Source: an optimization exercise on an open RTL-to-GDS flow (aim: small area and a short achievable clock period). Production flows keep margins and buffers that such runs may drop.
At most, simulation tests tie the RTL to the original design; equivalence was not proved.
The series may have gaps, and a smaller design here may also do less where the tests do not look.
The RTL of run 7 was laid out without a check of its function.
Power figures rest on the tool's default switching activity, not on a simulated workload.

**Run 1: met1 routing**

Supply wires on this layer in gray.
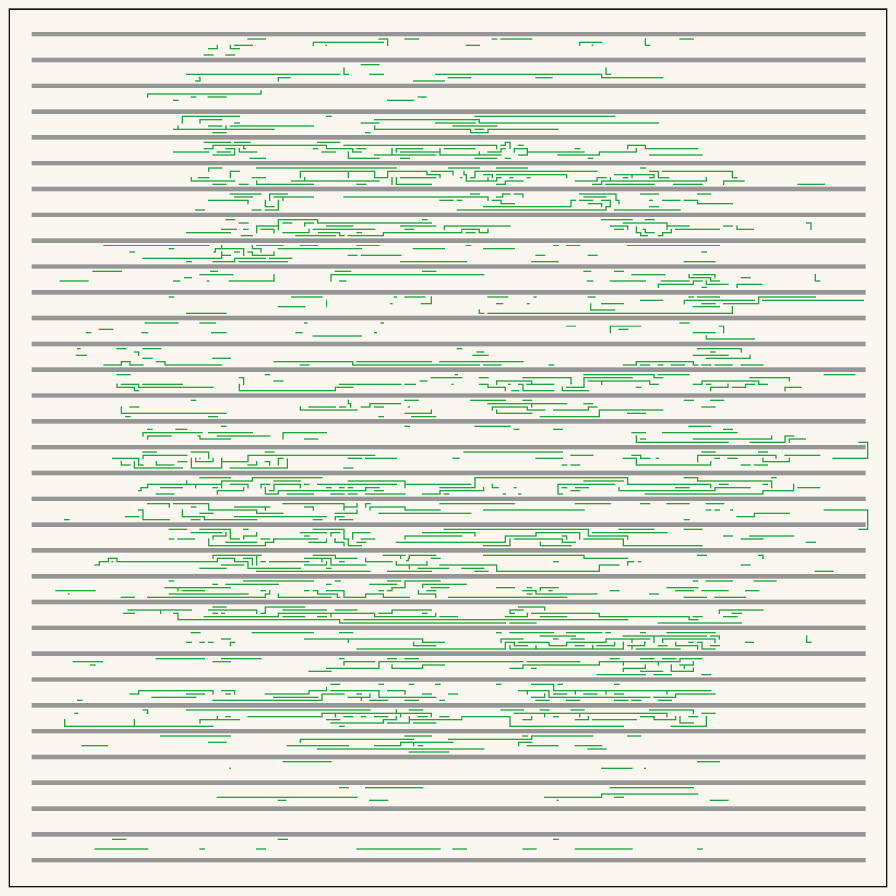
**Run 1: the metal 2 layer**

The bar under the picture is 20 µm long. Cells faint in the background.
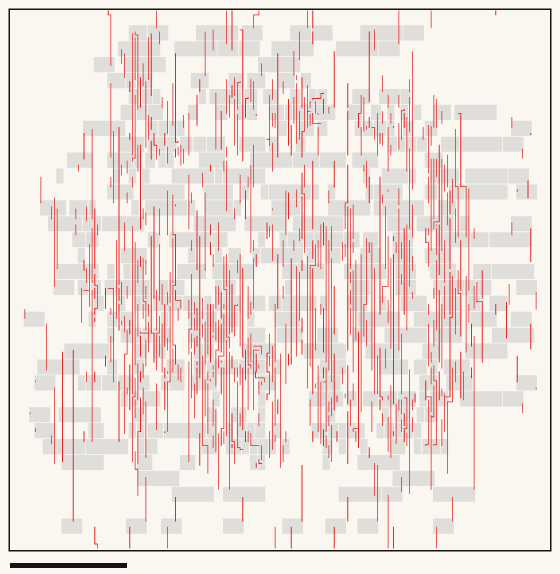
**Run 1: signal wires on met3**

The bar under the picture is 20 µm long. Cells faint in the background.
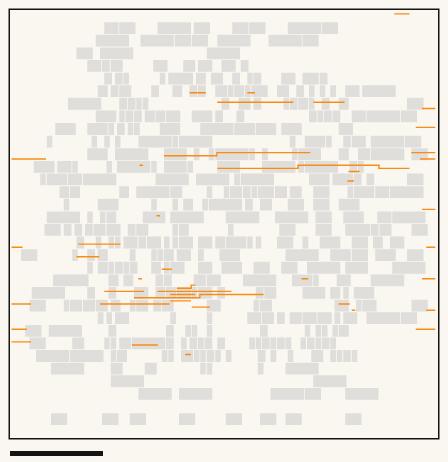
==> design.v <==
module mul8_top (
    input  logic        clk,
    input  logic [ 7:0] i_A,
    input  logic [ 7:0] i_B,
    output logic [15:0] o_result
);
    logic [ 7:0] a_q;
    logic [ 7:0] b_q;
    logic [15:0] product;
    r4mbe_dadda_multiplier_8bit mult_i (
        .i_A     (a_q),
        .i_B     (b_q),
        .o_result(product)
    );
    always_ff @(posedge clk) begin
        a_q      <= i_A;
        b_q      <= i_B;
        o_result <= product;
    end
endmodule

module HA (
    input  logic a,
    input  logic b,
    output logic s,
    output logic cout
);
    assign s = a ^ b;
    assign cout = a & b;
endmodule
module FA (
    input  logic a,
    input  logic b,
    input  logic cin,
    output logic s,
    output logic cout
);
    assign s = a ^ b ^ cin;
    assign cout = (a & b) | (a & cin) | (b & cin);
endmodule
module booth_encoder #(
    parameter int DATAW = 7
) (
    input logic [DATAW-1:0] i_multiplicand,
    input logic [2:0] i_window,
    output logic [DATAW:0] o_encoded,
    output logic o_sign
);
    always_comb begin
        case (i_window)
            3'b000:  o_encoded = '0;
            3'b001:  o_encoded = {1'b0, i_multiplicand[DATAW-1:0]};
            3'b010:  o_encoded = {1'b0, i_multiplicand[DATAW-1:0]};
            3'b011:  o_encoded = {i_multiplicand[DATAW-1:0], 1'b0};
            3'b100:  o_encoded = ~{i_multiplicand[DATAW-1:0], 1'b0};
            3'b101:  o_encoded = ~{1'b0, i_multiplicand[DATAW-1:0]};
            3'b110:  o_encoded = ~{1'b0, i_multiplicand[DATAW-1:0]};
            default: o_encoded = '1;
        endcase
    end
    assign o_sign = i_window[2];
endmodule
module dadda_tree(
    input  logic [8:0] i_rows_0,
    input  logic [8:0] i_rows_1,
    input  logic [8:0] i_rows_2,
    input  logic [8:0] i_rows_3,
    input  logic [8:0] i_rows_4,
    input  logic i_signs_0,
    input  logic i_signs_1,
    input  logic i_signs_2,
    input  logic i_signs_3,
    input  logic i_signs_4,
    output logic [16:0] o_sums,
    output logic [16:0] o_carries
);
    logic [1:0] layer_03_col_00;
    logic [0:0] layer_03_col_01;
    logic [2:0] layer_03_col_02;
    logic [1:0] layer_03_col_03;
    logic [3:0] layer_03_col_04;
    logic [2:0] layer_03_col_05;
    logic [4:0] layer_03_col_06;
    logic [3:0] layer_03_col_07;
    logic [4:0] layer_03_col_08;
    logic [4:0] layer_03_col_09;
    logic [4:0] layer_03_col_10;
    logic [4:0] layer_03_col_11;
    logic [3:0] layer_03_col_12;
    logic [2:0] layer_03_col_13;
    logic [2:0] layer_03_col_14;
    logic [1:0] layer_03_col_15;
    logic [1:0] layer_02_col_00;
    logic [0:0] layer_02_col_01;
    logic [2:0] layer_02_col_02;
    logic [1:0] layer_02_col_03;
    logic [3:0] layer_02_col_04;
    logic [2:0] layer_02_col_05;
    logic [3:0] layer_02_col_06;
    logic [3:0] layer_02_col_07;
    logic [3:0] layer_02_col_08;
    logic [3:0] layer_02_col_09;
    logic [3:0] layer_02_col_10;
    logic [3:0] layer_02_col_11;
    logic [3:0] layer_02_col_12;
    logic [3:0] layer_02_col_13;
    logic [2:0] layer_02_col_14;
    logic [1:0] layer_02_col_15;
    logic [1:0] layer_01_col_00;
    logic [0:0] layer_01_col_01;
    logic [2:0] layer_01_col_02;
    logic [1:0] layer_01_col_03;
    logic [2:0] layer_01_col_04;
    logic [2:0] layer_01_col_05;
    logic [2:0] layer_01_col_06;
    logic [2:0] layer_01_col_07;
    logic [2:0] layer_01_col_08;
    logic [2:0] layer_01_col_09;
    logic [2:0] layer_01_col_10;
    logic [2:0] layer_01_col_11;
    logic [2:0] layer_01_col_12;
    logic [2:0] layer_01_col_13;
    logic [2:0] layer_01_col_14;
    logic [2:0] layer_01_col_15;
    logic [1:0] layer_00_col_00;
    logic [0:0] layer_00_col_01;
    logic [1:0] layer_00_col_02;
    logic [1:0] layer_00_col_03;
    logic [1:0] layer_00_col_04;
    logic [1:0] layer_00_col_05;
    logic [1:0] layer_00_col_06;
    logic [1:0] layer_00_col_07;
    logic [1:0] layer_00_col_08;
    logic [1:0] layer_00_col_09;
    logic [1:0] layer_00_col_10;
    logic [1:0] layer_00_col_11;
    logic [1:0] layer_00_col_12;
    logic [1:0] layer_00_col_13;
    logic [1:0] layer_00_col_14;
    logic [1:0] layer_00_col_15;
    logic [0:0] layer_00_col_16;
    assign layer_03_col_00 = {i_rows_0[0], i_signs_0};
    assign layer_03_col_01 = {i_rows_0[1]};
    assign layer_03_col_02 = {i_rows_0[2], i_rows_1[0], i_signs_1};
    assign layer_03_col_03 = {i_rows_0[3], i_rows_1[1]};
    assign layer_03_col_04 = {i_rows_0[4], i_rows_1[2], i_rows_2[0], i_signs_2};
    assign layer_03_col_05 = {i_rows_0[5], i_rows_1[3], i_rows_2[1]};
    assign layer_03_col_06 = {i_rows_0[6], i_rows_1[4], i_rows_2[2], i_rows_3[0], i_signs_3};
    assign layer_03_col_07 = {i_rows_0[7], i_rows_1[5], i_rows_2[3], i_rows_3[1]};
    assign layer_03_col_08 = {i_rows_0[8], i_rows_1[6], i_rows_2[4], i_rows_3[2], i_rows_4[0]};
    assign layer_03_col_09 = {i_signs_0, i_rows_1[7], i_rows_2[5], i_rows_3[3], i_rows_4[1]};
    assign layer_03_col_10 = {i_signs_0, i_rows_1[8], i_rows_2[6], i_rows_3[4], i_rows_4[2]};
    assign layer_03_col_11 = {~i_signs_0, ~i_signs_1, i_rows_2[7], i_rows_3[5], i_rows_4[3]};
    assign layer_03_col_12 = {1'b1, i_rows_2[8], i_rows_3[6], i_rows_4[4]};
    assign layer_03_col_13 = {~i_signs_2, i_rows_3[7], i_rows_4[5]};
    assign layer_03_col_14 = {1'b1, i_rows_3[8], i_rows_4[6]};
    assign layer_03_col_15 = {~i_signs_3, i_rows_4[7]};
    HA HA_2_0_i (.a(layer_03_col_06[0]), .b(layer_03_col_06[1]), .s(layer_02_col_06[0]), .cout(layer_02_col_07[0]));
    HA HA_2_1_i (.a(layer_03_col_07[0]), .b(layer_03_col_07[1]), .s(layer_02_col_07[1]), .cout(layer_02_col_08[0]));
    HA HA_2_2_i (.a(layer_03_col_12[0]), .b(layer_03_col_12[1]), .s(layer_02_col_12[0]), .cout(layer_02_col_13[0]));
    FA FA_2_0_i (.a(layer_03_col_08[0]), .b(layer_03_col_08[1]), .cin(layer_03_col_08[2]), .s(layer_02_col_08[1]), .cout(layer_02_col_09[0]));
    FA FA_2_1_i (.a(layer_03_col_09[0]), .b(layer_03_col_09[1]), .cin(layer_03_col_09[2]), .s(layer_02_col_09[1]), .cout(layer_02_col_10[0]));
    FA FA_2_2_i (.a(layer_03_col_10[0]), .b(layer_03_col_10[1]), .cin(layer_03_col_10[2]), .s(layer_02_col_10[1]), .cout(layer_02_col_11[0]));
    FA FA_2_3_i (.a(layer_03_col_11[0]), .b(layer_03_col_11[1]), .cin(layer_03_col_11[2]), .s(layer_02_col_11[1]), .cout(layer_02_col_12[1]));
    assign layer_02_col_00[0] = layer_03_col_00[0];
    assign layer_02_col_00[1] = layer_03_col_00[1];
    assign layer_02_col_01[0] = layer_03_col_01[0];
    assign layer_02_col_02[0] = layer_03_col_02[0];
    assign layer_02_col_02[1] = layer_03_col_02[1];
    assign layer_02_col_02[2] = layer_03_col_02[2];
    assign layer_02_col_03[0] = layer_03_col_03[0];
    assign layer_02_col_03[1] = layer_03_col_03[1];
    assign layer_02_col_04[0] = layer_03_col_04[0];
    assign layer_02_col_04[1] = layer_03_col_04[1];
    assign layer_02_col_04[2] = layer_03_col_04[2];
    assign layer_02_col_04[3] = layer_03_col_04[3];
    assign layer_02_col_05[0] = layer_03_col_05[0];
    assign layer_02_col_05[1] = layer_03_col_05[1];
    assign layer_02_col_05[2] = layer_03_col_05[2];
    assign layer_02_col_06[1] = layer_03_col_06[2];
    assign layer_02_col_06[2] = layer_03_col_06[3];
    assign layer_02_col_06[3] = layer_03_col_06[4];
    assign layer_02_col_07[2] = layer_03_col_07[2];
    assign layer_02_col_07[3] = layer_03_col_07[3];
    assign layer_02_col_08[2] = layer_03_col_08[3];
    assign layer_02_col_08[3] = layer_03_col_08[4];
    assign layer_02_col_09[2] = layer_03_col_09[3];
    assign layer_02_col_09[3] = layer_03_col_09[4];
    assign layer_02_col_10[2] = layer_03_col_10[3];
    assign layer_02_col_10[3] = layer_03_col_10[4];
    assign layer_02_col_11[2] = layer_03_col_11[3];
    assign layer_02_col_11[3] = layer_03_col_11[4];
    assign layer_02_col_12[2] = layer_03_col_12[2];
    assign layer_02_col_12[3] = layer_03_col_12[3];
    assign layer_02_col_13[1] = layer_03_col_13[0];
    assign layer_02_col_13[2] = layer_03_col_13[1];
    assign layer_02_col_13[3] = layer_03_col_13[2];
    assign layer_02_col_14[0] = layer_03_col_14[0];
    assign layer_02_col_14[1] = layer_03_col_14[1];
    assign layer_02_col_14[2] = layer_03_col_14[2];
    assign layer_02_col_15[0] = layer_03_col_15[0];
    assign layer_02_col_15[1] = layer_03_col_15[1];
    HA HA_1_0_i (.a(layer_02_col_04[0]), .b(layer_02_col_04[1]), .s(layer_01_col_04[0]), .cout(layer_01_col_05[0]));
    HA HA_1_1_i (.a(layer_02_col_05[0]), .b(layer_02_col_05[1]), .s(layer_01_col_05[1]), .cout(layer_01_col_06[0]));
    HA HA_1_2_i (.a(layer_02_col_14[0]), .b(layer_02_col_14[1]), .s(layer_01_col_14[0]), .cout(layer_01_col_15[0]));
    FA FA_1_0_i (.a(layer_02_col_06[0]), .b(layer_02_col_06[1]), .cin(layer_02_col_06[2]), .s(layer_01_col_06[1]), .cout(layer_01_col_07[0]));
    FA FA_1_1_i (.a(layer_02_col_07[0]), .b(layer_02_col_07[1]), .cin(layer_02_col_07[2]), .s(layer_01_col_07[1]), .cout(layer_01_col_08[0]));
    FA FA_1_2_i (.a(layer_02_col_08[0]), .b(layer_02_col_08[1]), .cin(layer_02_col_08[2]), .s(layer_01_col_08[1]), .cout(layer_01_col_09[0]));
    FA FA_1_3_i (.a(layer_02_col_09[0]), .b(layer_02_col_09[1]), .cin(layer_02_col_09[2]), .s(layer_01_col_09[1]), .cout(layer_01_col_10[0]));
    FA FA_1_4_i (.a(layer_02_col_10[0]), .b(layer_02_col_10[1]), .cin(layer_02_col_10[2]), .s(layer_01_col_10[1]), .cout(layer_01_col_11[0]));
    FA FA_1_5_i (.a(layer_02_col_11[0]), .b(layer_02_col_11[1]), .cin(layer_02_col_11[2]), .s(layer_01_col_11[1]), .cout(layer_01_col_12[0]));
    FA FA_1_6_i (.a(layer_02_col_12[0]), .b(layer_02_col_12[1]), .cin(layer_02_col_12[2]), .s(layer_01_col_12[1]), .cout(layer_01_col_13[0]));
    FA FA_1_7_i (.a(layer_02_col_13[0]), .b(layer_02_col_13[1]), .cin(layer_02_col_13[2]), .s(layer_01_col_13[1]), .cout(layer_01_col_14[1]));
    assign layer_01_col_00[0] = layer_02_col_00[0];
    assign layer_01_col_00[1] = layer_02_col_00[1];
    assign layer_01_col_01[0] = layer_02_col_01[0];
    assign layer_01_col_02[0] = layer_02_col_02[0];
    assign layer_01_col_02[1] = layer_02_col_02[1];
    assign layer_01_col_02[2] = layer_02_col_02[2];
    assign layer_01_col_03[0] = layer_02_col_03[0];
    assign layer_01_col_03[1] = layer_02_col_03[1];
    assign layer_01_col_04[1] = layer_02_col_04[2];
    assign layer_01_col_04[2] = layer_02_col_04[3];
    assign layer_01_col_05[2] = layer_02_col_05[2];
    assign layer_01_col_06[2] = layer_02_col_06[3];
    assign layer_01_col_07[2] = layer_02_col_07[3];
    assign layer_01_col_08[2] = layer_02_col_08[3];
    assign layer_01_col_09[2] = layer_02_col_09[3];
    assign layer_01_col_10[2] = layer_02_col_10[3];
    assign layer_01_col_11[2] = layer_02_col_11[3];
    assign layer_01_col_12[2] = layer_02_col_12[3];
    assign layer_01_col_13[2] = layer_02_col_13[3];
    assign layer_01_col_14[2] = layer_02_col_14[2];
    assign layer_01_col_15[1] = layer_02_col_15[0];
    assign layer_01_col_15[2] = layer_02_col_15[1];
    HA HA_0_0_i (.a(layer_01_col_02[0]), .b(layer_01_col_02[1]), .s(layer_00_col_02[0]), .cout(layer_00_col_03[0]));
    HA HA_0_1_i (.a(layer_01_col_03[0]), .b(layer_01_col_03[1]), .s(layer_00_col_03[1]), .cout(layer_00_col_04[0]));
    FA FA_0_0_i (.a(layer_01_col_04[0]), .b(layer_01_col_04[1]), .cin(layer_01_col_04[2]), .s(layer_00_col_04[1]), .cout(layer_00_col_05[0]));
    FA FA_0_1_i (.a(layer_01_col_05[0]), .b(layer_01_col_05[1]), .cin(layer_01_col_05[2]), .s(layer_00_col_05[1]), .cout(layer_00_col_06[0]));
    FA FA_0_2_i (.a(layer_01_col_06[0]), .b(layer_01_col_06[1]), .cin(layer_01_col_06[2]), .s(layer_00_col_06[1]), .cout(layer_00_col_07[0]));
    FA FA_0_3_i (.a(layer_01_col_07[0]), .b(layer_01_col_07[1]), .cin(layer_01_col_07[2]), .s(layer_00_col_07[1]), .cout(layer_00_col_08[0]));
    FA FA_0_4_i (.a(layer_01_col_08[0]), .b(layer_01_col_08[1]), .cin(layer_01_col_08[2]), .s(layer_00_col_08[1]), .cout(layer_00_col_09[0]));
    FA FA_0_5_i (.a(layer_01_col_09[0]), .b(layer_01_col_09[1]), .cin(layer_01_col_09[2]), .s(layer_00_col_09[1]), .cout(layer_00_col_10[0]));
    FA FA_0_6_i (.a(layer_01_col_10[0]), .b(layer_01_col_10[1]), .cin(layer_01_col_10[2]), .s(layer_00_col_10[1]), .cout(layer_00_col_11[0]));
    FA FA_0_7_i (.a(layer_01_col_11[0]), .b(layer_01_col_11[1]), .cin(layer_01_col_11[2]), .s(layer_00_col_11[1]), .cout(layer_00_col_12[0]));
    FA FA_0_8_i (.a(layer_01_col_12[0]), .b(layer_01_col_12[1]), .cin(layer_01_col_12[2]), .s(layer_00_col_12[1]), .cout(layer_00_col_13[0]));
    FA FA_0_9_i (.a(layer_01_col_13[0]), .b(layer_01_col_13[1]), .cin(layer_01_col_13[2]), .s(layer_00_col_13[1]), .cout(layer_00_col_14[0]));
    FA FA_0_10_i (.a(layer_01_col_14[0]), .b(layer_01_col_14[1]), .cin(layer_01_col_14[2]), .s(layer_00_col_14[1]), .cout(layer_00_col_15[0]));
    FA FA_0_11_i (.a(layer_01_col_15[0]), .b(layer_01_col_15[1]), .cin(layer_01_col_15[2]), .s(layer_00_col_15[1]), .cout(layer_00_col_16[0]));
    assign layer_00_col_00[0] = layer_01_col_00[0];
    assign layer_00_col_00[1] = layer_01_col_00[1];
    assign layer_00_col_01[0] = layer_01_col_01[0];
    assign layer_00_col_02[1] = layer_01_col_02[2];
    assign o_carries[0] = layer_00_col_00[0];
    assign o_sums[0] = layer_00_col_00[1];
    assign o_carries[1] = layer_00_col_01[0];
    assign o_sums[1] = 0;
    assign o_carries[2] = layer_00_col_02[0];
    assign o_sums[2] = layer_00_col_02[1];
    assign o_carries[3] = layer_00_col_03[0];
    assign o_sums[3] = layer_00_col_03[1];
    assign o_carries[4] = layer_00_col_04[0];
    assign o_sums[4] = layer_00_col_04[1];
    assign o_carries[5] = layer_00_col_05[0];
    assign o_sums[5] = layer_00_col_05[1];
    assign o_carries[6] = layer_00_col_06[0];
    assign o_sums[6] = layer_00_col_06[1];
    assign o_carries[7] = layer_00_col_07[0];
    assign o_sums[7] = layer_00_col_07[1];
    assign o_carries[8] = layer_00_col_08[0];
    assign o_sums[8] = layer_00_col_08[1];
    assign o_carries[9] = layer_00_col_09[0];
    assign o_sums[9] = layer_00_col_09[1];
    assign o_carries[10] = layer_00_col_10[0];
    assign o_sums[10] = layer_00_col_10[1];
    assign o_carries[11] = layer_00_col_11[0];
    assign o_sums[11] = layer_00_col_11[1];
    assign o_carries[12] = layer_00_col_12[0];
    assign o_sums[12] = layer_00_col_12[1];
    assign o_carries[13] = layer_00_col_13[0];
    assign o_sums[13] = layer_00_col_13[1];
    assign o_carries[14] = layer_00_col_14[0];
    assign o_sums[14] = layer_00_col_14[1];
    assign o_carries[15] = layer_00_col_15[0];
    assign o_sums[15] = layer_00_col_15[1];
    assign o_carries[16] = layer_00_col_16[0];
    assign o_sums[16] = 0;
endmodule
module r4mbe_dadda_multiplier_8bit (
    input  logic [ 7:0] i_A,
    input  logic [ 7:0] i_B,
    output logic [15:0] o_result
);
    logic [ 8:0] rows_0     ;
    logic        rows_sign_0;
    logic [ 8:0] rows_1     ;
    logic        rows_sign_1;
    logic [ 8:0] rows_2     ;
    logic        rows_sign_2;
    logic [ 8:0] rows_3     ;
    logic        rows_sign_3;
    logic [ 8:0] rows_4     ;
    logic        rows_sign_4;
    logic [10:0] padded_B;
    logic [16:0] dadda_out1;
    logic [16:0] dadda_out2;
    logic [17:0] full_result;
    assign padded_B = {1'b0, 1'b0, i_B, 1'b0};
    booth_encoder #(
        .DATAW(8)
    ) encoder_0 (
        .i_multiplicand(i_A),
        .i_window      (padded_B[2:0]),
        .o_encoded     (rows_0),
        .o_sign        (rows_sign_0)
    );
    booth_encoder #(
        .DATAW(8)
    ) encoder_1 (
        .i_multiplicand(i_A),
        .i_window      (padded_B[4:2]),
        .o_encoded     (rows_1),
        .o_sign        (rows_sign_1)
    );
    booth_encoder #(
        .DATAW(8)
    ) encoder_2 (
        .i_multiplicand(i_A),
        .i_window      (padded_B[6:4]),
        .o_encoded     (rows_2),
        .o_sign        (rows_sign_2)
    );
    booth_encoder #(
        .DATAW(8)
    ) encoder_3 (
        .i_multiplicand(i_A),
        .i_window      (padded_B[8:6]),
        .o_encoded     (rows_3),
        .o_sign        (rows_sign_3)
    );
    booth_encoder #(
        .DATAW(8)
    ) encoder_4 (
        .i_multiplicand(i_A),
        .i_window      (padded_B[10:8]),
        .o_encoded     (rows_4),
        .o_sign        (rows_sign_4)
    );
    dadda_tree dadda_tree_i (
        .i_rows_0(rows_0),
        .i_rows_1(rows_1),
        .i_rows_2(rows_2),
        .i_rows_3(rows_3),
        .i_rows_4(rows_4),
        .i_signs_0(rows_sign_0),
        .i_signs_1(rows_sign_1),
        .i_signs_2(rows_sign_2),
        .i_signs_3(rows_sign_3),
        .i_signs_4(rows_sign_4),
        .o_sums(dadda_out1),
        .o_carries(dadda_out2)
    );
    assign full_result = dadda_out1 + dadda_out2;
    assign o_result = full_result[15:0];
endmodule
==> run.sh <==
#!/bin/bash
# synth_recipe.tcl (not shown) runs the flow's synth.tcl, then flattens the netlist and writes it again
# the make line also repeats each setting of config.mk as NAME=value (left out here)
make -C /OpenROAD-flow-scripts/flow DESIGN_CONFIG=/design/flow/config.mk WORK_HOME=/design/flow/orfs CLKGATE_MAP_FILE= SYNTH_SCRIPT=/design/flow/synth_recipe.tcl finish
==> config.mk <==
export PLATFORM = sky130hd
export DESIGN_NAME = mul8_top
export DESIGN_NICKNAME = mul8_top
export VERILOG_FILES = /design/flow/design.v
export SDC_FILE = /design/flow/constraint.sdc
export NUM_CORES = 4
export LEC_CHECK = 0
export CAP_MARGIN = 20
export CORE_MARGIN = 2
export CORE_UTILIZATION = 40
export SLEW_MARGIN = 20
==> constraint.sdc <==
create_clock -name core_clock -period 5.0 [get_ports {clk}]
set_input_delay 1.0000 -clock core_clock [delete_from_list [all_inputs] [get_ports {clk}]]
set_output_delay 1.0000 -clock core_clock [all_outputs]
set_load 0.01 [all_outputs]
==> flow_summary.toml, run 1 <==
[sta]
setup_tns_ns = 0
timing.final.crit_share_pct = 92.9
fmax_ghz = 0.215
max_slew_margin_pct = 46.1

[power]
clock_power_share_pct = 12.5
power.leakage_nw = 1.57
total_power_mw = 1.71
switchingPower_mw = 0.736

[critical_path]
worst_setup_path_startpoint = "b_q[5]"
timing.reg2reg.worst_path_depth = 15

[placement]
place.detailed.instances = 501
place_ws_ns = 0.249

[run_status]
status = "finished clean"

[cells_and_area]
flow.area_growth_from_synthesis_pct = 14.9
nFillCells = 762

[clocking]
root_driver = "clkbuf_8"
clock_tree.htree_level_count = 2
cts_tree = "yes"

[drt]
vias_per_cell = 5.35
drt.antenna.violating_nets = 0

[yosys]
largest_family_of_logic_cells_by_synthesized_area = "compound AO/OA/AOI/OAI gates"

[die]
die_x_um = 92.3
core_area_um2 = 7650
die_area_um2 = 8520
starting_density_of_the_core_pct = 40.8
Notes on 'met1 routing' above:
The longest straight run is 29.9 µm. The layer carries 3140 µm of wire.
total number of vias: 2723
detailed-route wire length: 7170 µm
GR Layer Usage met1: 21.3%

Notes on 'the metal 2 layer' above:
The longest straight run is 29.2 µm. The layer holds 50% of the routed length. The wires run mostly vertical. The layer carries 3600 µm of wire. 382 nets have wire on it.
met2 track demand over resource in global routing: 32.4%

Notes on 'signal wires on met3' above:
The layer holds 3.7% of the routed length. The layer carries 264 µm of wire. The longest straight run is 20.0 µm. The wires run mostly horizontal.
met3 Use GR: 2.85%

-- run 1: registers in the layout, summed over array words and instances, names as in the netlist --
name and cells:
o_result 16, a_q 8, b_q 8
-- run 1: layer usage --
layer	routed length (µm)	GRT usage (%)	share of wire (%)
met5	0	0	0
met4	169	5.85	2.4
met1	3140	21.3	44
met3	263	2.85	3.7
met2	3600	32.4	50
-- run 1: power by group through the flow --
stage	Combinational, mW	Clock [mW]	Sequential (mW)
2_1_floorplan	0.821	0	0.391
3_3_place_gp	1.12	0	0.370
3_5_place_dp	1.14	0	0.370
4_1_cts	1.14	0.223	0.364
5_1_grt	1.30	0.233	0.372
6_report	1.13	0.214	0.364
-- run 1: cell usage in the layout, fill, tap and decap left out, types with 4 or more instances in the layout --
cell             count
nand2_1             42
a21oi_1             38
inv_1               35
nor2_1              32
clkdlybuf4s50_1     32
dfxtp_1             31
ha_1                25
fa_1                21
o21ai_0             18
a221oi_1            14
xnor2_1             12
buf_4               11
a22oi_1              9
xor2_1               8
and2_1               8
o22ai_1              8
mux2i_1              7
clkbuf_8             6
a22o_2               5
a31oi_1              5
o21a_1               4
nand3_1              4
-- run 1: Yosys cell counts (9+ instances only) --
cell	count
a21oi_1	38
a221oi_1	14
a22oi_1	9
clkbuf_1	28
dfxtp_1	32
fa_1	21
ha_1	25
inv_1	35
nand2_1	42
nor2_1	32
o21ai_0	18
xnor2_1	12
-- run 1: critical path: cells and delay by family (launching register included) --
family	cells	cell delay, ns
adders and majority gates	4	1.82
AOI/OAI and AO/OA	6	1.17
and+or+nand+nor	2	0.64
DFF	1	0.59
xor gates and xnor gates	1	0.16
buffers and inverters	2	0.13
-- run 1: how the worst min path moves through the flow --
stage	slack [ns]	from	cells after the start	endpoint
floorplan	0.56	b_q[1]	1	o_result[0]
global placement	0.84	a_q[0]	3	o_result[0]
detailed placement	0.84	a_q[0]	3	o_result[0]
CTS	0.86	a_q[0]	3	o_result[0]
global route	0.92	a_q[0]	3	o_result[0]
finish	0.85	a_q[0]	3	o_result[0]
-- run 1: final cells by class --
| type | count | area share, % |
|---|---|---|
| clock buffers | 8 | 2.51 |
| repair buffers | 43 | 11.2 |
| inverters | 35 | 3.66 |
| well taps | 102 | 3.56 |
| flip-flops and latches | 32 | 17.9 |
| multi-input cells | 289 | 61.1 |
**Run 1: clock distribution**

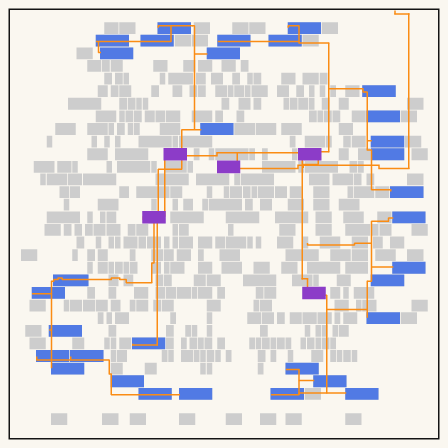

--- run 2 (changed files replaced; the others as in run 1) ---
removed: run.sh
==> design.v <==
module mul8_top (
    input  logic        clk,
    input  logic [ 7:0] i_A,
    input  logic [ 7:0] i_B,
    output logic [15:0] o_result
);
    logic [ 7:0] a_q;
    logic [ 7:0] b_q;
    logic [15:0] product;
    r4mbe_dadda_multiplier_8bit mult_i (
        .i_A     (a_q),
        .i_B     (b_q),
        .o_result(product)
    );
    always_ff @(posedge clk) begin
        a_q      <= i_A;
        b_q      <= i_B;
        o_result <= product;
    end
endmodule

module r4mbe_dadda_multiplier_8bit (
    input  logic [ 7:0] i_A,
    input  logic [ 7:0] i_B,
    output logic [15:0] o_result
);
    wire pp_0_0 = i_A[0] & i_B[0];
    wire pp_0_1 = i_A[0] & i_B[1];
    wire pp_0_2 = i_A[0] & i_B[2];
    wire pp_0_3 = i_A[0] & i_B[3];
    wire pp_0_4 = i_A[0] & i_B[4];
    wire pp_0_5 = i_A[0] & i_B[5];
    wire pp_0_6 = i_A[0] & i_B[6];
    wire pp_0_7 = i_A[0] & i_B[7];
    wire pp_1_0 = i_A[1] & i_B[0];
    wire pp_1_1 = i_A[1] & i_B[1];
    wire pp_1_2 = i_A[1] & i_B[2];
    wire pp_1_3 = i_A[1] & i_B[3];
    wire pp_1_4 = i_A[1] & i_B[4];
    wire pp_1_5 = i_A[1] & i_B[5];
    wire pp_1_6 = i_A[1] & i_B[6];
    wire pp_1_7 = i_A[1] & i_B[7];
    wire pp_2_0 = i_A[2] & i_B[0];
    wire pp_2_1 = i_A[2] & i_B[1];
    wire pp_2_2 = i_A[2] & i_B[2];
    wire pp_2_3 = i_A[2] & i_B[3];
    wire pp_2_4 = i_A[2] & i_B[4];
    wire pp_2_5 = i_A[2] & i_B[5];
    wire pp_2_6 = i_A[2] & i_B[6];
    wire pp_2_7 = i_A[2] & i_B[7];
    wire pp_3_0 = i_A[3] & i_B[0];
    wire pp_3_1 = i_A[3] & i_B[1];
    wire pp_3_2 = i_A[3] & i_B[2];
    wire pp_3_3 = i_A[3] & i_B[3];
    wire pp_3_4 = i_A[3] & i_B[4];
    wire pp_3_5 = i_A[3] & i_B[5];
    wire pp_3_6 = i_A[3] & i_B[6];
    wire pp_3_7 = i_A[3] & i_B[7];
    wire pp_4_0 = i_A[4] & i_B[0];
    wire pp_4_1 = i_A[4] & i_B[1];
    wire pp_4_2 = i_A[4] & i_B[2];
    wire pp_4_3 = i_A[4] & i_B[3];
    wire pp_4_4 = i_A[4] & i_B[4];
    wire pp_4_5 = i_A[4] & i_B[5];
    wire pp_4_6 = i_A[4] & i_B[6];
    wire pp_4_7 = i_A[4] & i_B[7];
    wire pp_5_0 = i_A[5] & i_B[0];
    wire pp_5_1 = i_A[5] & i_B[1];
    wire pp_5_2 = i_A[5] & i_B[2];
    wire pp_5_3 = i_A[5] & i_B[3];
    wire pp_5_4 = i_A[5] & i_B[4];
    wire pp_5_5 = i_A[5] & i_B[5];
    wire pp_5_6 = i_A[5] & i_B[6];
    wire pp_5_7 = i_A[5] & i_B[7];
    wire pp_6_0 = i_A[6] & i_B[0];
    wire pp_6_1 = i_A[6] & i_B[1];
    wire pp_6_2 = i_A[6] & i_B[2];
    wire pp_6_3 = i_A[6] & i_B[3];
    wire pp_6_4 = i_A[6] & i_B[4];
    wire pp_6_5 = i_A[6] & i_B[5];
    wire pp_6_6 = i_A[6] & i_B[6];
    wire pp_6_7 = i_A[6] & i_B[7];
    wire pp_7_0 = i_A[7] & i_B[0];
    wire pp_7_1 = i_A[7] & i_B[1];
    wire pp_7_2 = i_A[7] & i_B[2];
    wire pp_7_3 = i_A[7] & i_B[3];
    wire pp_7_4 = i_A[7] & i_B[4];
    wire pp_7_5 = i_A[7] & i_B[5];
    wire pp_7_6 = i_A[7] & i_B[6];
    wire pp_7_7 = i_A[7] & i_B[7];
    wire s0 = pp_0_6 ^ pp_1_5;
    wire c1 = pp_0_6 & pp_1_5;
    wire s2 = pp_0_7 ^ pp_1_6 ^ pp_2_5;
    wire c3 = (pp_0_7 & pp_1_6) | (pp_0_7 & pp_2_5) | (pp_1_6 & pp_2_5);
    wire s4 = pp_3_4 ^ pp_4_3;
    wire c5 = pp_3_4 & pp_4_3;
    wire s6 = pp_1_7 ^ pp_2_6 ^ pp_3_5;
    wire c7 = (pp_1_7 & pp_2_6) | (pp_1_7 & pp_3_5) | (pp_2_6 & pp_3_5);
    wire s8 = pp_4_4 ^ pp_5_3;
    wire c9 = pp_4_4 & pp_5_3;
    wire s10 = pp_2_7 ^ pp_3_6 ^ pp_4_5;
    wire c11 = (pp_2_7 & pp_3_6) | (pp_2_7 & pp_4_5) | (pp_3_6 & pp_4_5);
    wire s12 = pp_0_4 ^ pp_1_3;
    wire c13 = pp_0_4 & pp_1_3;
    wire s14 = pp_0_5 ^ pp_1_4 ^ pp_2_3;
    wire c15 = (pp_0_5 & pp_1_4) | (pp_0_5 & pp_2_3) | (pp_1_4 & pp_2_3);
    wire s16 = pp_3_2 ^ pp_4_1;
    wire c17 = pp_3_2 & pp_4_1;
    wire s18 = pp_2_4 ^ pp_3_3 ^ pp_4_2;
    wire c19 = (pp_2_4 & pp_3_3) | (pp_2_4 & pp_4_2) | (pp_3_3 & pp_4_2);
    wire s20 = pp_5_1 ^ pp_6_0 ^ s0;
    wire c21 = (pp_5_1 & pp_6_0) | (pp_5_1 & s0) | (pp_6_0 & s0);
    wire s22 = pp_5_2 ^ pp_6_1 ^ pp_7_0;
    wire c23 = (pp_5_2 & pp_6_1) | (pp_5_2 & pp_7_0) | (pp_6_1 & pp_7_0);
    wire s24 = c1 ^ s4 ^ s2;
    wire c25 = (c1 & s4) | (c1 & s2) | (s4 & s2);
    wire s26 = pp_6_2 ^ pp_7_1 ^ c5;
    wire c27 = (pp_6_2 & pp_7_1) | (pp_6_2 & c5) | (pp_7_1 & c5);
    wire s28 = s8 ^ c3 ^ s6;
    wire c29 = (s8 & c3) | (s8 & s6) | (c3 & s6);
    wire s30 = pp_5_4 ^ pp_6_3 ^ pp_7_2;
    wire c31 = (pp_5_4 & pp_6_3) | (pp_5_4 & pp_7_2) | (pp_6_3 & pp_7_2);
    wire s32 = c9 ^ c7 ^ s10;
    wire c33 = (c9 & c7) | (c9 & s10) | (c7 & s10);
    wire s34 = pp_3_7 ^ pp_4_6 ^ pp_5_5;
    wire c35 = (pp_3_7 & pp_4_6) | (pp_3_7 & pp_5_5) | (pp_4_6 & pp_5_5);
    wire s36 = pp_6_4 ^ pp_7_3 ^ c11;
    wire c37 = (pp_6_4 & pp_7_3) | (pp_6_4 & c11) | (pp_7_3 & c11);
    wire s38 = pp_4_7 ^ pp_5_6 ^ pp_6_5;
    wire c39 = (pp_4_7 & pp_5_6) | (pp_4_7 & pp_6_5) | (pp_5_6 & pp_6_5);
    wire s40 = pp_0_3 ^ pp_1_2;
    wire c41 = pp_0_3 & pp_1_2;
    wire s42 = pp_2_2 ^ pp_3_1 ^ pp_4_0;
    wire c43 = (pp_2_2 & pp_3_1) | (pp_2_2 & pp_4_0) | (pp_3_1 & pp_4_0);
    wire s44 = pp_5_0 ^ c13 ^ s16;
    wire c45 = (pp_5_0 & c13) | (pp_5_0 & s16) | (c13 & s16);
    wire s46 = c17 ^ c15 ^ s18;
    wire c47 = (c17 & c15) | (c17 & s18) | (c15 & s18);
    wire s48 = c19 ^ s22 ^ c21;
    wire c49 = (c19 & s22) | (c19 & c21) | (s22 & c21);
    wire s50 = c23 ^ s26 ^ c25;
    wire c51 = (c23 & s26) | (c23 & c25) | (s26 & c25);
    wire s52 = s30 ^ c27 ^ c29;
    wire c53 = (s30 & c27) | (s30 & c29) | (c27 & c29);
    wire s54 = c31 ^ s34 ^ s36;
    wire c55 = (c31 & s34) | (c31 & s36) | (s34 & s36);
    wire s56 = pp_7_4 ^ c35 ^ s38;
    wire c57 = (pp_7_4 & c35) | (pp_7_4 & s38) | (c35 & s38);
    wire s58 = pp_5_7 ^ pp_6_6 ^ pp_7_5;
    wire c59 = (pp_5_7 & pp_6_6) | (pp_5_7 & pp_7_5) | (pp_6_6 & pp_7_5);
    wire s60 = pp_0_2 ^ pp_1_1;
    wire c61 = pp_0_2 & pp_1_1;
    wire s62 = pp_2_1 ^ pp_3_0 ^ s40;
    wire c63 = (pp_2_1 & pp_3_0) | (pp_2_1 & s40) | (pp_3_0 & s40);
    wire s64 = c41 ^ s12 ^ s42;
    wire c65 = (c41 & s12) | (c41 & s42) | (s12 & s42);
    wire s66 = c43 ^ s14 ^ s44;
    wire c67 = (c43 & s14) | (c43 & s44) | (s14 & s44);
    wire s68 = c45 ^ s20 ^ s46;
    wire c69 = (c45 & s20) | (c45 & s46) | (s20 & s46);
    wire s70 = c47 ^ s24 ^ s48;
    wire c71 = (c47 & s24) | (c47 & s48) | (s24 & s48);
    wire s72 = c49 ^ s28 ^ s50;
    wire c73 = (c49 & s28) | (c49 & s50) | (s28 & s50);
    wire s74 = s32 ^ c51 ^ s52;
    wire c75 = (s32 & c51) | (s32 & s52) | (c51 & s52);
    wire s76 = c33 ^ c53 ^ s54;
    wire c77 = (c33 & c53) | (c33 & s54) | (c53 & s54);
    wire s78 = c37 ^ s56 ^ c55;
    wire c79 = (c37 & s56) | (c37 & c55) | (s56 & c55);
    wire s80 = c39 ^ s58 ^ c57;
    wire c81 = (c39 & s58) | (c39 & c57) | (s58 & c57);
    wire s82 = pp_6_7 ^ pp_7_6 ^ c59;
    wire c83 = (pp_6_7 & pp_7_6) | (pp_6_7 & c59) | (pp_7_6 & c59);
    wire g84 = pp_0_0 & 1'b0;
    wire p85 = pp_0_0 ^ 1'b0;
    wire g86 = pp_0_1 & pp_1_0;
    wire p87 = pp_0_1 ^ pp_1_0;
    wire g88 = pp_2_0 & s60;
    wire p89 = pp_2_0 ^ s60;
    wire g90 = c61 & s62;
    wire p91 = c61 ^ s62;
    wire g92 = c63 & s64;
    wire p93 = c63 ^ s64;
    wire g94 = c65 & s66;
    wire p95 = c65 ^ s66;
    wire g96 = c67 & s68;
    wire p97 = c67 ^ s68;
    wire g98 = c69 & s70;
    wire p99 = c69 ^ s70;
    wire g100 = c71 & s72;
    wire p101 = c71 ^ s72;
    wire g102 = c73 & s74;
    wire p103 = c73 ^ s74;
    wire g104 = c75 & s76;
    wire p105 = c75 ^ s76;
    wire g106 = s78 & c77;
    wire p107 = s78 ^ c77;
    wire g108 = s80 & c79;
    wire p109 = s80 ^ c79;
    wire g110 = s82 & c81;
    wire p111 = s82 ^ c81;
    wire g112 = pp_7_7 & c83;
    wire p113 = pp_7_7 ^ c83;
    wire g114 = 1'b0 & 1'b0;
    wire p115 = 1'b0 ^ 1'b0;
    wire g116 = g86 | (p87 & g84);
    wire g117 = g90 | (p91 & g88);
    wire p118 = p91 & p89;
    wire g119 = g94 | (p95 & g92);
    wire p120 = p95 & p93;
    wire g121 = g98 | (p99 & g96);
    wire p122 = p99 & p97;
    wire g123 = g102 | (p103 & g100);
    wire p124 = p103 & p101;
    wire g125 = g106 | (p107 & g104);
    wire p126 = p107 & p105;
    wire g127 = g110 | (p111 & g108);
    wire p128 = p111 & p109;
    wire g129 = g88 | (p89 & g116);
    wire g130 = g117 | (p118 & g116);
    wire g131 = g96 | (p97 & g119);
    wire p132 = p97 & p120;
    wire g133 = g121 | (p122 & g119);
    wire p134 = p122 & p120;
    wire g135 = g104 | (p105 & g123);
    wire p136 = p105 & p124;
    wire g137 = g125 | (p126 & g123);
    wire p138 = p126 & p124;
    wire g139 = g112 | (p113 & g127);
    wire p140 = p113 & p128;
    wire g141 = g92 | (p93 & g130);
    wire g142 = g119 | (p120 & g130);
    wire g143 = g131 | (p132 & g130);
    wire g144 = g133 | (p134 & g130);
    wire g145 = g108 | (p109 & g137);
    wire p146 = p109 & p138;
    wire g147 = g127 | (p128 & g137);
    wire p148 = p128 & p138;
    wire g149 = g139 | (p140 & g137);
    wire p150 = p140 & p138;
    wire g151 = g100 | (p101 & g144);
    wire g152 = g123 | (p124 & g144);
    wire g153 = g135 | (p136 & g144);
    wire g154 = g137 | (p138 & g144);
    wire g155 = g145 | (p146 & g144);
    wire g156 = g147 | (p148 & g144);
    wire g157 = g149 | (p150 & g144);
    wire o158 = p87 ^ g84;
    wire o159 = p89 ^ g116;
    wire o160 = p91 ^ g129;
    wire o161 = p93 ^ g130;
    wire o162 = p95 ^ g141;
    wire o163 = p97 ^ g142;
    wire o164 = p99 ^ g143;
    wire o165 = p101 ^ g144;
    wire o166 = p103 ^ g151;
    wire o167 = p105 ^ g152;
    wire o168 = p107 ^ g153;
    wire o169 = p109 ^ g154;
    wire o170 = p111 ^ g155;
    wire o171 = p113 ^ g156;
    wire o172 = p115 ^ g157;
    assign o_result = {o172, o171, o170, o169, o168, o167, o166, o165, o164, o163, o162, o161, o160, o159, o158, p85};
endmodule
==> flow/run.sh <==
#!/bin/bash
# The standard layout (standard.sh), with two changes:
#  - ports are buffered with the smallest buffer, sky130_fd_sc_hd__buf_1;
#  - the clock tree is built without dummy loads.
# The make output goes to flow.log in the work folder; each ORFS step keeps its own
# log under orfs/logs/.
set -euo pipefail
export BUFFER_PORTS_ARGS="-buffer_cell sky130_fd_sc_hd__buf_1"
export CTS_ARGS="-sink_clustering_enable -repair_clock_nets -dont_use_dummy_load"
bash standard.sh > flow.log 2>&1
==> standard.sh <==
#!/bin/bash
# synth_recipe.tcl (not shown) runs the flow's synth.tcl, then flattens the netlist and writes it again
# the make line also repeats each setting of config.mk as NAME=value (left out here)
make -C /OpenROAD-flow-scripts/flow DESIGN_CONFIG=/design/flow/config.mk WORK_HOME=/design/flow/orfs CLKGATE_MAP_FILE= SYNTH_SCRIPT=/design/flow/synth_recipe.tcl "${@:-finish}"
**Run 2: clock distribution**

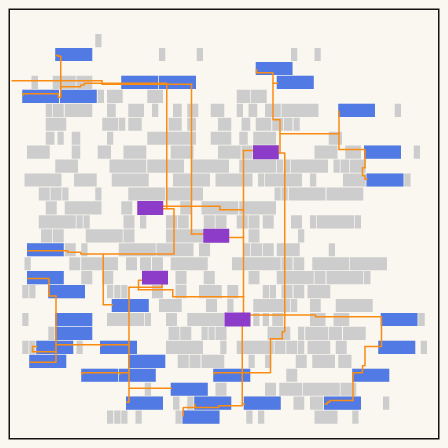
Orange is clock wires, length 569 µm. Blue is flip-flops, count 32. Purple is clock drivers, count 5.
Position of the flops: all over the die. There are 6 routed clock nets.
setup clock skew after layout: 0.0121 ns
latest clock arrival within the worst-skew pair: 0.29 ns
clock group power: 0.186 mW

**Run 2: signal wires on met3**

The bar under the picture is 20 µm long. Cells faint in the background.
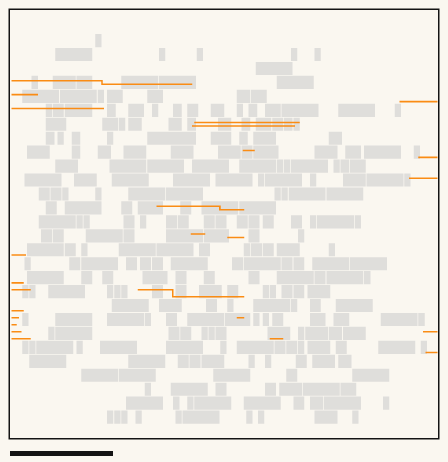
The layer carries 186 µm of wire. The longest straight run is 20.2 µm. 20 nets have wire on it.
total number of vias: 1678
met3 Use GR: 2.57%

==> flow_summary.toml, run 2 <==
[die]
die_x_um = 83.5
die_area_um2 = 6970
core_area_um2 = 6030
starting_density_of_the_core_pct = 41.9

[global_routing]
remaining_global_route_overflow = 0
grtUsageMet2_pct = 25.4
globalRoute.busiestLayer = "met2"

[yosys]
synth_top_flop_cell = "dfxtp_1"
largest_family_of_logic_cells_by_synthesized_area = "adder cells"
most_frequent_cell_after_synthesis = "and2_1"
yosys-top-cells-count = "and2_1 (56), fa_1 (38), dfxtp_1 (32)"
number_of_different_library_cells_in_the_post_synthesis_netlist = 31
mappedNetlistArea_um2 = 2530

[power]
power.leakage_nw = 1.35

[sta]
setup_tns_ns = 0
max_slew_margin_pct = 79.0
fin_crit_ns = 3.97
fmax_ghz = 0.252
timing.final.crit_share_pct = 79.4

[cells_and_area]
biggestRegsByFlops = "o_result (16), a_q (8), b_q (8)"
flow.area_growth_from_synthesis_pct = 11.2
mostFrequentLayoutCell = "and2_1"
largest_register = "o_result"
final_cell_mix = "and2_1 (56), fa_1 (38), dfxtp_1 (32), buf_1 (32), inv_1 (29)"
largest_register_ff_count = 16

[critical_path]
cp_data_required_time_ns = 5.17
timing.critical_path.buf_inv = 2
cpLargestDelayFamily = "adder cells"

[job]
maxCapViolations = 0

[drt]
remaining_drc_errors = 0
vias_per_cell = 4.85
drt.antenna.violating_nets = 0

[clocking]
cts_tree = "yes"
root_driver = "clkbuf_8"
clock_tree.htree_level_count = 2

[run_status]
status = "finished clean"

[placement]
place_ws_ns = 1.03
**Run 2: met1 routing**

Supply wires on this layer in gray.
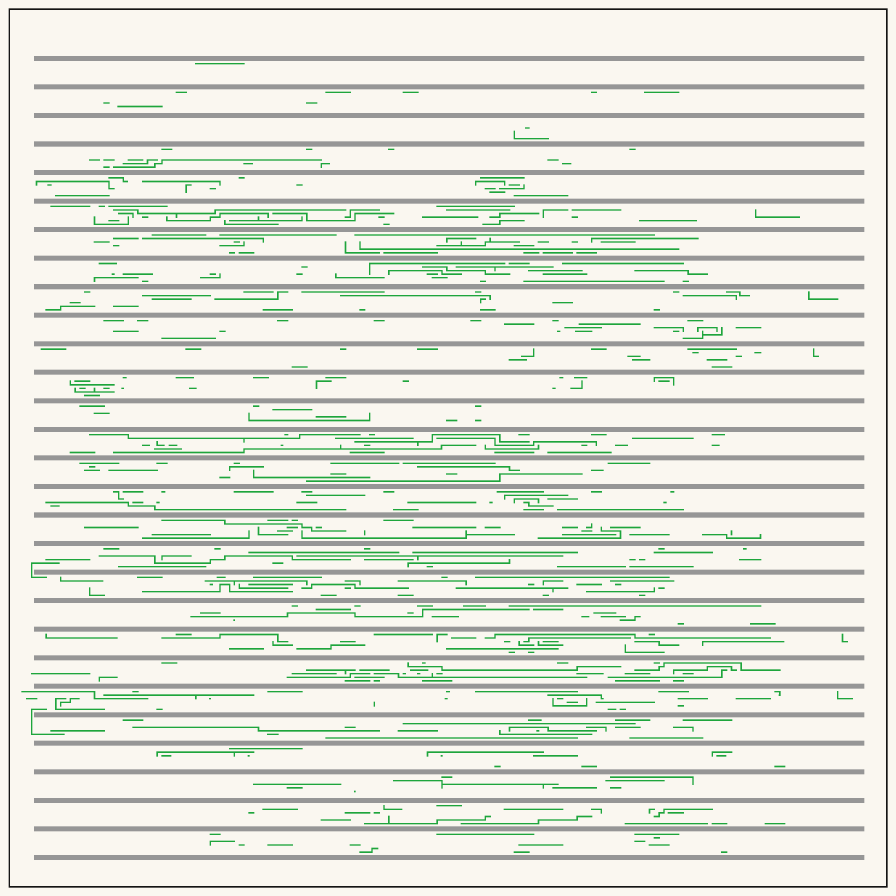
The longest straight run is 30.4 µm. 309 nets have wire on it. The layer holds 46% of the routed length. The layer carries 2090 µm of wire. The wires run mostly horizontal.
GR Layer Usage met1: 19.6%
detailed-route wire length: 4520 µm

-- run 2: final timing paths --
| kind | start | to | slack (ns) | cells after the start |
|---|---|---|---|---|
| worst max-delay path | b_q[7] | o_result[14] | 1.03 | 13 |
| worst min-delay path | b_q[0] | o_result[0] | 0.59 | 1 |
| worst max register to register | b_q[7] | o_result[14] | 1.03 | 13 |
| worst min register to register | b_q[0] | o_result[0] | 0.59 | 1 |
-- run 2: logic make-up (layout without fill, tap and decap cells) --
logic type / after synthesis / in the layout
AND/OR/NAND/NOR: 83 / 83
AO/OA/AOI/OAI: 22 / 22
flip-flops: 32 / 32
buffers and inverters: 29 / 66
multiplexers: 1 / 1
XOR/XNOR: 8 / 8
adder cells (fa/ha/maj): 59 / 59
-- run 2: area by class of cell --
cell class | count | area (µm²)
fill | 610 | 3220
multi-input combinational | 173 | 1780
sequential | 32 | 641
timing repair buffer | 32 | 120
inverter | 29 | 109
tap | 75 | 93.8
clock buffer | 5 | 68.8
-- run 2: per-stage QoR --
stage,instances,power (mW)
finish,346,1.11
global route,346,1.23
CTS,346,1.13
detailed placement,341,0.942
global placement,341,0.937
floorplan,234,0.810
-- run 2: power breakdown --
part	internal (mW)	total [mW]	switching, mW
clock	0.0898	0.186	0.0967
combinational	0.263	0.583	0.319
sequential	0.321	0.345	0.0239
total	0.674	1.11	0.440
-- run 2: layer usage --
layer  vias to the layer above  share of wire [%]
li1                        821                  -
met1                       823                 46
met2                        27                 48
met3                         7                4.1
met4                         0                1.4
met5                         -                  0
**Run 2: clock tree after CTS**

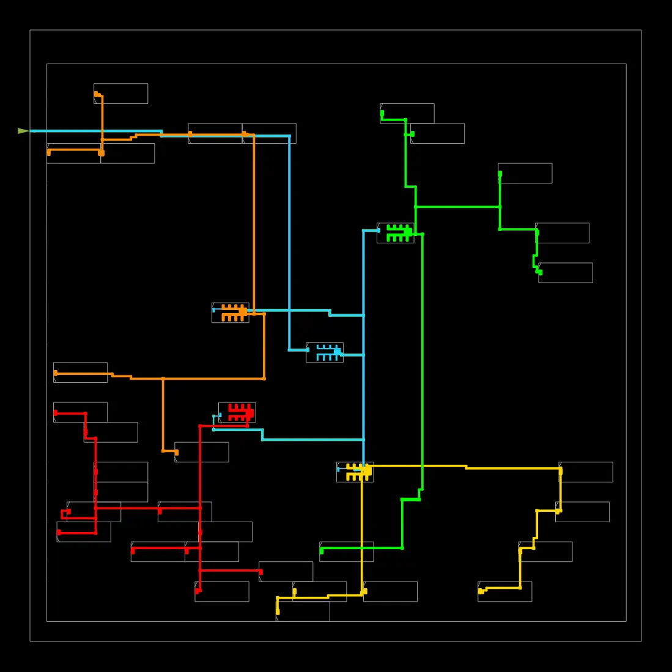

==> run 3: changes to the inputs <==
--- a/flow/run.sh
+++ b/flow/run.sh
@@ -6,5 +6,5 @@
 # log under orfs/logs/.
 set -euo pipefail
 export BUFFER_PORTS_ARGS="-buffer_cell sky130_fd_sc_hd__buf_1"
-export CTS_ARGS="-sink_clustering_enable -repair_clock_nets -dont_use_dummy_load"
+export CTS_ARGS="-repair_clock_nets -dont_use_dummy_load -root_buf sky130_fd_sc_hd__clkbuf_16 -buf_list sky130_fd_sc_hd__clkbuf_16"
 bash standard.sh > flow.log 2>&1
**Run 3: clock tree after CTS**

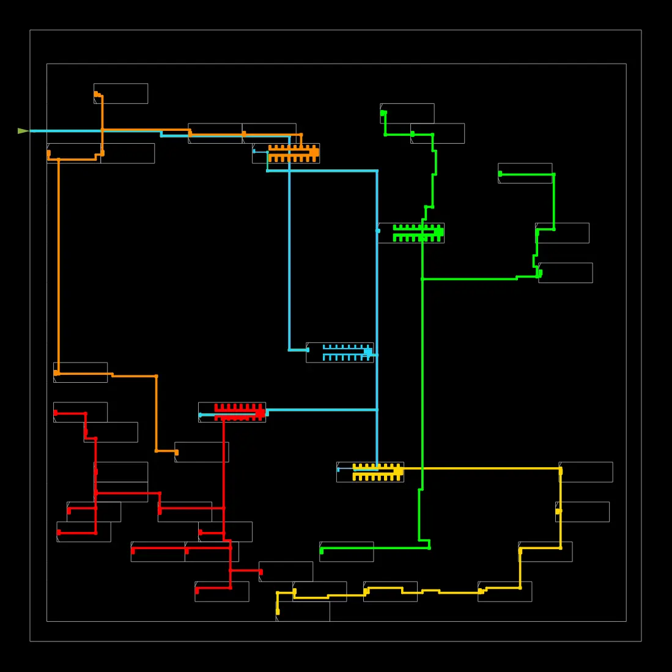
H-tree Lvls: 2
TritonCTS Buffers: 5
Seq Cell Count: 32
Root Driver: clkbuf_16

**Run 3: signal wires on met3**

The bar under the picture is 20 µm long. Cells faint in the background.
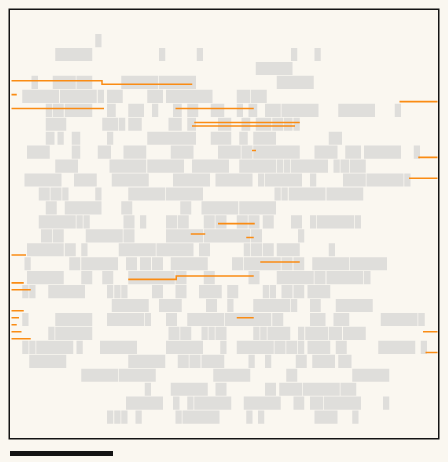
detailed-route wire length: 4510 µm
total number of vias: 1674
met3 Use GR: 3.17%

==> flow_summary.toml, run 3 <==
[power]
power.leakage_nw = 1.37
power.internal_mw = 0.761
pwr-share-comb_pct = 48.2
clock_power_share_pct = 23.3
power.switching_fraction_pct = 37.1
switchingPower_mw = 0.449
seqPwrFrac_pct = 28.5

[drt]
remaining_drc_errors = 0
drt.antenna.violating_nets = 0
vias_per_cell = 4.84

[die]
io_pins = 33
die_x_um = 83.5
die_area_um2 = 6970
core_area_um2 = 6030
starting_density_of_the_core_pct = 41.9

[sta]
timing.clock.skew_ns = 0.00995
fin_crit_ns = 3.97
setup_tns_ns = 0
max_slew_margin_pct = 79.0
timing.final.crit_share_pct = 79.3
fmax_ghz = 0.252

[yosys]
syn-num-nets = 310
most_frequent_cell_after_synthesis = "and2_1"
yosys-top-cells-count = "and2_1 (56), fa_1 (38), dfxtp_1 (32)"
area_fraction_of_the_dominant_cell_type_after_synthesis_pct = 30.1
mappedNetlistArea_um2 = 2530
number_of_different_library_cells_in_the_post_synthesis_netlist = 31

[clocking]
cts_tree = "yes"
insertion_delay_ns = 0.28

[cells_and_area]
num_antenna_cells = 0
final_cell_mix = "and2_1 (56), fa_1 (38), dfxtp_1 (32), buf_1 (32), inv_1 (29)"
largest_register_ff_count = 16
largest_register = "o_result"
biggestRegsByFlops = "o_result (16), a_q (8), b_q (8)"
flow.area_growth_from_synthesis_pct = 13.4
mostFrequentLayoutCell = "and2_1"

[job]
maxCapViolations = 0

[run_status]
status = "finished clean"

[critical_path]
cp_data_required_time_ns = 5.15

[global_routing]
grt_start_max_net_pins = 13
remaining_global_route_overflow = 0
**Run 3: the metal 2 layer**

The bar under the picture is 20 µm long. Cells faint in the background.
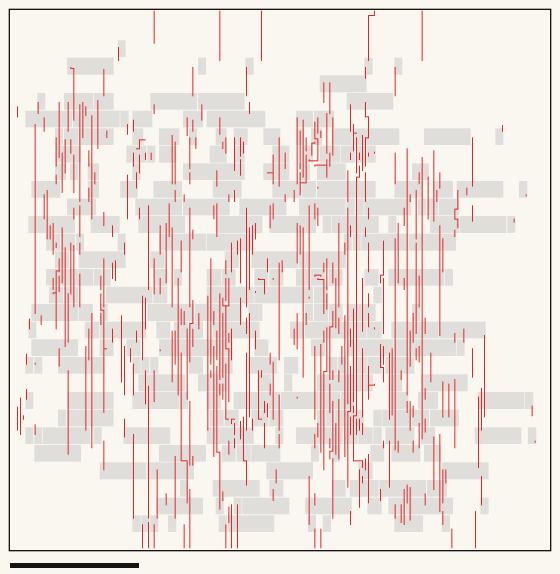
The wires run mostly vertical. 298 nets have wire on it. The layer carries 2150 µm of wire. The layer holds 48% of the routed length. The longest straight run is 43.5 µm.
met2 track demand over resource in global routing: 25.4%

==> run 3: logic make-up (layout without fill, tap and decap cells) <==
logic type / count (synthesis) / count (layout) / synth area share, %
buffers and inverters: 29 / 66 / 4.31
adders and majority gates: 59 / 59 / 40.5
DFF: 32 / 32 / 25.3
AOI/OAI and AO/OA: 22 / 22 / 7.08
xor gates and xnor gates: 8 / 8 / 2.77
and+or+nand+nor: 83 / 83 / 19.6
muxes: 1 / 1 / 0.446
==> run 3: through the flow <==
step	setup WS (ns)	cells	utilization (%)	cell area, µm²	power [mW]
final	1.03	346	47.6	2870	1.21
after CTS	1.01	346	47.6	2870	1.23
after global routing	0.817	346	47.6	2870	1.33
after global placement	1.06	341	45.5	2740	0.937
after floorplan	1.28	234	-	2530	0.810
after detailed placement	1.03	341	45.5	2740	0.942
==> run 3: final cells by class <==
cell class              count  area, µm²
fillers                   603       3160
multi-input cells         173       1780
flip-flops and latches     32        641
clock buffers               5        125
repair buffers             32        120
inverters                  29        109
well taps                  75       93.8
==> run 3: critical path, delay by kind of cell (launching register included) <==
family | cells | cell delay [ns]
adder cells (fa/ha/maj) | 5 | 2.15
AND/OR/NAND/NOR | 5 | 0.85
buffers and inverters | 2 | 0.14
AO/OA/AOI/OAI | 1 | 0.32
flip-flops | 1 | 0.37
==> run 3: layer usage <==
layer	part of all wire, %	vias up	global-route usage (%)
li1	-	823	-
met5	0	-	0
met3	4.3	7	3.17
met1	46	814	19.6
met4	1.6	0	6.01
met2	48	30	25.4
==> run 3: worst paths after layout <==
check	from	endpoint	slack, ns	cells after the start
setup / recovery	b_q[7]	o_result[14]	1.03	13
hold / removal	b_q[0]	o_result[0]	0.58	1
setup reg to reg	b_q[7]	o_result[14]	1.03	13
hold reg to reg	b_q[0]	o_result[0]	0.58	1
==> run 3: power groups by stage <==
stage | Combinational, mW | Clock, mW | Sequential, mW
detailed placement | 0.590 | 0 | 0.352
floorplan | 0.435 | 0 | 0.375
global placement | 0.585 | 0 | 0.352
CTS | 0.593 | 0.288 | 0.346
finish | 0.583 | 0.281 | 0.345
global route | 0.672 | 0.302 | 0.353
==> run 4: changes to the inputs <==
--- a/flow/run.sh
+++ b/flow/run.sh
@@ -6,5 +6,5 @@
 # log under orfs/logs/.
 set -euo pipefail
 export BUFFER_PORTS_ARGS="-buffer_cell sky130_fd_sc_hd__buf_1"
-export CTS_ARGS="-repair_clock_nets -dont_use_dummy_load -root_buf sky130_fd_sc_hd__clkbuf_16 -buf_list sky130_fd_sc_hd__clkbuf_16"
+export CTS_ARGS="-sink_clustering_enable -sink_clustering_size 32 -sink_clustering_max_diameter 400 -repair_clock_nets -dont_use_dummy_load -root_buf sky130_fd_sc_hd__clkbuf_8 -buf_list sky130_fd_sc_hd__clkbuf_8"
 bash standard.sh > flow.log 2>&1
**Run 4: the metal 2 layer**

The bar under the picture is 20 µm long. Cells faint in the background.
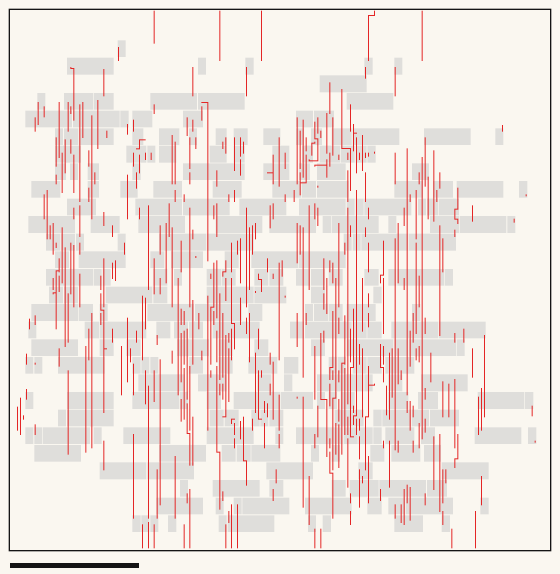
detailed-route wire length: 4520 µm
total number of vias: 1678

==> flow_summary.toml, run 4 <==
[run_status]
status = "finished clean"

[placement]
place.detailed.instances = 341

[power]
seqPwrFrac_pct = 31.0
power.internal_mw = 0.674
switchingPower_mw = 0.440

[clocking]
insertion_delay_ns = 0.29
root_driver = "clkbuf_8"
clock_tree.htree_level_count = 2

[yosys]
number_of_different_library_cells_in_the_post_synthesis_netlist = 31
area_fraction_of_the_dominant_cell_type_after_synthesis_pct = 30.1
yosys-top-cells-count = "and2_1 (56), fa_1 (38), dfxtp_1 (32)"
mappedNetlistArea_um2 = 2530
most_frequent_cell_after_synthesis = "and2_1"

[critical_path]
timing.critical_path.buf_inv = 2
cpLargestDelayFamily = "adder cells"
timing.rr.start = "b_q[7]"

[sta]
timing.final.crit_share_pct = 79.4
fmax_ghz = 0.252
fin_crit_ns = 3.97
setup_tns_ns = 0
max_slew_margin_pct = 79.0

[cells_and_area]
mostFrequentLayoutCell = "and2_1"
largest_register = "o_result"
layout.cells.non_filler = 346
flow.area_growth_from_synthesis_pct = 11.2
largest_register_ff_count = 16

[drt]
drt.antenna.violating_nets = 0

[die]
starting_density_of_the_core_pct = 41.9
io_pins = 33
core_area_um2 = 6030

[job]
maxCapViolations = 0
## run 4: metal layers
| layer | vias up | routed length, µm | global-route usage [%] |
|---|---|---|---|
| met5 | - | 0 | 0 |
| met1 | 823 | 2090 | 19.6 |
| met4 | 0 | 61 | 6.45 |
| li1 | 821 | - | - |
| met2 | 27 | 2180 | 25.4 |
| met3 | 7 | 186 | 2.57 |
## run 4: worst paths after layout
| check | end | slack, ns | depth (start not counted) |
|---|---|---|---|
| hold reg to reg | o_result[0] | 0.59 | 1 |
| setup / recovery | o_result[14] | 1.03 | 13 |
| hold / removal | o_result[0] | 0.59 | 1 |
| setup reg to reg | o_result[14] | 1.03 | 13 |
## run 4: worst register-to-register path: stages (launching register included)
cell	delay, ns
dfxtp_1	0.38
and2_1	0.20
fa_1	0.53
inv_1	0.05
fa_1	0.36
inv_1	0.09
fa_1	0.43
fa_1	0.50
ha_1	0.34
and3_4	0.18
a221oi_4	0.32
nor2b_2	0.10
nor4_1	0.30
nor3b_2	0.08
## run 4: per-stage QoR
step / power, mW / utilization, % / setup slack [ns] / hold slack, ns / area, µm²
5_1_grt: 1.23 / 46.6 / 0.808 / 0.641 / 2810
2_1_floorplan: 0.810 / - / 1.28 / 0.508 / 2530
3_5_place_dp: 0.942 / 45.5 / 1.03 / 0.580 / 2740
3_3_place_gp: 0.937 / 45.5 / 1.06 / 0.581 / 2740
6_report: 1.11 / 46.6 / 1.03 / 0.586 / 2810
4_1_cts: 1.13 / 46.6 / 1.00 / 0.581 / 2810
## run 4: power groups by stage
stage          sequential [mW]  clock [mW]  combinational, mW
2_1_floorplan            0.375           0              0.435
3_3_place_gp             0.352           0              0.585
3_5_place_dp             0.352           0              0.590
4_1_cts                  0.346       0.191              0.593
5_1_grt                  0.352       0.205              0.672
6_report                 0.345       0.186              0.583
## run 4: final cells by class
class | instances | area [µm²]
clock buffer | 5 | 68.8
fill | 610 | 3220
inverter | 29 | 109
multi-input combinational | 173 | 1780
sequential | 32 | 641
tap | 75 | 93.8
timing repair buffer | 32 | 120
## run 4: cell families (layout without fill, tap and decap cells)
family | Yosys count | after routing | synth area share, %
simple gates | 83 | 83 | 19.6
mux | 1 | 1 | 0.446
fa+ha+maj | 59 | 59 | 40.5
xor+xnor | 8 | 8 | 2.77
flops | 32 | 32 | 25.3
compound gates | 22 | 22 | 7.08
buf+inv | 29 | 66 | 4.31
==> run 5: changes to the inputs <==
==> run.sh (new file) <==
#!/bin/bash
# synth_recipe.tcl (not shown) runs the flow's synth.tcl, then flattens the netlist and writes it again
# the make line also repeats each setting of config.mk as NAME=value (left out here)
make -C /OpenROAD-flow-scripts/flow DESIGN_CONFIG=/design/flow/config.mk WORK_HOME=/design/flow/orfs CLKGATE_MAP_FILE= SYNTH_SCRIPT=/design/flow/synth_recipe.tcl finish
removed: flow/run.sh
removed: standard.sh
**Run 5: met1 routing**

Supply wires on this layer in gray.
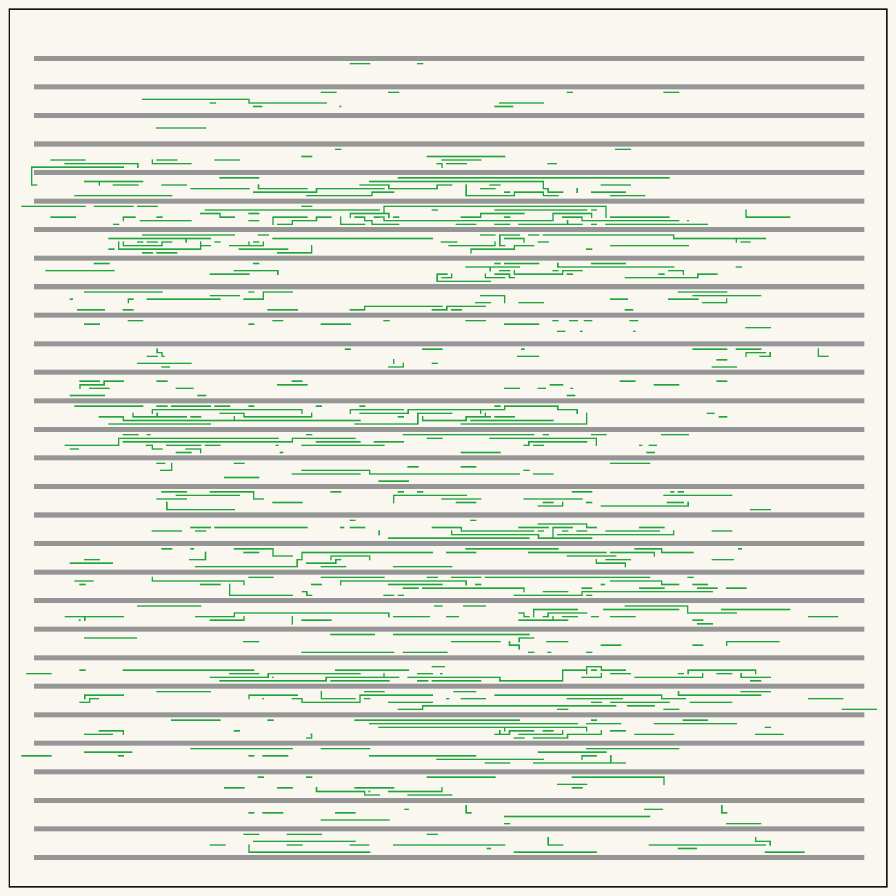
304 nets have wire on it. The longest straight run is 25.8 µm.
GR Layer Usage met1: 18.6%
total number of vias: 1661
detailed-route wire length: 4550 µm

**Run 5: signal wires on met3**

The bar under the picture is 20 µm long. Cells faint in the background.
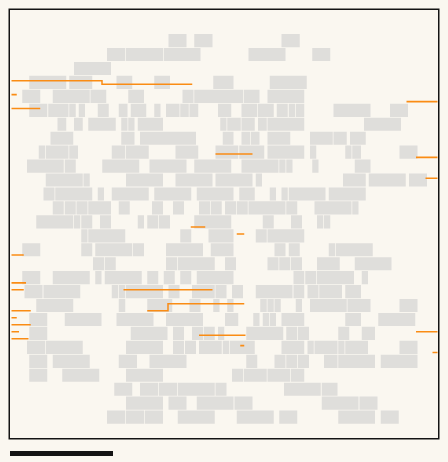
met3 Use GR: 3.26%

==> flow_summary.toml, run 5 <==
[placement]
place.detailed.instances = 341
detailed_place.area_um2 = 2940

[cells_and_area]
finish.net_count = 349
nFillCells = 571
area.sequential_um2 = 641
drive_gt1_share_pct = 5.84
layout.cells.non_filler = 349
mostFrequentLayoutCell = "and2_1"
flow.area_growth_from_synthesis_pct = 20.9
fin_area_um2 = 3060
largest_register = "o_result"
biggestRegsByFlops = "o_result (16), a_q (8), b_q (8)"
largest_register_ff_count = 16
multi_input_area_um2 = 1780

[sta]
timing.final.crit_share_pct = 79.8
setup_tns_ns = 0
fmax_ghz = 0.251
max_slew_margin_pct = 78.3
fin_crit_ns = 3.99

[min_path]
worst_hold_path.endpoint = "o_result[0]"
hp-start = "b_q[0]"
hold_depth = 1

[power]
total_power_mw = 1.27
seqPwrFrac_pct = 27.4
p_per_area_nw_per_um2 = 414
power.internal_mw = 0.806
switchingPower_mw = 0.459
pwr-share-comb_pct = 51.8
vdd_ir_drop_max_v = 0.000249

[global_routing]
grt_first_pass_wirelength_um = 8190
grt_pass1_vias = 1780

[clocking]
cts_num_sinks = 32
cts_repair_resize_count = 0
clock_tree.htree_level_count = 2
cts_tree = "yes"
root_driver = "clkbuf_8"
cts_setup_buffers = 0

[drt]
firstDrtPassIters = 4
drt.antenna.violating_nets = 0

[die]
io_pins = 33
core_area_um2 = 6030
die_x_um = 83.5
starting_density_of_the_core_pct = 41.9

[run_status]
status = "finished clean"

[yosys]
mappedNetlistArea_um2 = 2530
area_fraction_of_the_dominant_cell_type_after_synthesis_pct = 30.1
yosys-top-cells-count = "and2_1 (56), fa_1 (38), dfxtp_1 (32)"
syn-mean-instance-area_um2 = 10.8
asyncSetResetFlopFracSynth_pct = 0
most_frequent_cell_after_synthesis = "and2_1"
number_of_different_library_cells_in_the_post_synthesis_netlist = 31

[job]
maxCapViolations = 0

[critical_path]
timing.reg2reg.worst_path_depth = 13
reg2reg_setup_slack_ns = 1.01
timing.rr.start = "b_q[7]"
timing.critical_path.from_type = "flop"
timing.rr.end = "o_result[14]"
**Run 5: clock distribution**

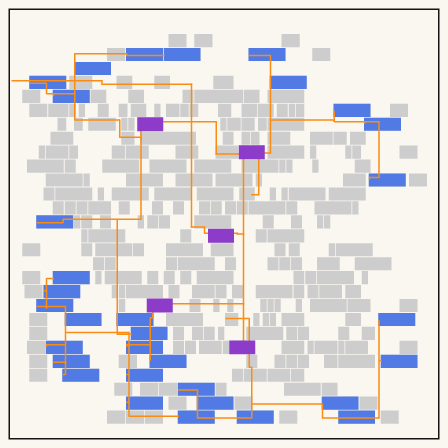
Blue is flip-flops, count 32. Orange is clock wires, length 544 µm. Purple is clock drivers, count 5.
Position of the flops: all over the die. There are 6 routed clock nets.
clock group power: 0.263 mW
clock network fraction of total power: 20.8%
setup clock skew after layout: 0.0108 ns
latest clock arrival within the worst-skew pair: 0.30 ns

==> run 5: area by class of cell <==
class	count	area share, %
clock buffers	5	2.25
clock inverters	3	1.51
inverters	29	3.56
multi-input cells	173	58.2
flip-flops and latches	32	21.0
well taps	75	3.07
repair buffers	32	10.5
==> run 5: kinds of logic after synthesis <==
| kind of cell | count (synthesis) | share of synthesized area (%) |
|---|---|---|
| and+or+nand+nor | 83 | 19.6 |
| adders and majority gates | 59 | 40.5 |
| DFF | 32 | 25.3 |
| buffers and inverters | 29 | 4.31 |
| AOI/OAI and AO/OA | 22 | 7.08 |
| xor gates and xnor gates | 8 | 2.77 |
| muxes | 1 | 0.446 |
==> run 5: worst max-delay path: stages, from the launching register on <==
cell and delay, ns:
dfxtp_1 0.38, and2_1 0.20, fa_1 0.54, inv_1 0.06
fa_1 0.36, inv_1 0.09, fa_1 0.43, fa_1 0.49
ha_1 0.34, and3_4 0.18, a221oi_4 0.33, nor2b_2 0.10
nor4_1 0.31, nor3b_2 0.08
==> run 5: per-stage QoR <==
| step | setup slack, ns | utilization (%) | hold WS, ns |
|---|---|---|---|
| final | 1.01 | 50.7 | 0.589 |
| after global routing | 0.762 | 50.7 | 0.618 |
| after CTS | 0.972 | 50.7 | 0.590 |
| after detailed placement | 1.00 | 48.8 | 0.580 |
| after global placement | 1.07 | 48.8 | 0.570 |
| after floorplan | 1.28 | - | 0.508 |
==> run 5: layer usage <==
layer	wire length [µm]	GRT usage (%)	vias up
met5	0	0	-
met4	65	4.84	0
met3	132	3.26	6
met2	2230	25.9	25
met1	2120	18.6	811
li1	-	-	819
==> run 5: worst max path at each step <==
stage	from	to	slack, ns
final	b_q[7]	o_result[14]	1.01
after floorplan	b_q[7]	o_result[14]	1.28
after global placement	a_q[0]	o_result[14]	1.07
after detailed placement	b_q[7]	o_result[14]	1.00
after CTS	b_q[7]	o_result[14]	0.97
after global routing	a_q[0]	o_result[14]	0.76
==> run 5: power by group through the flow <==
stage	logic (mW)	clock network [mW]	registers (mW)
6_report	0.656	0.263	0.346
5_1_grt	0.743	0.284	0.353
4_1_cts	0.667	0.272	0.347
3_5_place_dp	0.665	0	0.353
3_3_place_gp	0.656	0	0.352
2_1_floorplan	0.435	0	0.375
**Run 5: clock tree after CTS**

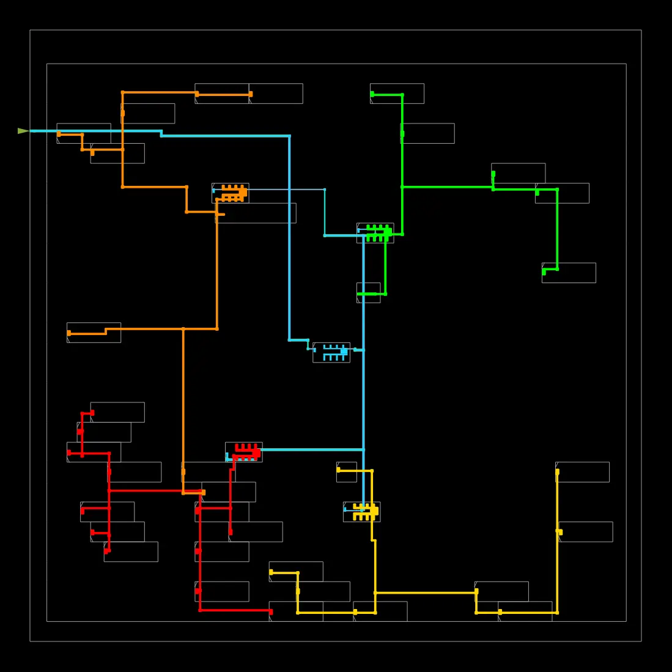

--- run 6 (changed files replaced; the others as in run 5) ---
removed: run.sh
==> design.v <==
module mul8_top (
    input  logic        clk,
    input  logic [ 7:0] i_A,
    input  logic [ 7:0] i_B,
    output logic [15:0] o_result
);
    logic [ 7:0] a_q;
    logic [ 7:0] b_q;
    logic [15:0] product;
    r4mbe_dadda_multiplier_8bit mult_i (
        .i_A     (a_q),
        .i_B     (b_q),
        .o_result(product)
    );
    always_ff @(posedge clk) begin
        a_q      <= i_A;
        b_q      <= i_B;
        o_result <= product;
    end
endmodule

module HA (
    input  logic a,
    input  logic b,
    output logic s,
    output logic cout
);
    assign s = a ^ b;
    assign cout = a & b;
endmodule
module HAN (
    input  logic a,
    input  logic b,
    output logic s,
    output logic cout
);
    assign s = ~(a ^ b);
    assign cout = a | b;
endmodule
module FA (
    input  logic a,
    input  logic b,
    input  logic cin,
    output logic s,
    output logic cout
);
    assign s = a ^ b ^ cin;
    assign cout = (a & b) | (a & cin) | (b & cin);
endmodule
module r4mbe_dadda_multiplier_8bit (
    input  logic [ 7:0] i_A,
    input  logic [ 7:0] i_B,
    output logic [15:0] o_result
);
    wire pp0_0 = i_A[0] & i_B[0];
    wire pp0_1 = i_A[0] & i_B[1];
    wire pp0_2 = i_A[0] & i_B[2];
    wire pp0_3 = i_A[0] & i_B[3];
    wire pp0_4 = i_A[0] & i_B[4];
    wire pp0_5 = i_A[0] & i_B[5];
    wire pp0_6 = i_A[0] & i_B[6];
    wire pp0_7 = i_A[0] & i_B[7];
    wire pp1_0 = i_A[1] & i_B[0];
    wire pp1_1 = i_A[1] & i_B[1];
    wire pp1_2 = i_A[1] & i_B[2];
    wire pp1_3 = i_A[1] & i_B[3];
    wire pp1_4 = i_A[1] & i_B[4];
    wire pp1_5 = i_A[1] & i_B[5];
    wire pp1_6 = i_A[1] & i_B[6];
    wire pp1_7 = i_A[1] & i_B[7];
    wire pp2_0 = i_A[2] & i_B[0];
    wire pp2_1 = i_A[2] & i_B[1];
    wire pp2_2 = i_A[2] & i_B[2];
    wire pp2_3 = i_A[2] & i_B[3];
    wire pp2_4 = i_A[2] & i_B[4];
    wire pp2_5 = i_A[2] & i_B[5];
    wire pp2_6 = i_A[2] & i_B[6];
    wire pp2_7 = i_A[2] & i_B[7];
    wire pp3_0 = i_A[3] & i_B[0];
    wire pp3_1 = i_A[3] & i_B[1];
    wire pp3_2 = i_A[3] & i_B[2];
    wire pp3_3 = i_A[3] & i_B[3];
    wire pp3_4 = i_A[3] & i_B[4];
    wire pp3_5 = i_A[3] & i_B[5];
    wire pp3_6 = i_A[3] & i_B[6];
    wire pp3_7 = i_A[3] & i_B[7];
    wire pp4_0 = i_A[4] & i_B[0];
    wire pp4_1 = i_A[4] & i_B[1];
    wire pp4_2 = i_A[4] & i_B[2];
    wire pp4_3 = i_A[4] & i_B[3];
    wire pp4_4 = i_A[4] & i_B[4];
    wire pp4_5 = i_A[4] & i_B[5];
    wire pp4_6 = i_A[4] & i_B[6];
    wire pp4_7 = i_A[4] & i_B[7];
    wire pp5_0 = i_A[5] & i_B[0];
    wire pp5_1 = i_A[5] & i_B[1];
    wire pp5_2 = i_A[5] & i_B[2];
    wire pp5_3 = i_A[5] & i_B[3];
    wire pp5_4 = i_A[5] & i_B[4];
    wire pp5_5 = i_A[5] & i_B[5];
    wire pp5_6 = i_A[5] & i_B[6];
    wire pp5_7 = i_A[5] & i_B[7];
    wire pp6_0 = i_A[6] & i_B[0];
    wire pp6_1 = i_A[6] & i_B[1];
    wire pp6_2 = i_A[6] & i_B[2];
    wire pp6_3 = i_A[6] & i_B[3];
    wire pp6_4 = i_A[6] & i_B[4];
    wire pp6_5 = i_A[6] & i_B[5];
    wire pp6_6 = i_A[6] & i_B[6];
    wire pp6_7 = i_A[6] & i_B[7];
    wire pp7_0 = i_A[7] & i_B[0];
    wire pp7_1 = i_A[7] & i_B[1];
    wire pp7_2 = i_A[7] & i_B[2];
    wire pp7_3 = i_A[7] & i_B[3];
    wire pp7_4 = i_A[7] & i_B[4];
    wire pp7_5 = i_A[7] & i_B[5];
    wire pp7_6 = i_A[7] & i_B[6];
    wire pp7_7 = i_A[7] & i_B[7];
    wire s0, c1;
    HA u_s0 (.a(pp0_6), .b(pp1_5), .s(s0), .cout(c1));
    wire s2, c3;
    FA u_s2 (.a(pp0_7), .b(pp1_6), .cin(pp2_5), .s(s2), .cout(c3));
    wire s4, c5;
    HA u_s4 (.a(pp3_4), .b(pp4_3), .s(s4), .cout(c5));
    wire s6, c7;
    FA u_s6 (.a(pp1_7), .b(pp2_6), .cin(pp3_5), .s(s6), .cout(c7));
    wire s8, c9;
    HA u_s8 (.a(pp4_4), .b(pp5_3), .s(s8), .cout(c9));
    wire s10, c11;
    FA u_s10 (.a(pp2_7), .b(pp3_6), .cin(pp4_5), .s(s10), .cout(c11));
    wire s12, c13;
    HA u_s12 (.a(pp0_4), .b(pp1_3), .s(s12), .cout(c13));
    wire s14, c15;
    FA u_s14 (.a(pp0_5), .b(pp1_4), .cin(pp2_3), .s(s14), .cout(c15));
    wire s16, c17;
    HA u_s16 (.a(pp3_2), .b(pp4_1), .s(s16), .cout(c17));
    wire s18, c19;
    FA u_s18 (.a(pp2_4), .b(pp3_3), .cin(pp4_2), .s(s18), .cout(c19));
    wire s20, c21;
    FA u_s20 (.a(pp5_1), .b(pp6_0), .cin(s0), .s(s20), .cout(c21));
    wire s22, c23;
    FA u_s22 (.a(pp5_2), .b(pp6_1), .cin(pp7_0), .s(s22), .cout(c23));
    wire s24, c25;
    FA u_s24 (.a(c1), .b(s4), .cin(s2), .s(s24), .cout(c25));
    wire s26, c27;
    FA u_s26 (.a(pp6_2), .b(pp7_1), .cin(c5), .s(s26), .cout(c27));
    wire s28, c29;
    FA u_s28 (.a(s8), .b(c3), .cin(s6), .s(s28), .cout(c29));
    wire s30, c31;
    FA u_s30 (.a(pp5_4), .b(pp6_3), .cin(pp7_2), .s(s30), .cout(c31));
    wire s32, c33;
    FA u_s32 (.a(c9), .b(c7), .cin(s10), .s(s32), .cout(c33));
    wire s34, c35;
    FA u_s34 (.a(pp3_7), .b(pp4_6), .cin(pp5_5), .s(s34), .cout(c35));
    wire s36, c37;
    FA u_s36 (.a(pp6_4), .b(pp7_3), .cin(c11), .s(s36), .cout(c37));
    wire s38, c39;
    FA u_s38 (.a(pp4_7), .b(pp5_6), .cin(pp6_5), .s(s38), .cout(c39));
    wire s40, c41;
    HA u_s40 (.a(pp0_3), .b(pp1_2), .s(s40), .cout(c41));
    wire s42, c43;
    FA u_s42 (.a(pp2_2), .b(pp3_1), .cin(pp4_0), .s(s42), .cout(c43));
    wire s44, c45;
    FA u_s44 (.a(pp5_0), .b(c13), .cin(s16), .s(s44), .cout(c45));
    wire s46, c47;
    FA u_s46 (.a(c17), .b(c15), .cin(s18), .s(s46), .cout(c47));
    wire s48, c49;
    FA u_s48 (.a(c19), .b(s22), .cin(c21), .s(s48), .cout(c49));
    wire s50, c51;
    FA u_s50 (.a(c23), .b(s26), .cin(c25), .s(s50), .cout(c51));
    wire s52, c53;
    FA u_s52 (.a(s30), .b(c27), .cin(c29), .s(s52), .cout(c53));
    wire s54, c55;
    FA u_s54 (.a(c31), .b(s34), .cin(c33), .s(s54), .cout(c55));
    wire s56, c57;
    FA u_s56 (.a(pp7_4), .b(c35), .cin(s38), .s(s56), .cout(c57));
    wire s58, c59;
    FA u_s58 (.a(pp5_7), .b(pp6_6), .cin(pp7_5), .s(s58), .cout(c59));
    wire s60, c61;
    HA u_s60 (.a(pp0_2), .b(pp1_1), .s(s60), .cout(c61));
    wire s62, c63;
    FA u_s62 (.a(pp2_1), .b(pp3_0), .cin(s40), .s(s62), .cout(c63));
    wire s64, c65;
    FA u_s64 (.a(c41), .b(s12), .cin(s42), .s(s64), .cout(c65));
    wire s66, c67;
    FA u_s66 (.a(c43), .b(s14), .cin(s44), .s(s66), .cout(c67));
    wire s68, c69;
    FA u_s68 (.a(c45), .b(s20), .cin(s46), .s(s68), .cout(c69));
    wire s70, c71;
    FA u_s70 (.a(c47), .b(s24), .cin(s48), .s(s70), .cout(c71));
    wire s72, c73;
    FA u_s72 (.a(s28), .b(c49), .cin(s50), .s(s72), .cout(c73));
    wire s74, c75;
    FA u_s74 (.a(s32), .b(c51), .cin(s52), .s(s74), .cout(c75));
    wire s76, c77;
    FA u_s76 (.a(s36), .b(c53), .cin(s54), .s(s76), .cout(c77));
    wire s78, c79;
    FA u_s78 (.a(c37), .b(s56), .cin(c55), .s(s78), .cout(c79));
    wire s80, c81;
    FA u_s80 (.a(c39), .b(s58), .cin(c57), .s(s80), .cout(c81));
    wire s82, c83;
    FA u_s82 (.a(pp6_7), .b(pp7_6), .cin(c59), .s(s82), .cout(c83));
    wire [15:0] ra = {1'b0, pp7_7, s82, s80, s78, c75, c73, c71, c69, c67, c65, c63, c61, pp2_0, pp0_1, pp0_0};
    wire [15:0] rb = {1'b0, c83, c81, c79, c77, s76, s74, s72, s70, s68, s66, s64, s62, s60, pp1_0, 1'b0};
    assign o_result = ra + rb;
endmodule
==> flow/run.sh <==
#!/bin/bash
# The standard layout (standard.sh), with two changes:
#  - ports are buffered with the smallest buffer, sky130_fd_sc_hd__buf_1;
#  - the clock tree is built without dummy loads.
# The make output goes to flow.log in the work folder; each ORFS step keeps its own
# log under orfs/logs/.
set -euo pipefail
export BUFFER_PORTS_ARGS="-buffer_cell sky130_fd_sc_hd__buf_1"
export CTS_ARGS="-sink_clustering_enable -repair_clock_nets -dont_use_dummy_load"
bash standard.sh > flow.log 2>&1
==> standard.sh <==
#!/bin/bash
# synth_recipe.tcl (not shown) runs the flow's synth.tcl, then flattens the netlist and writes it again
# the make line also repeats each setting of config.mk as NAME=value (left out here)
make -C /OpenROAD-flow-scripts/flow DESIGN_CONFIG=/design/flow/config.mk WORK_HOME=/design/flow/orfs CLKGATE_MAP_FILE= SYNTH_SCRIPT=/design/flow/synth_recipe.tcl "${@:-finish}"
==> config.mk <==
export PLATFORM = sky130hd
export DESIGN_NAME = mul8_top
export DESIGN_NICKNAME = mul8_top
export VERILOG_FILES = /design/flow/design.v
export SDC_FILE = /design/flow/constraint.sdc
export NUM_CORES = 4
export LEC_CHECK = 0
export CAP_MARGIN = 20
export CORE_MARGIN = 2
export CORE_UTILIZATION = 40
export SLEW_MARGIN = 20
export SYNTH_HIERARCHICAL = 1
export SYNTH_MINIMUM_KEEP_SIZE = 0
**Run 6: clock tree after CTS**

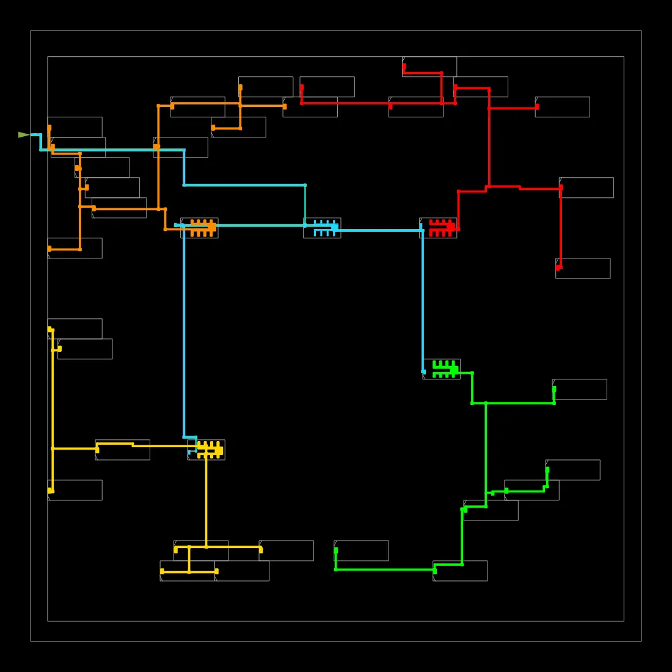
Num Clock Sinks: 32
Root Driver: clkbuf_8

**Run 6: the metal 2 layer**

The bar under the picture is 20 µm long. Cells faint in the background.
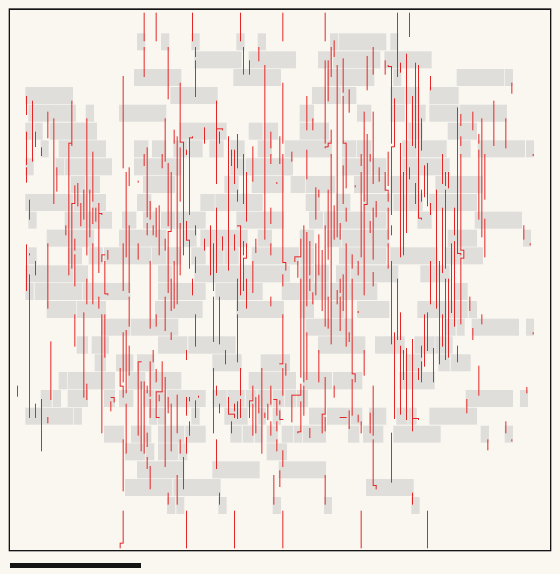
The wires run mostly vertical. The longest straight run is 28.9 µm. The layer holds 49% of the routed length. 277 nets have wire on it.
met2 track demand over resource in global routing: 23.9%
total number of vias: 1641
detailed-route wire length: 4440 µm

**Run 6: clock distribution**

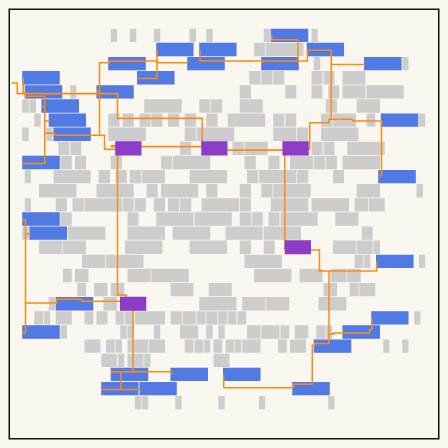
Purple is clock drivers, count 5. Blue is flip-flops, count 32. Orange is clock wires, length 475 µm.
Position of the flops: all over the die. There are 6 routed clock nets.
latest clock arrival within the worst-skew pair: 0.28 ns
setup clock skew after layout: 0.0130 ns
clock group power: 0.178 mW
clock network fraction of total power: 15.9%

==> flow_summary.toml, run 6 <==
[critical_path]
cpLargestDelayFamily = "adder cells"
crit_path_top_delay_cell = "fa_1"
timing.critical_path.from_type = "flop"
crit_path_cell_trace = "and2_1 -> fa_1 -> fa_1 -> fa_1 -> fa_1 -> ha_1 -> a21oi_1 -> o21ai_0 -> o41a_1 -> xor2_1"
timing.critical_path.buf_inv = 0

[cells_and_area]
largest_register_ff_count = 16
nFillCells = 580
biggestRegsByFlops = "o_result (16), a_q (8), b_q (8)"

[power]
total_power_mw = 1.11
p_per_area_nw_per_um2 = 407
pwr-share-comb_pct = 53.2

[clocking]
cts_setup_buffers = 0
cts_tree = "yes"
clock_tree.htree_level_count = 2

[run_status]
status = "finished clean"

[sta]
fmax_ghz = 0.263
setup_tns_ns = 0

[die]
starting_density_of_the_core_pct = 41.5

[yosys]
asyncSetResetFlopFracSynth_pct = 0
most_frequent_cell_after_synthesis = "and2_1"
yosys-top-cells-count = "and2_1 (64), fa_1 (36), dfxtp_1 (32)"
syn-mean-instance-area_um2 = 11.2
area_fraction_of_the_dominant_cell_type_after_synthesis_pct = 29.3

[drt]
drt.antenna.violating_nets = 0
firstDrtPassIters = 4

[job]
maxCapViolations = 0

[global_routing]
grt_pass1_vias = 1617
-- run 6: cell count changes after synthesis, sizes merged, moves of 3 or more --
cell / previous run / this run
and2: 56 / 64
and3: 1 / 4
inv: 29 / 0
nand2: 12 / 4
nor2: 2 / 10
o21ai: 1 / 5
xnor2: 3 / 6
-- run 6: path summary, 6_finish.rpt --
| kind | start | end | slack, ns | cells past startpoint |
|---|---|---|---|---|
| worst max register to register | a_q[2] | o_result[13] | 1.20 | 10 |
| worst min-delay path | b_q[0] | o_result[0] | 0.58 | 1 |
| worst max-delay path | a_q[2] | o_result[13] | 1.20 | 10 |
| worst min register to register | b_q[0] | o_result[0] | 0.58 | 1 |
-- run 6: logic make-up after synthesis --
family,after synthesis,synth area share (%)
muxes,1,0.407
buffers and inverters,1,0.305
adders and majority gates,57,40.0
and+or+nand+nor,93,22.1
AOI/OAI and AO/OA,26,7.58
xor gates and xnor gates,10,3.56
DFF,32,26.1
-- run 6: metrics by stage --
| stage | worst slack (ns) | std cells | util [%] | hold slack (ns) |
|---|---|---|---|---|
| 5_1_grt | 1.03 | 331 | 46.2 | 0.599 |
| 3_5_place_dp | 1.20 | 326 | 45.0 | 0.580 |
| 2_1_floorplan | 1.47 | 220 | - | 0.599 |
| 4_1_cts | 1.18 | 331 | 46.2 | 0.588 |
| 3_3_place_gp | 1.26 | 326 | 45.0 | 0.547 |
| 6_report | 1.20 | 331 | 46.2 | 0.576 |
-- run 6: power by group through the flow --
stage	clock network, mW	logic (mW)	registers (mW)
floorplan	0	0.438	0.374
global placement	0	0.593	0.352
detailed placement	0	0.598	0.351
CTS	0.186	0.600	0.345
global route	0.195	0.676	0.352
finish	0.178	0.592	0.344
-- run 6: layer usage --
metal	vias up	track usage (%)	wire length, µm	part of all wire, %
li1	805	-	-	-
met1	794	20.1	1990	45
met2	36	23.9	2170	49
met3	6	3.37	221	5.0
met4	0	4.50	52	1.2
met5	-	0	0	0
-- run 6: area by class of cell --
| class | count | share of cell area, % |
|---|---|---|
| Tap cell | 75 | 3.43 |
| Clock buffer | 5 | 2.52 |
| Sequential cell | 32 | 23.4 |
| Timing Repair Buffer | 32 | 4.39 |
| Multi-Input combinational cell | 187 | 66.2 |
**Run 6: met1 routing**

Supply wires on this layer in gray.
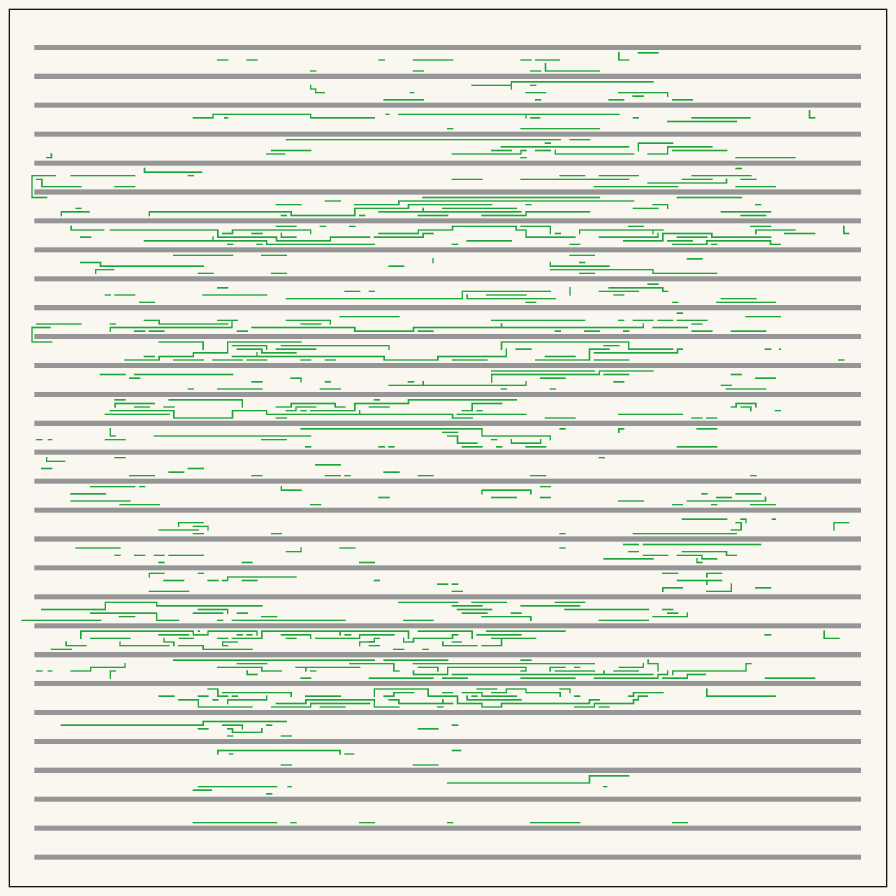

## Run 7: files that changed since run 6, shown whole
==> design.v <==
module mul8_top (
    input  logic        clk,
    input  logic [ 7:0] i_A,
    input  logic [ 7:0] i_B,
    output logic [15:0] o_result
);
    logic [ 7:0] a_q;
    logic [ 7:0] b_q;
    logic [15:0] product;
    r4mbe_dadda_multiplier_8bit mult_i (
        .i_A     (a_q),
        .i_B     (b_q),
        .o_result(product)
    );
    always_ff @(posedge clk) begin
        a_q      <= i_A;
        b_q      <= i_B;
        o_result <= product;
    end
endmodule

module HA (
    input  logic a,
    input  logic b,
    output logic s,
    output logic cout
);
    assign s = a ^ b;
    assign cout = a & b;
endmodule
module HAN (
    input  logic a,
    input  logic b,
    output logic s,
    output logic cout
);
    assign s = ~(a ^ b);
    assign cout = a | b;
endmodule
module FA (
    input  logic a,
    input  logic b,
    input  logic cin,
    output logic s,
    output logic cout
);
    assign s = a ^ b ^ cin;
    assign cout = (a & b) | (a & cin) | (b & cin);
endmodule
module r4mbe_dadda_multiplier_8bit (
    input  logic [ 7:0] i_A,
    input  logic [ 7:0] i_B,
    output logic [15:0] o_result
);
    wire pp0_0 = ~(i_A[0] & i_B[0]);
    wire pp0_1 = ~(i_A[0] & i_B[1]);
    wire pp0_2 = ~(i_A[0] & i_B[2]);
    wire pp0_3 = ~(i_A[0] & i_B[3]);
    wire pp0_4 = ~(i_A[0] & i_B[4]);
    wire pp0_5 = ~(i_A[0] & i_B[5]);
    wire pp0_6 = ~(i_A[0] & i_B[6]);
    wire pp0_7 = ~(i_A[0] & i_B[7]);
    wire pp1_0 = ~(i_A[1] & i_B[0]);
    wire pp1_1 = ~(i_A[1] & i_B[1]);
    wire pp1_2 = ~(i_A[1] & i_B[2]);
    wire pp1_3 = ~(i_A[1] & i_B[3]);
    wire pp1_4 = ~(i_A[1] & i_B[4]);
    wire pp1_5 = ~(i_A[1] & i_B[5]);
    wire pp1_6 = ~(i_A[1] & i_B[6]);
    wire pp1_7 = ~(i_A[1] & i_B[7]);
    wire pp2_0 = ~(i_A[2] & i_B[0]);
    wire pp2_1 = ~(i_A[2] & i_B[1]);
    wire pp2_2 = ~(i_A[2] & i_B[2]);
    wire pp2_3 = ~(i_A[2] & i_B[3]);
    wire pp2_4 = ~(i_A[2] & i_B[4]);
    wire pp2_5 = ~(i_A[2] & i_B[5]);
    wire pp2_6 = ~(i_A[2] & i_B[6]);
    wire pp2_7 = ~(i_A[2] & i_B[7]);
    wire pp3_0 = ~(i_A[3] & i_B[0]);
    wire pp3_1 = ~(i_A[3] & i_B[1]);
    wire pp3_2 = ~(i_A[3] & i_B[2]);
    wire pp3_3 = ~(i_A[3] & i_B[3]);
    wire pp3_4 = ~(i_A[3] & i_B[4]);
    wire pp3_5 = ~(i_A[3] & i_B[5]);
    wire pp3_6 = ~(i_A[3] & i_B[6]);
    wire pp3_7 = ~(i_A[3] & i_B[7]);
    wire pp4_0 = ~(i_A[4] & i_B[0]);
    wire pp4_1 = ~(i_A[4] & i_B[1]);
    wire pp4_2 = ~(i_A[4] & i_B[2]);
    wire pp4_3 = ~(i_A[4] & i_B[3]);
    wire pp4_4 = ~(i_A[4] & i_B[4]);
    wire pp4_5 = ~(i_A[4] & i_B[5]);
    wire pp4_6 = ~(i_A[4] & i_B[6]);
    wire pp4_7 = ~(i_A[4] & i_B[7]);
    wire pp5_0 = ~(i_A[5] & i_B[0]);
    wire pp5_1 = ~(i_A[5] & i_B[1]);
    wire pp5_2 = ~(i_A[5] & i_B[2]);
    wire pp5_3 = ~(i_A[5] & i_B[3]);
    wire pp5_4 = ~(i_A[5] & i_B[4]);
    wire pp5_5 = ~(i_A[5] & i_B[5]);
    wire pp5_6 = ~(i_A[5] & i_B[6]);
    wire pp5_7 = ~(i_A[5] & i_B[7]);
    wire pp6_0 = ~(i_A[6] & i_B[0]);
    wire pp6_1 = ~(i_A[6] & i_B[1]);
    wire pp6_2 = ~(i_A[6] & i_B[2]);
    wire pp6_3 = ~(i_A[6] & i_B[3]);
    wire pp6_4 = ~(i_A[6] & i_B[4]);
    wire pp6_5 = ~(i_A[6] & i_B[5]);
    wire pp6_6 = ~(i_A[6] & i_B[6]);
    wire pp6_7 = ~(i_A[6] & i_B[7]);
    wire pp7_0 = ~(i_A[7] & i_B[0]);
    wire pp7_1 = ~(i_A[7] & i_B[1]);
    wire pp7_2 = ~(i_A[7] & i_B[2]);
    wire pp7_3 = ~(i_A[7] & i_B[3]);
    wire pp7_4 = ~(i_A[7] & i_B[4]);
    wire pp7_5 = ~(i_A[7] & i_B[5]);
    wire pp7_6 = ~(i_A[7] & i_B[6]);
    wire pp7_7 = ~(i_A[7] & i_B[7]);
    wire s0, c1;
    HAN u_s0 (.a(pp0_6), .b(pp1_5), .s(s0), .cout(c1));
    wire s2, c3;
    FA u_s2 (.a(pp0_7), .b(pp1_6), .cin(pp2_5), .s(s2), .cout(c3));
    wire s4, c5;
    HAN u_s4 (.a(pp3_4), .b(pp4_3), .s(s4), .cout(c5));
    wire s6, c7;
    FA u_s6 (.a(pp1_7), .b(pp2_6), .cin(pp3_5), .s(s6), .cout(c7));
    wire s8, c9;
    HAN u_s8 (.a(pp4_4), .b(pp5_3), .s(s8), .cout(c9));
    wire s10, c11;
    FA u_s10 (.a(pp2_7), .b(pp3_6), .cin(pp4_5), .s(s10), .cout(c11));
    wire s12, c13;
    HAN u_s12 (.a(pp0_4), .b(pp1_3), .s(s12), .cout(c13));
    wire s14, c15;
    FA u_s14 (.a(pp0_5), .b(pp1_4), .cin(pp2_3), .s(s14), .cout(c15));
    wire s16, c17;
    HAN u_s16 (.a(pp3_2), .b(pp4_1), .s(s16), .cout(c17));
    wire s18, c19;
    FA u_s18 (.a(pp2_4), .b(pp3_3), .cin(pp4_2), .s(s18), .cout(c19));
    wire s20, c21;
    FA u_s20 (.a(pp5_1), .b(pp6_0), .cin(s0), .s(s20), .cout(c21));
    wire s22, c23;
    FA u_s22 (.a(pp5_2), .b(pp6_1), .cin(pp7_0), .s(s22), .cout(c23));
    wire s24, c25;
    FA u_s24 (.a(c1), .b(s4), .cin(s2), .s(s24), .cout(c25));
    wire s26, c27;
    FA u_s26 (.a(pp6_2), .b(pp7_1), .cin(c5), .s(s26), .cout(c27));
    wire s28, c29;
    FA u_s28 (.a(s8), .b(c3), .cin(s6), .s(s28), .cout(c29));
    wire s30, c31;
    FA u_s30 (.a(pp5_4), .b(pp6_3), .cin(pp7_2), .s(s30), .cout(c31));
    wire s32, c33;
    FA u_s32 (.a(c9), .b(c7), .cin(s10), .s(s32), .cout(c33));
    wire s34, c35;
    FA u_s34 (.a(pp3_7), .b(pp4_6), .cin(pp5_5), .s(s34), .cout(c35));
    wire s36, c37;
    FA u_s36 (.a(pp6_4), .b(pp7_3), .cin(c11), .s(s36), .cout(c37));
    wire s38, c39;
    FA u_s38 (.a(pp4_7), .b(pp5_6), .cin(pp6_5), .s(s38), .cout(c39));
    wire s40, c41;
    HAN u_s40 (.a(pp0_3), .b(pp1_2), .s(s40), .cout(c41));
    wire s42, c43;
    FA u_s42 (.a(pp2_2), .b(pp3_1), .cin(pp4_0), .s(s42), .cout(c43));
    wire s44, c45;
    FA u_s44 (.a(pp5_0), .b(c13), .cin(s16), .s(s44), .cout(c45));
    wire s46, c47;
    FA u_s46 (.a(c17), .b(c15), .cin(s18), .s(s46), .cout(c47));
    wire s48, c49;
    FA u_s48 (.a(c19), .b(s22), .cin(c21), .s(s48), .cout(c49));
    wire s50, c51;
    FA u_s50 (.a(c23), .b(s26), .cin(c25), .s(s50), .cout(c51));
    wire s52, c53;
    FA u_s52 (.a(s30), .b(c27), .cin(c29), .s(s52), .cout(c53));
    wire s54, c55;
    FA u_s54 (.a(c31), .b(s34), .cin(c33), .s(s54), .cout(c55));
    wire s56, c57;
    FA u_s56 (.a(pp7_4), .b(c35), .cin(s38), .s(s56), .cout(c57));
    wire s58, c59;
    FA u_s58 (.a(pp5_7), .b(pp6_6), .cin(pp7_5), .s(s58), .cout(c59));
    wire s60, c61;
    HAN u_s60 (.a(pp0_2), .b(pp1_1), .s(s60), .cout(c61));
    wire s62, c63;
    FA u_s62 (.a(pp2_1), .b(pp3_0), .cin(s40), .s(s62), .cout(c63));
    wire s64, c65;
    FA u_s64 (.a(c41), .b(s12), .cin(s42), .s(s64), .cout(c65));
    wire s66, c67;
    FA u_s66 (.a(c43), .b(s14), .cin(s44), .s(s66), .cout(c67));
    wire s68, c69;
    FA u_s68 (.a(c45), .b(s20), .cin(s46), .s(s68), .cout(c69));
    wire s70, c71;
    FA u_s70 (.a(c47), .b(s24), .cin(s48), .s(s70), .cout(c71));
    wire s72, c73;
    FA u_s72 (.a(s28), .b(c49), .cin(s50), .s(s72), .cout(c73));
    wire s74, c75;
    FA u_s74 (.a(s32), .b(c51), .cin(s52), .s(s74), .cout(c75));
    wire s76, c77;
    FA u_s76 (.a(s36), .b(c53), .cin(s54), .s(s76), .cout(c77));
    wire s78, c79;
    FA u_s78 (.a(c37), .b(s56), .cin(c55), .s(s78), .cout(c79));
    wire s80, c81;
    FA u_s80 (.a(c39), .b(s58), .cin(c57), .s(s80), .cout(c81));
    wire s82, c83;
    FA u_s82 (.a(pp6_7), .b(pp7_6), .cin(c59), .s(s82), .cout(c83));
    wire [15:0] ra = {1'b1, pp7_7, s82, s80, s78, c75, c73, c71, c69, c67, c65, c63, c61, pp2_0, pp0_1, pp0_0};
    wire [15:0] rb = {1'b1, c83, c81, c79, c77, s76, s74, s72, s70, s68, s66, s64, s62, s60, pp1_0, 1'b1};
    assign o_result = ~(ra + rb + 16'd1);
endmodule
**Run 7: met1 routing**

Supply wires on this layer in gray.
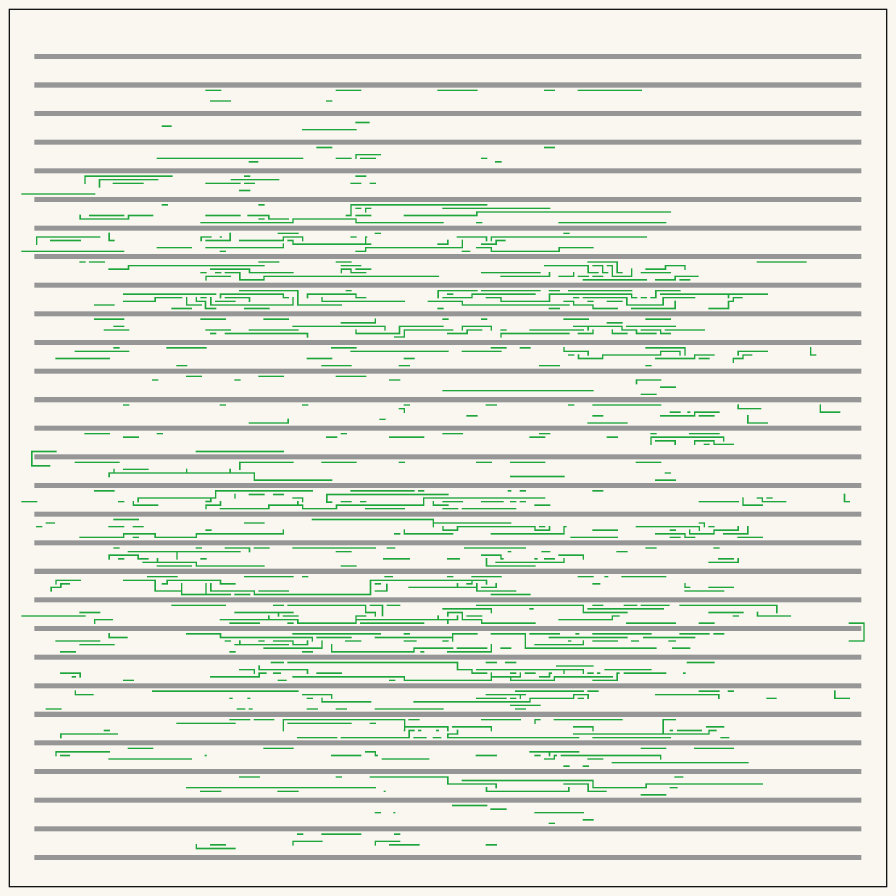
detailed-route wire length: 4550 µm
total number of vias: 1829
GR Layer Usage met1: 19.1%

**Run 7: signal wires on met3**

The bar under the picture is 20 µm long. Cells faint in the background.
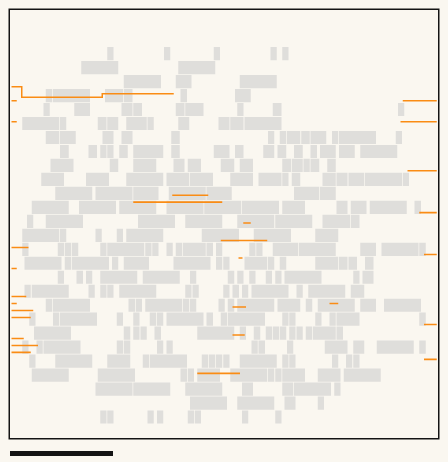
The wires run mostly horizontal. The longest straight run is 17.0 µm. The layer holds 3.0% of the routed length.
met3 Use GR: 3.08%

==> flow_summary.toml, run 7 <==
[run_status]
status = "finished clean"

[sta]
whs_ns = 0.606
rsz0062_at_grt = "no"
finalSetupViolCount = 0
timing.final.crit_share_pct = 77.1
number_of_pins_exceeding_their_max_slew_limit_in_the_final_report = 0
pin_slew_with_the_least_headroom_to_its_limit_ns = 0.368
setup_tns_ns = 0
timing_hold_violations_final = 0
fmax_ghz = 0.259

[die]
die_height_um = 83.3
core_area_um2 = 5990
core.rowCount = 28
starting_density_of_the_core_pct = 42.0

[cells_and_area]
biggestRegsByFlops = "o_result (16), a_q (8), b_q (8)"
nFillCells = 603
finish.net_count = 371
num_antenna_cells = 0
final_cell_mix = "nand2_1 (70), fa_1 (36), dfxtp_1 (32), buf_1 (32), inv_1 (30)"
largest_register = "o_result"
largest_register_ff_count = 16

[yosys]
asyncSetResetFlopFracSynth_pct = 0
syn-mean-instance-area_um2 = 9.28
number_of_different_library_cells_in_the_post_synthesis_netlist = 33
synth_top_flop_cell = "dfxtp_1"
ys_ff_latch = 32
area_fraction_of_the_dominant_cell_type_after_synthesis_pct = 28.7
synth-warning-count = 7
yosys-top-cells-count = "nand2_1 (70), fa_1 (36), dfxtp_1 (32)"
most_frequent_cell_after_synthesis = "nand2_1"

[critical_path]
timing.critical_path.from_type = "flop"
crit_path_cell_trace = "nand2_1 -> fa_1 -> fa_1 -> fa_1 -> fa_1 -> ha_1 -> a21o_1 -> a2bb2oi_1 -> nor2b_1 -> and4b_1 -> nor3_1"
crit_path_top_delay_cell = "fa_1"
cp_data_arrival_time_ns = 4.02
cp_data_required_time_ns = 5.16

[drt]
drt.antenna.violating_nets = 0
top_signal_layer_used = "met4"
avgRoutedWirePerCell_um = 12.3
firstDrtPassIters = 4
wl_met2_um = 2260
vias_per_cell = 4.94
remaining_drc_errors = 0
wl_met1_um = 2100
detail_route_met3_wl_um = 135

[clocking]
cts_tree = "yes"
cts_repair_resize_count = 0
cts_setup_buffers = 0
insertion_delay_ns = 0.28
clock_tree.htree_level_count = 2
root_driver = "clkbuf_8"
cts_num_sinks = 32

[global_routing]
grt_pass1_vias = 1923
grt_total_usage_pct = 14.9
grt_first_pass_wirelength_um = 8400

[power]
p_per_area_nw_per_um2 = 466
seqPwrFrac_pct = 27.4
power.switching_fraction_pct = 41.8
pwr-share-comb_pct = 58.7

[placement]
portBuffers = 32

[job]
maxCapViolations = 0
**Run 7: clock distribution**

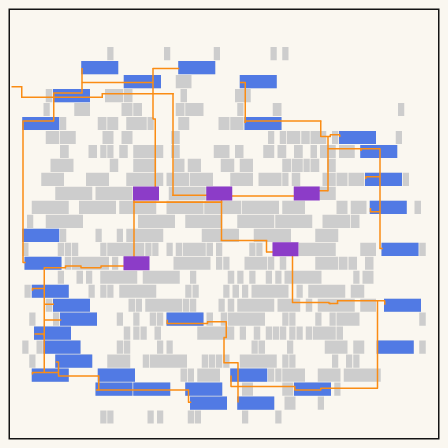
Blue is flip-flops, count 32. Orange is clock wires, length 501 µm. Purple is clock drivers, count 5.
There are 6 routed clock nets. Position of the flops: all over the die.
clock network fraction of total power: 13.8%
setup clock skew after layout: 0.0141 ns
clock group power: 0.177 mW

## run 7: cell types whose count changed after synthesis, sizes merged, moves of 2 or more
cell and change:
a21oi +6, and3 -2, and2 -59, clkbuf +13, inv +30, nand3 -2, nor2 -6, nand2 +66
nand2b +5, a21o -2
## run 7: worst paths after layout
path                             start           end  depth (start not counted)  slack (ns)
worst max-delay path            a_q[1]  o_result[12]                         11        1.15
worst min-delay path            b_q[0]   o_result[0]                          1        0.61
worst max register to register  a_q[1]  o_result[12]                         11        1.15
worst min register to register  b_q[0]   o_result[0]                          1        0.61
## run 7: layout make-up
class / count / area share, %
clock buffers: 5 / 2.50
multi-input cells: 196 / 62.3
inverters: 30 / 4.10
repair buffers: 32 / 4.37
flip-flops and latches: 32 / 23.3
well taps: 75 / 3.41
## run 7: critical path, delay by kind of cell (launching register included)
| family | cells | cell delay [ns] |
|---|---|---|
| flops | 1 | 0.47 |
| simple gates | 4 | 0.59 |
| fa+ha+maj | 5 | 2.23 |
| compound gates | 2 | 0.45 |
## run 7: power groups by stage
stage	sequential [mW]	clock (mW)	combinational [mW]
after floorplan	0.376	0	0.579
after global placement	0.359	0	0.750
after detailed placement	0.357	0	0.756
after CTS	0.352	0.188	0.761
after global routing	0.359	0.202	0.867
final	0.351	0.177	0.753
## run 7: layer usage
layer,GRT usage [%],vias to the layer above
li1,-,896
met5,0,-
met2,25.4,31
met3,3.08,6
met1,19.1,896
met4,3.87,0
## run 7: cell families (layout without fill, tap and decap cells)
group / Yosys count / after routing / synth area share, %
AND/OR/NAND/NOR: 97 / 97 / 16.7
adder cells (fa/ha/maj): 57 / 57 / 39.1
XOR/XNOR: 9 / 9 / 3.13
multiplexers: 2 / 2 / 0.846
flip-flops: 32 / 32 / 25.5
AO/OA/AOI/OAI: 31 / 31 / 8.36
buffers and inverters: 43 / 67 / 6.42
## run 7: through the flow
step	setup slack (ns)	cell area [µm²]	power, mW	utilization [%]	cells
floorplan	1.40	2510	0.954	-	271
global placement	1.20	2680	1.11	44.7	365
detailed placement	1.14	2680	1.11	44.7	365
CTS	1.11	2750	1.30	45.9	370
global route	0.902	2750	1.43	45.9	370
finish	1.15	2750	1.28	45.9	370
## run 7: per-module statistics from Yosys (local to each module, per instance)
module,cells,copies in the design
FA,1,35
HAN,5,7
mul8_top,32,1
r4mbe_dadda_multiplier_8bit,169,1

## separate check: timing with driven ports
In the flow no input, the clock included, has a driving cell. The finished layouts below were timed again as built, in two steps.
Step 1, drivers: a clkbuf_16 drives clk and a buf_2 each remaining input, both assumed.
Step 2 times the ports against the registers' clock, not the clock port: input delays grow and output delays shrink by t, the midpoint of the rising clock arrivals with the driver on.
a / b / c = ideal / step 1 / step 2; a / b = the first two.
| run | shift t [ns] | setup slack, ns | worst hold slack (ns) | slew at the worst register clock pin (ns) | cell pins on the clock port's net |
|---|---|---|---|---|---|
| run 1 | 0.315 | 0.357 / 0.357 / 0.357 | 0.852 / 0.852 / 0.852 | 0.07 / 0.07 | 1 |
| run 2 | 0.313 | 1.028 / 1.028 / 1.028 | 0.586 / 0.586 / 0.586 | 0.08 / 0.08 | 1 |
| run 3 | 0.308 | 1.033 / 1.033 / 1.033 | 0.581 / 0.581 / 0.581 | 0.06 / 0.06 | 1 |
| run 4 | 0.313 | 1.028 / 1.028 / 1.028 | 0.586 / 0.586 / 0.586 | 0.08 / 0.08 | 1 |
| run 5 | 0.323 | 1.009 / 1.009 / 1.009 | 0.589 / 0.589 / 0.589 | 0.08 / 0.08 | 1 |
| run 6 | 0.302 | 1.205 / 1.205 / 1.205 | 0.576 / 0.576 / 0.576 | 0.07 / 0.07 | 1 |
| run 7 | 0.300 | 1.146 / 1.146 / 1.146 | 0.606 / 0.606 / 0.606 | 0.07 / 0.07 | 1 |
After both steps every run listed still meets setup and hold.
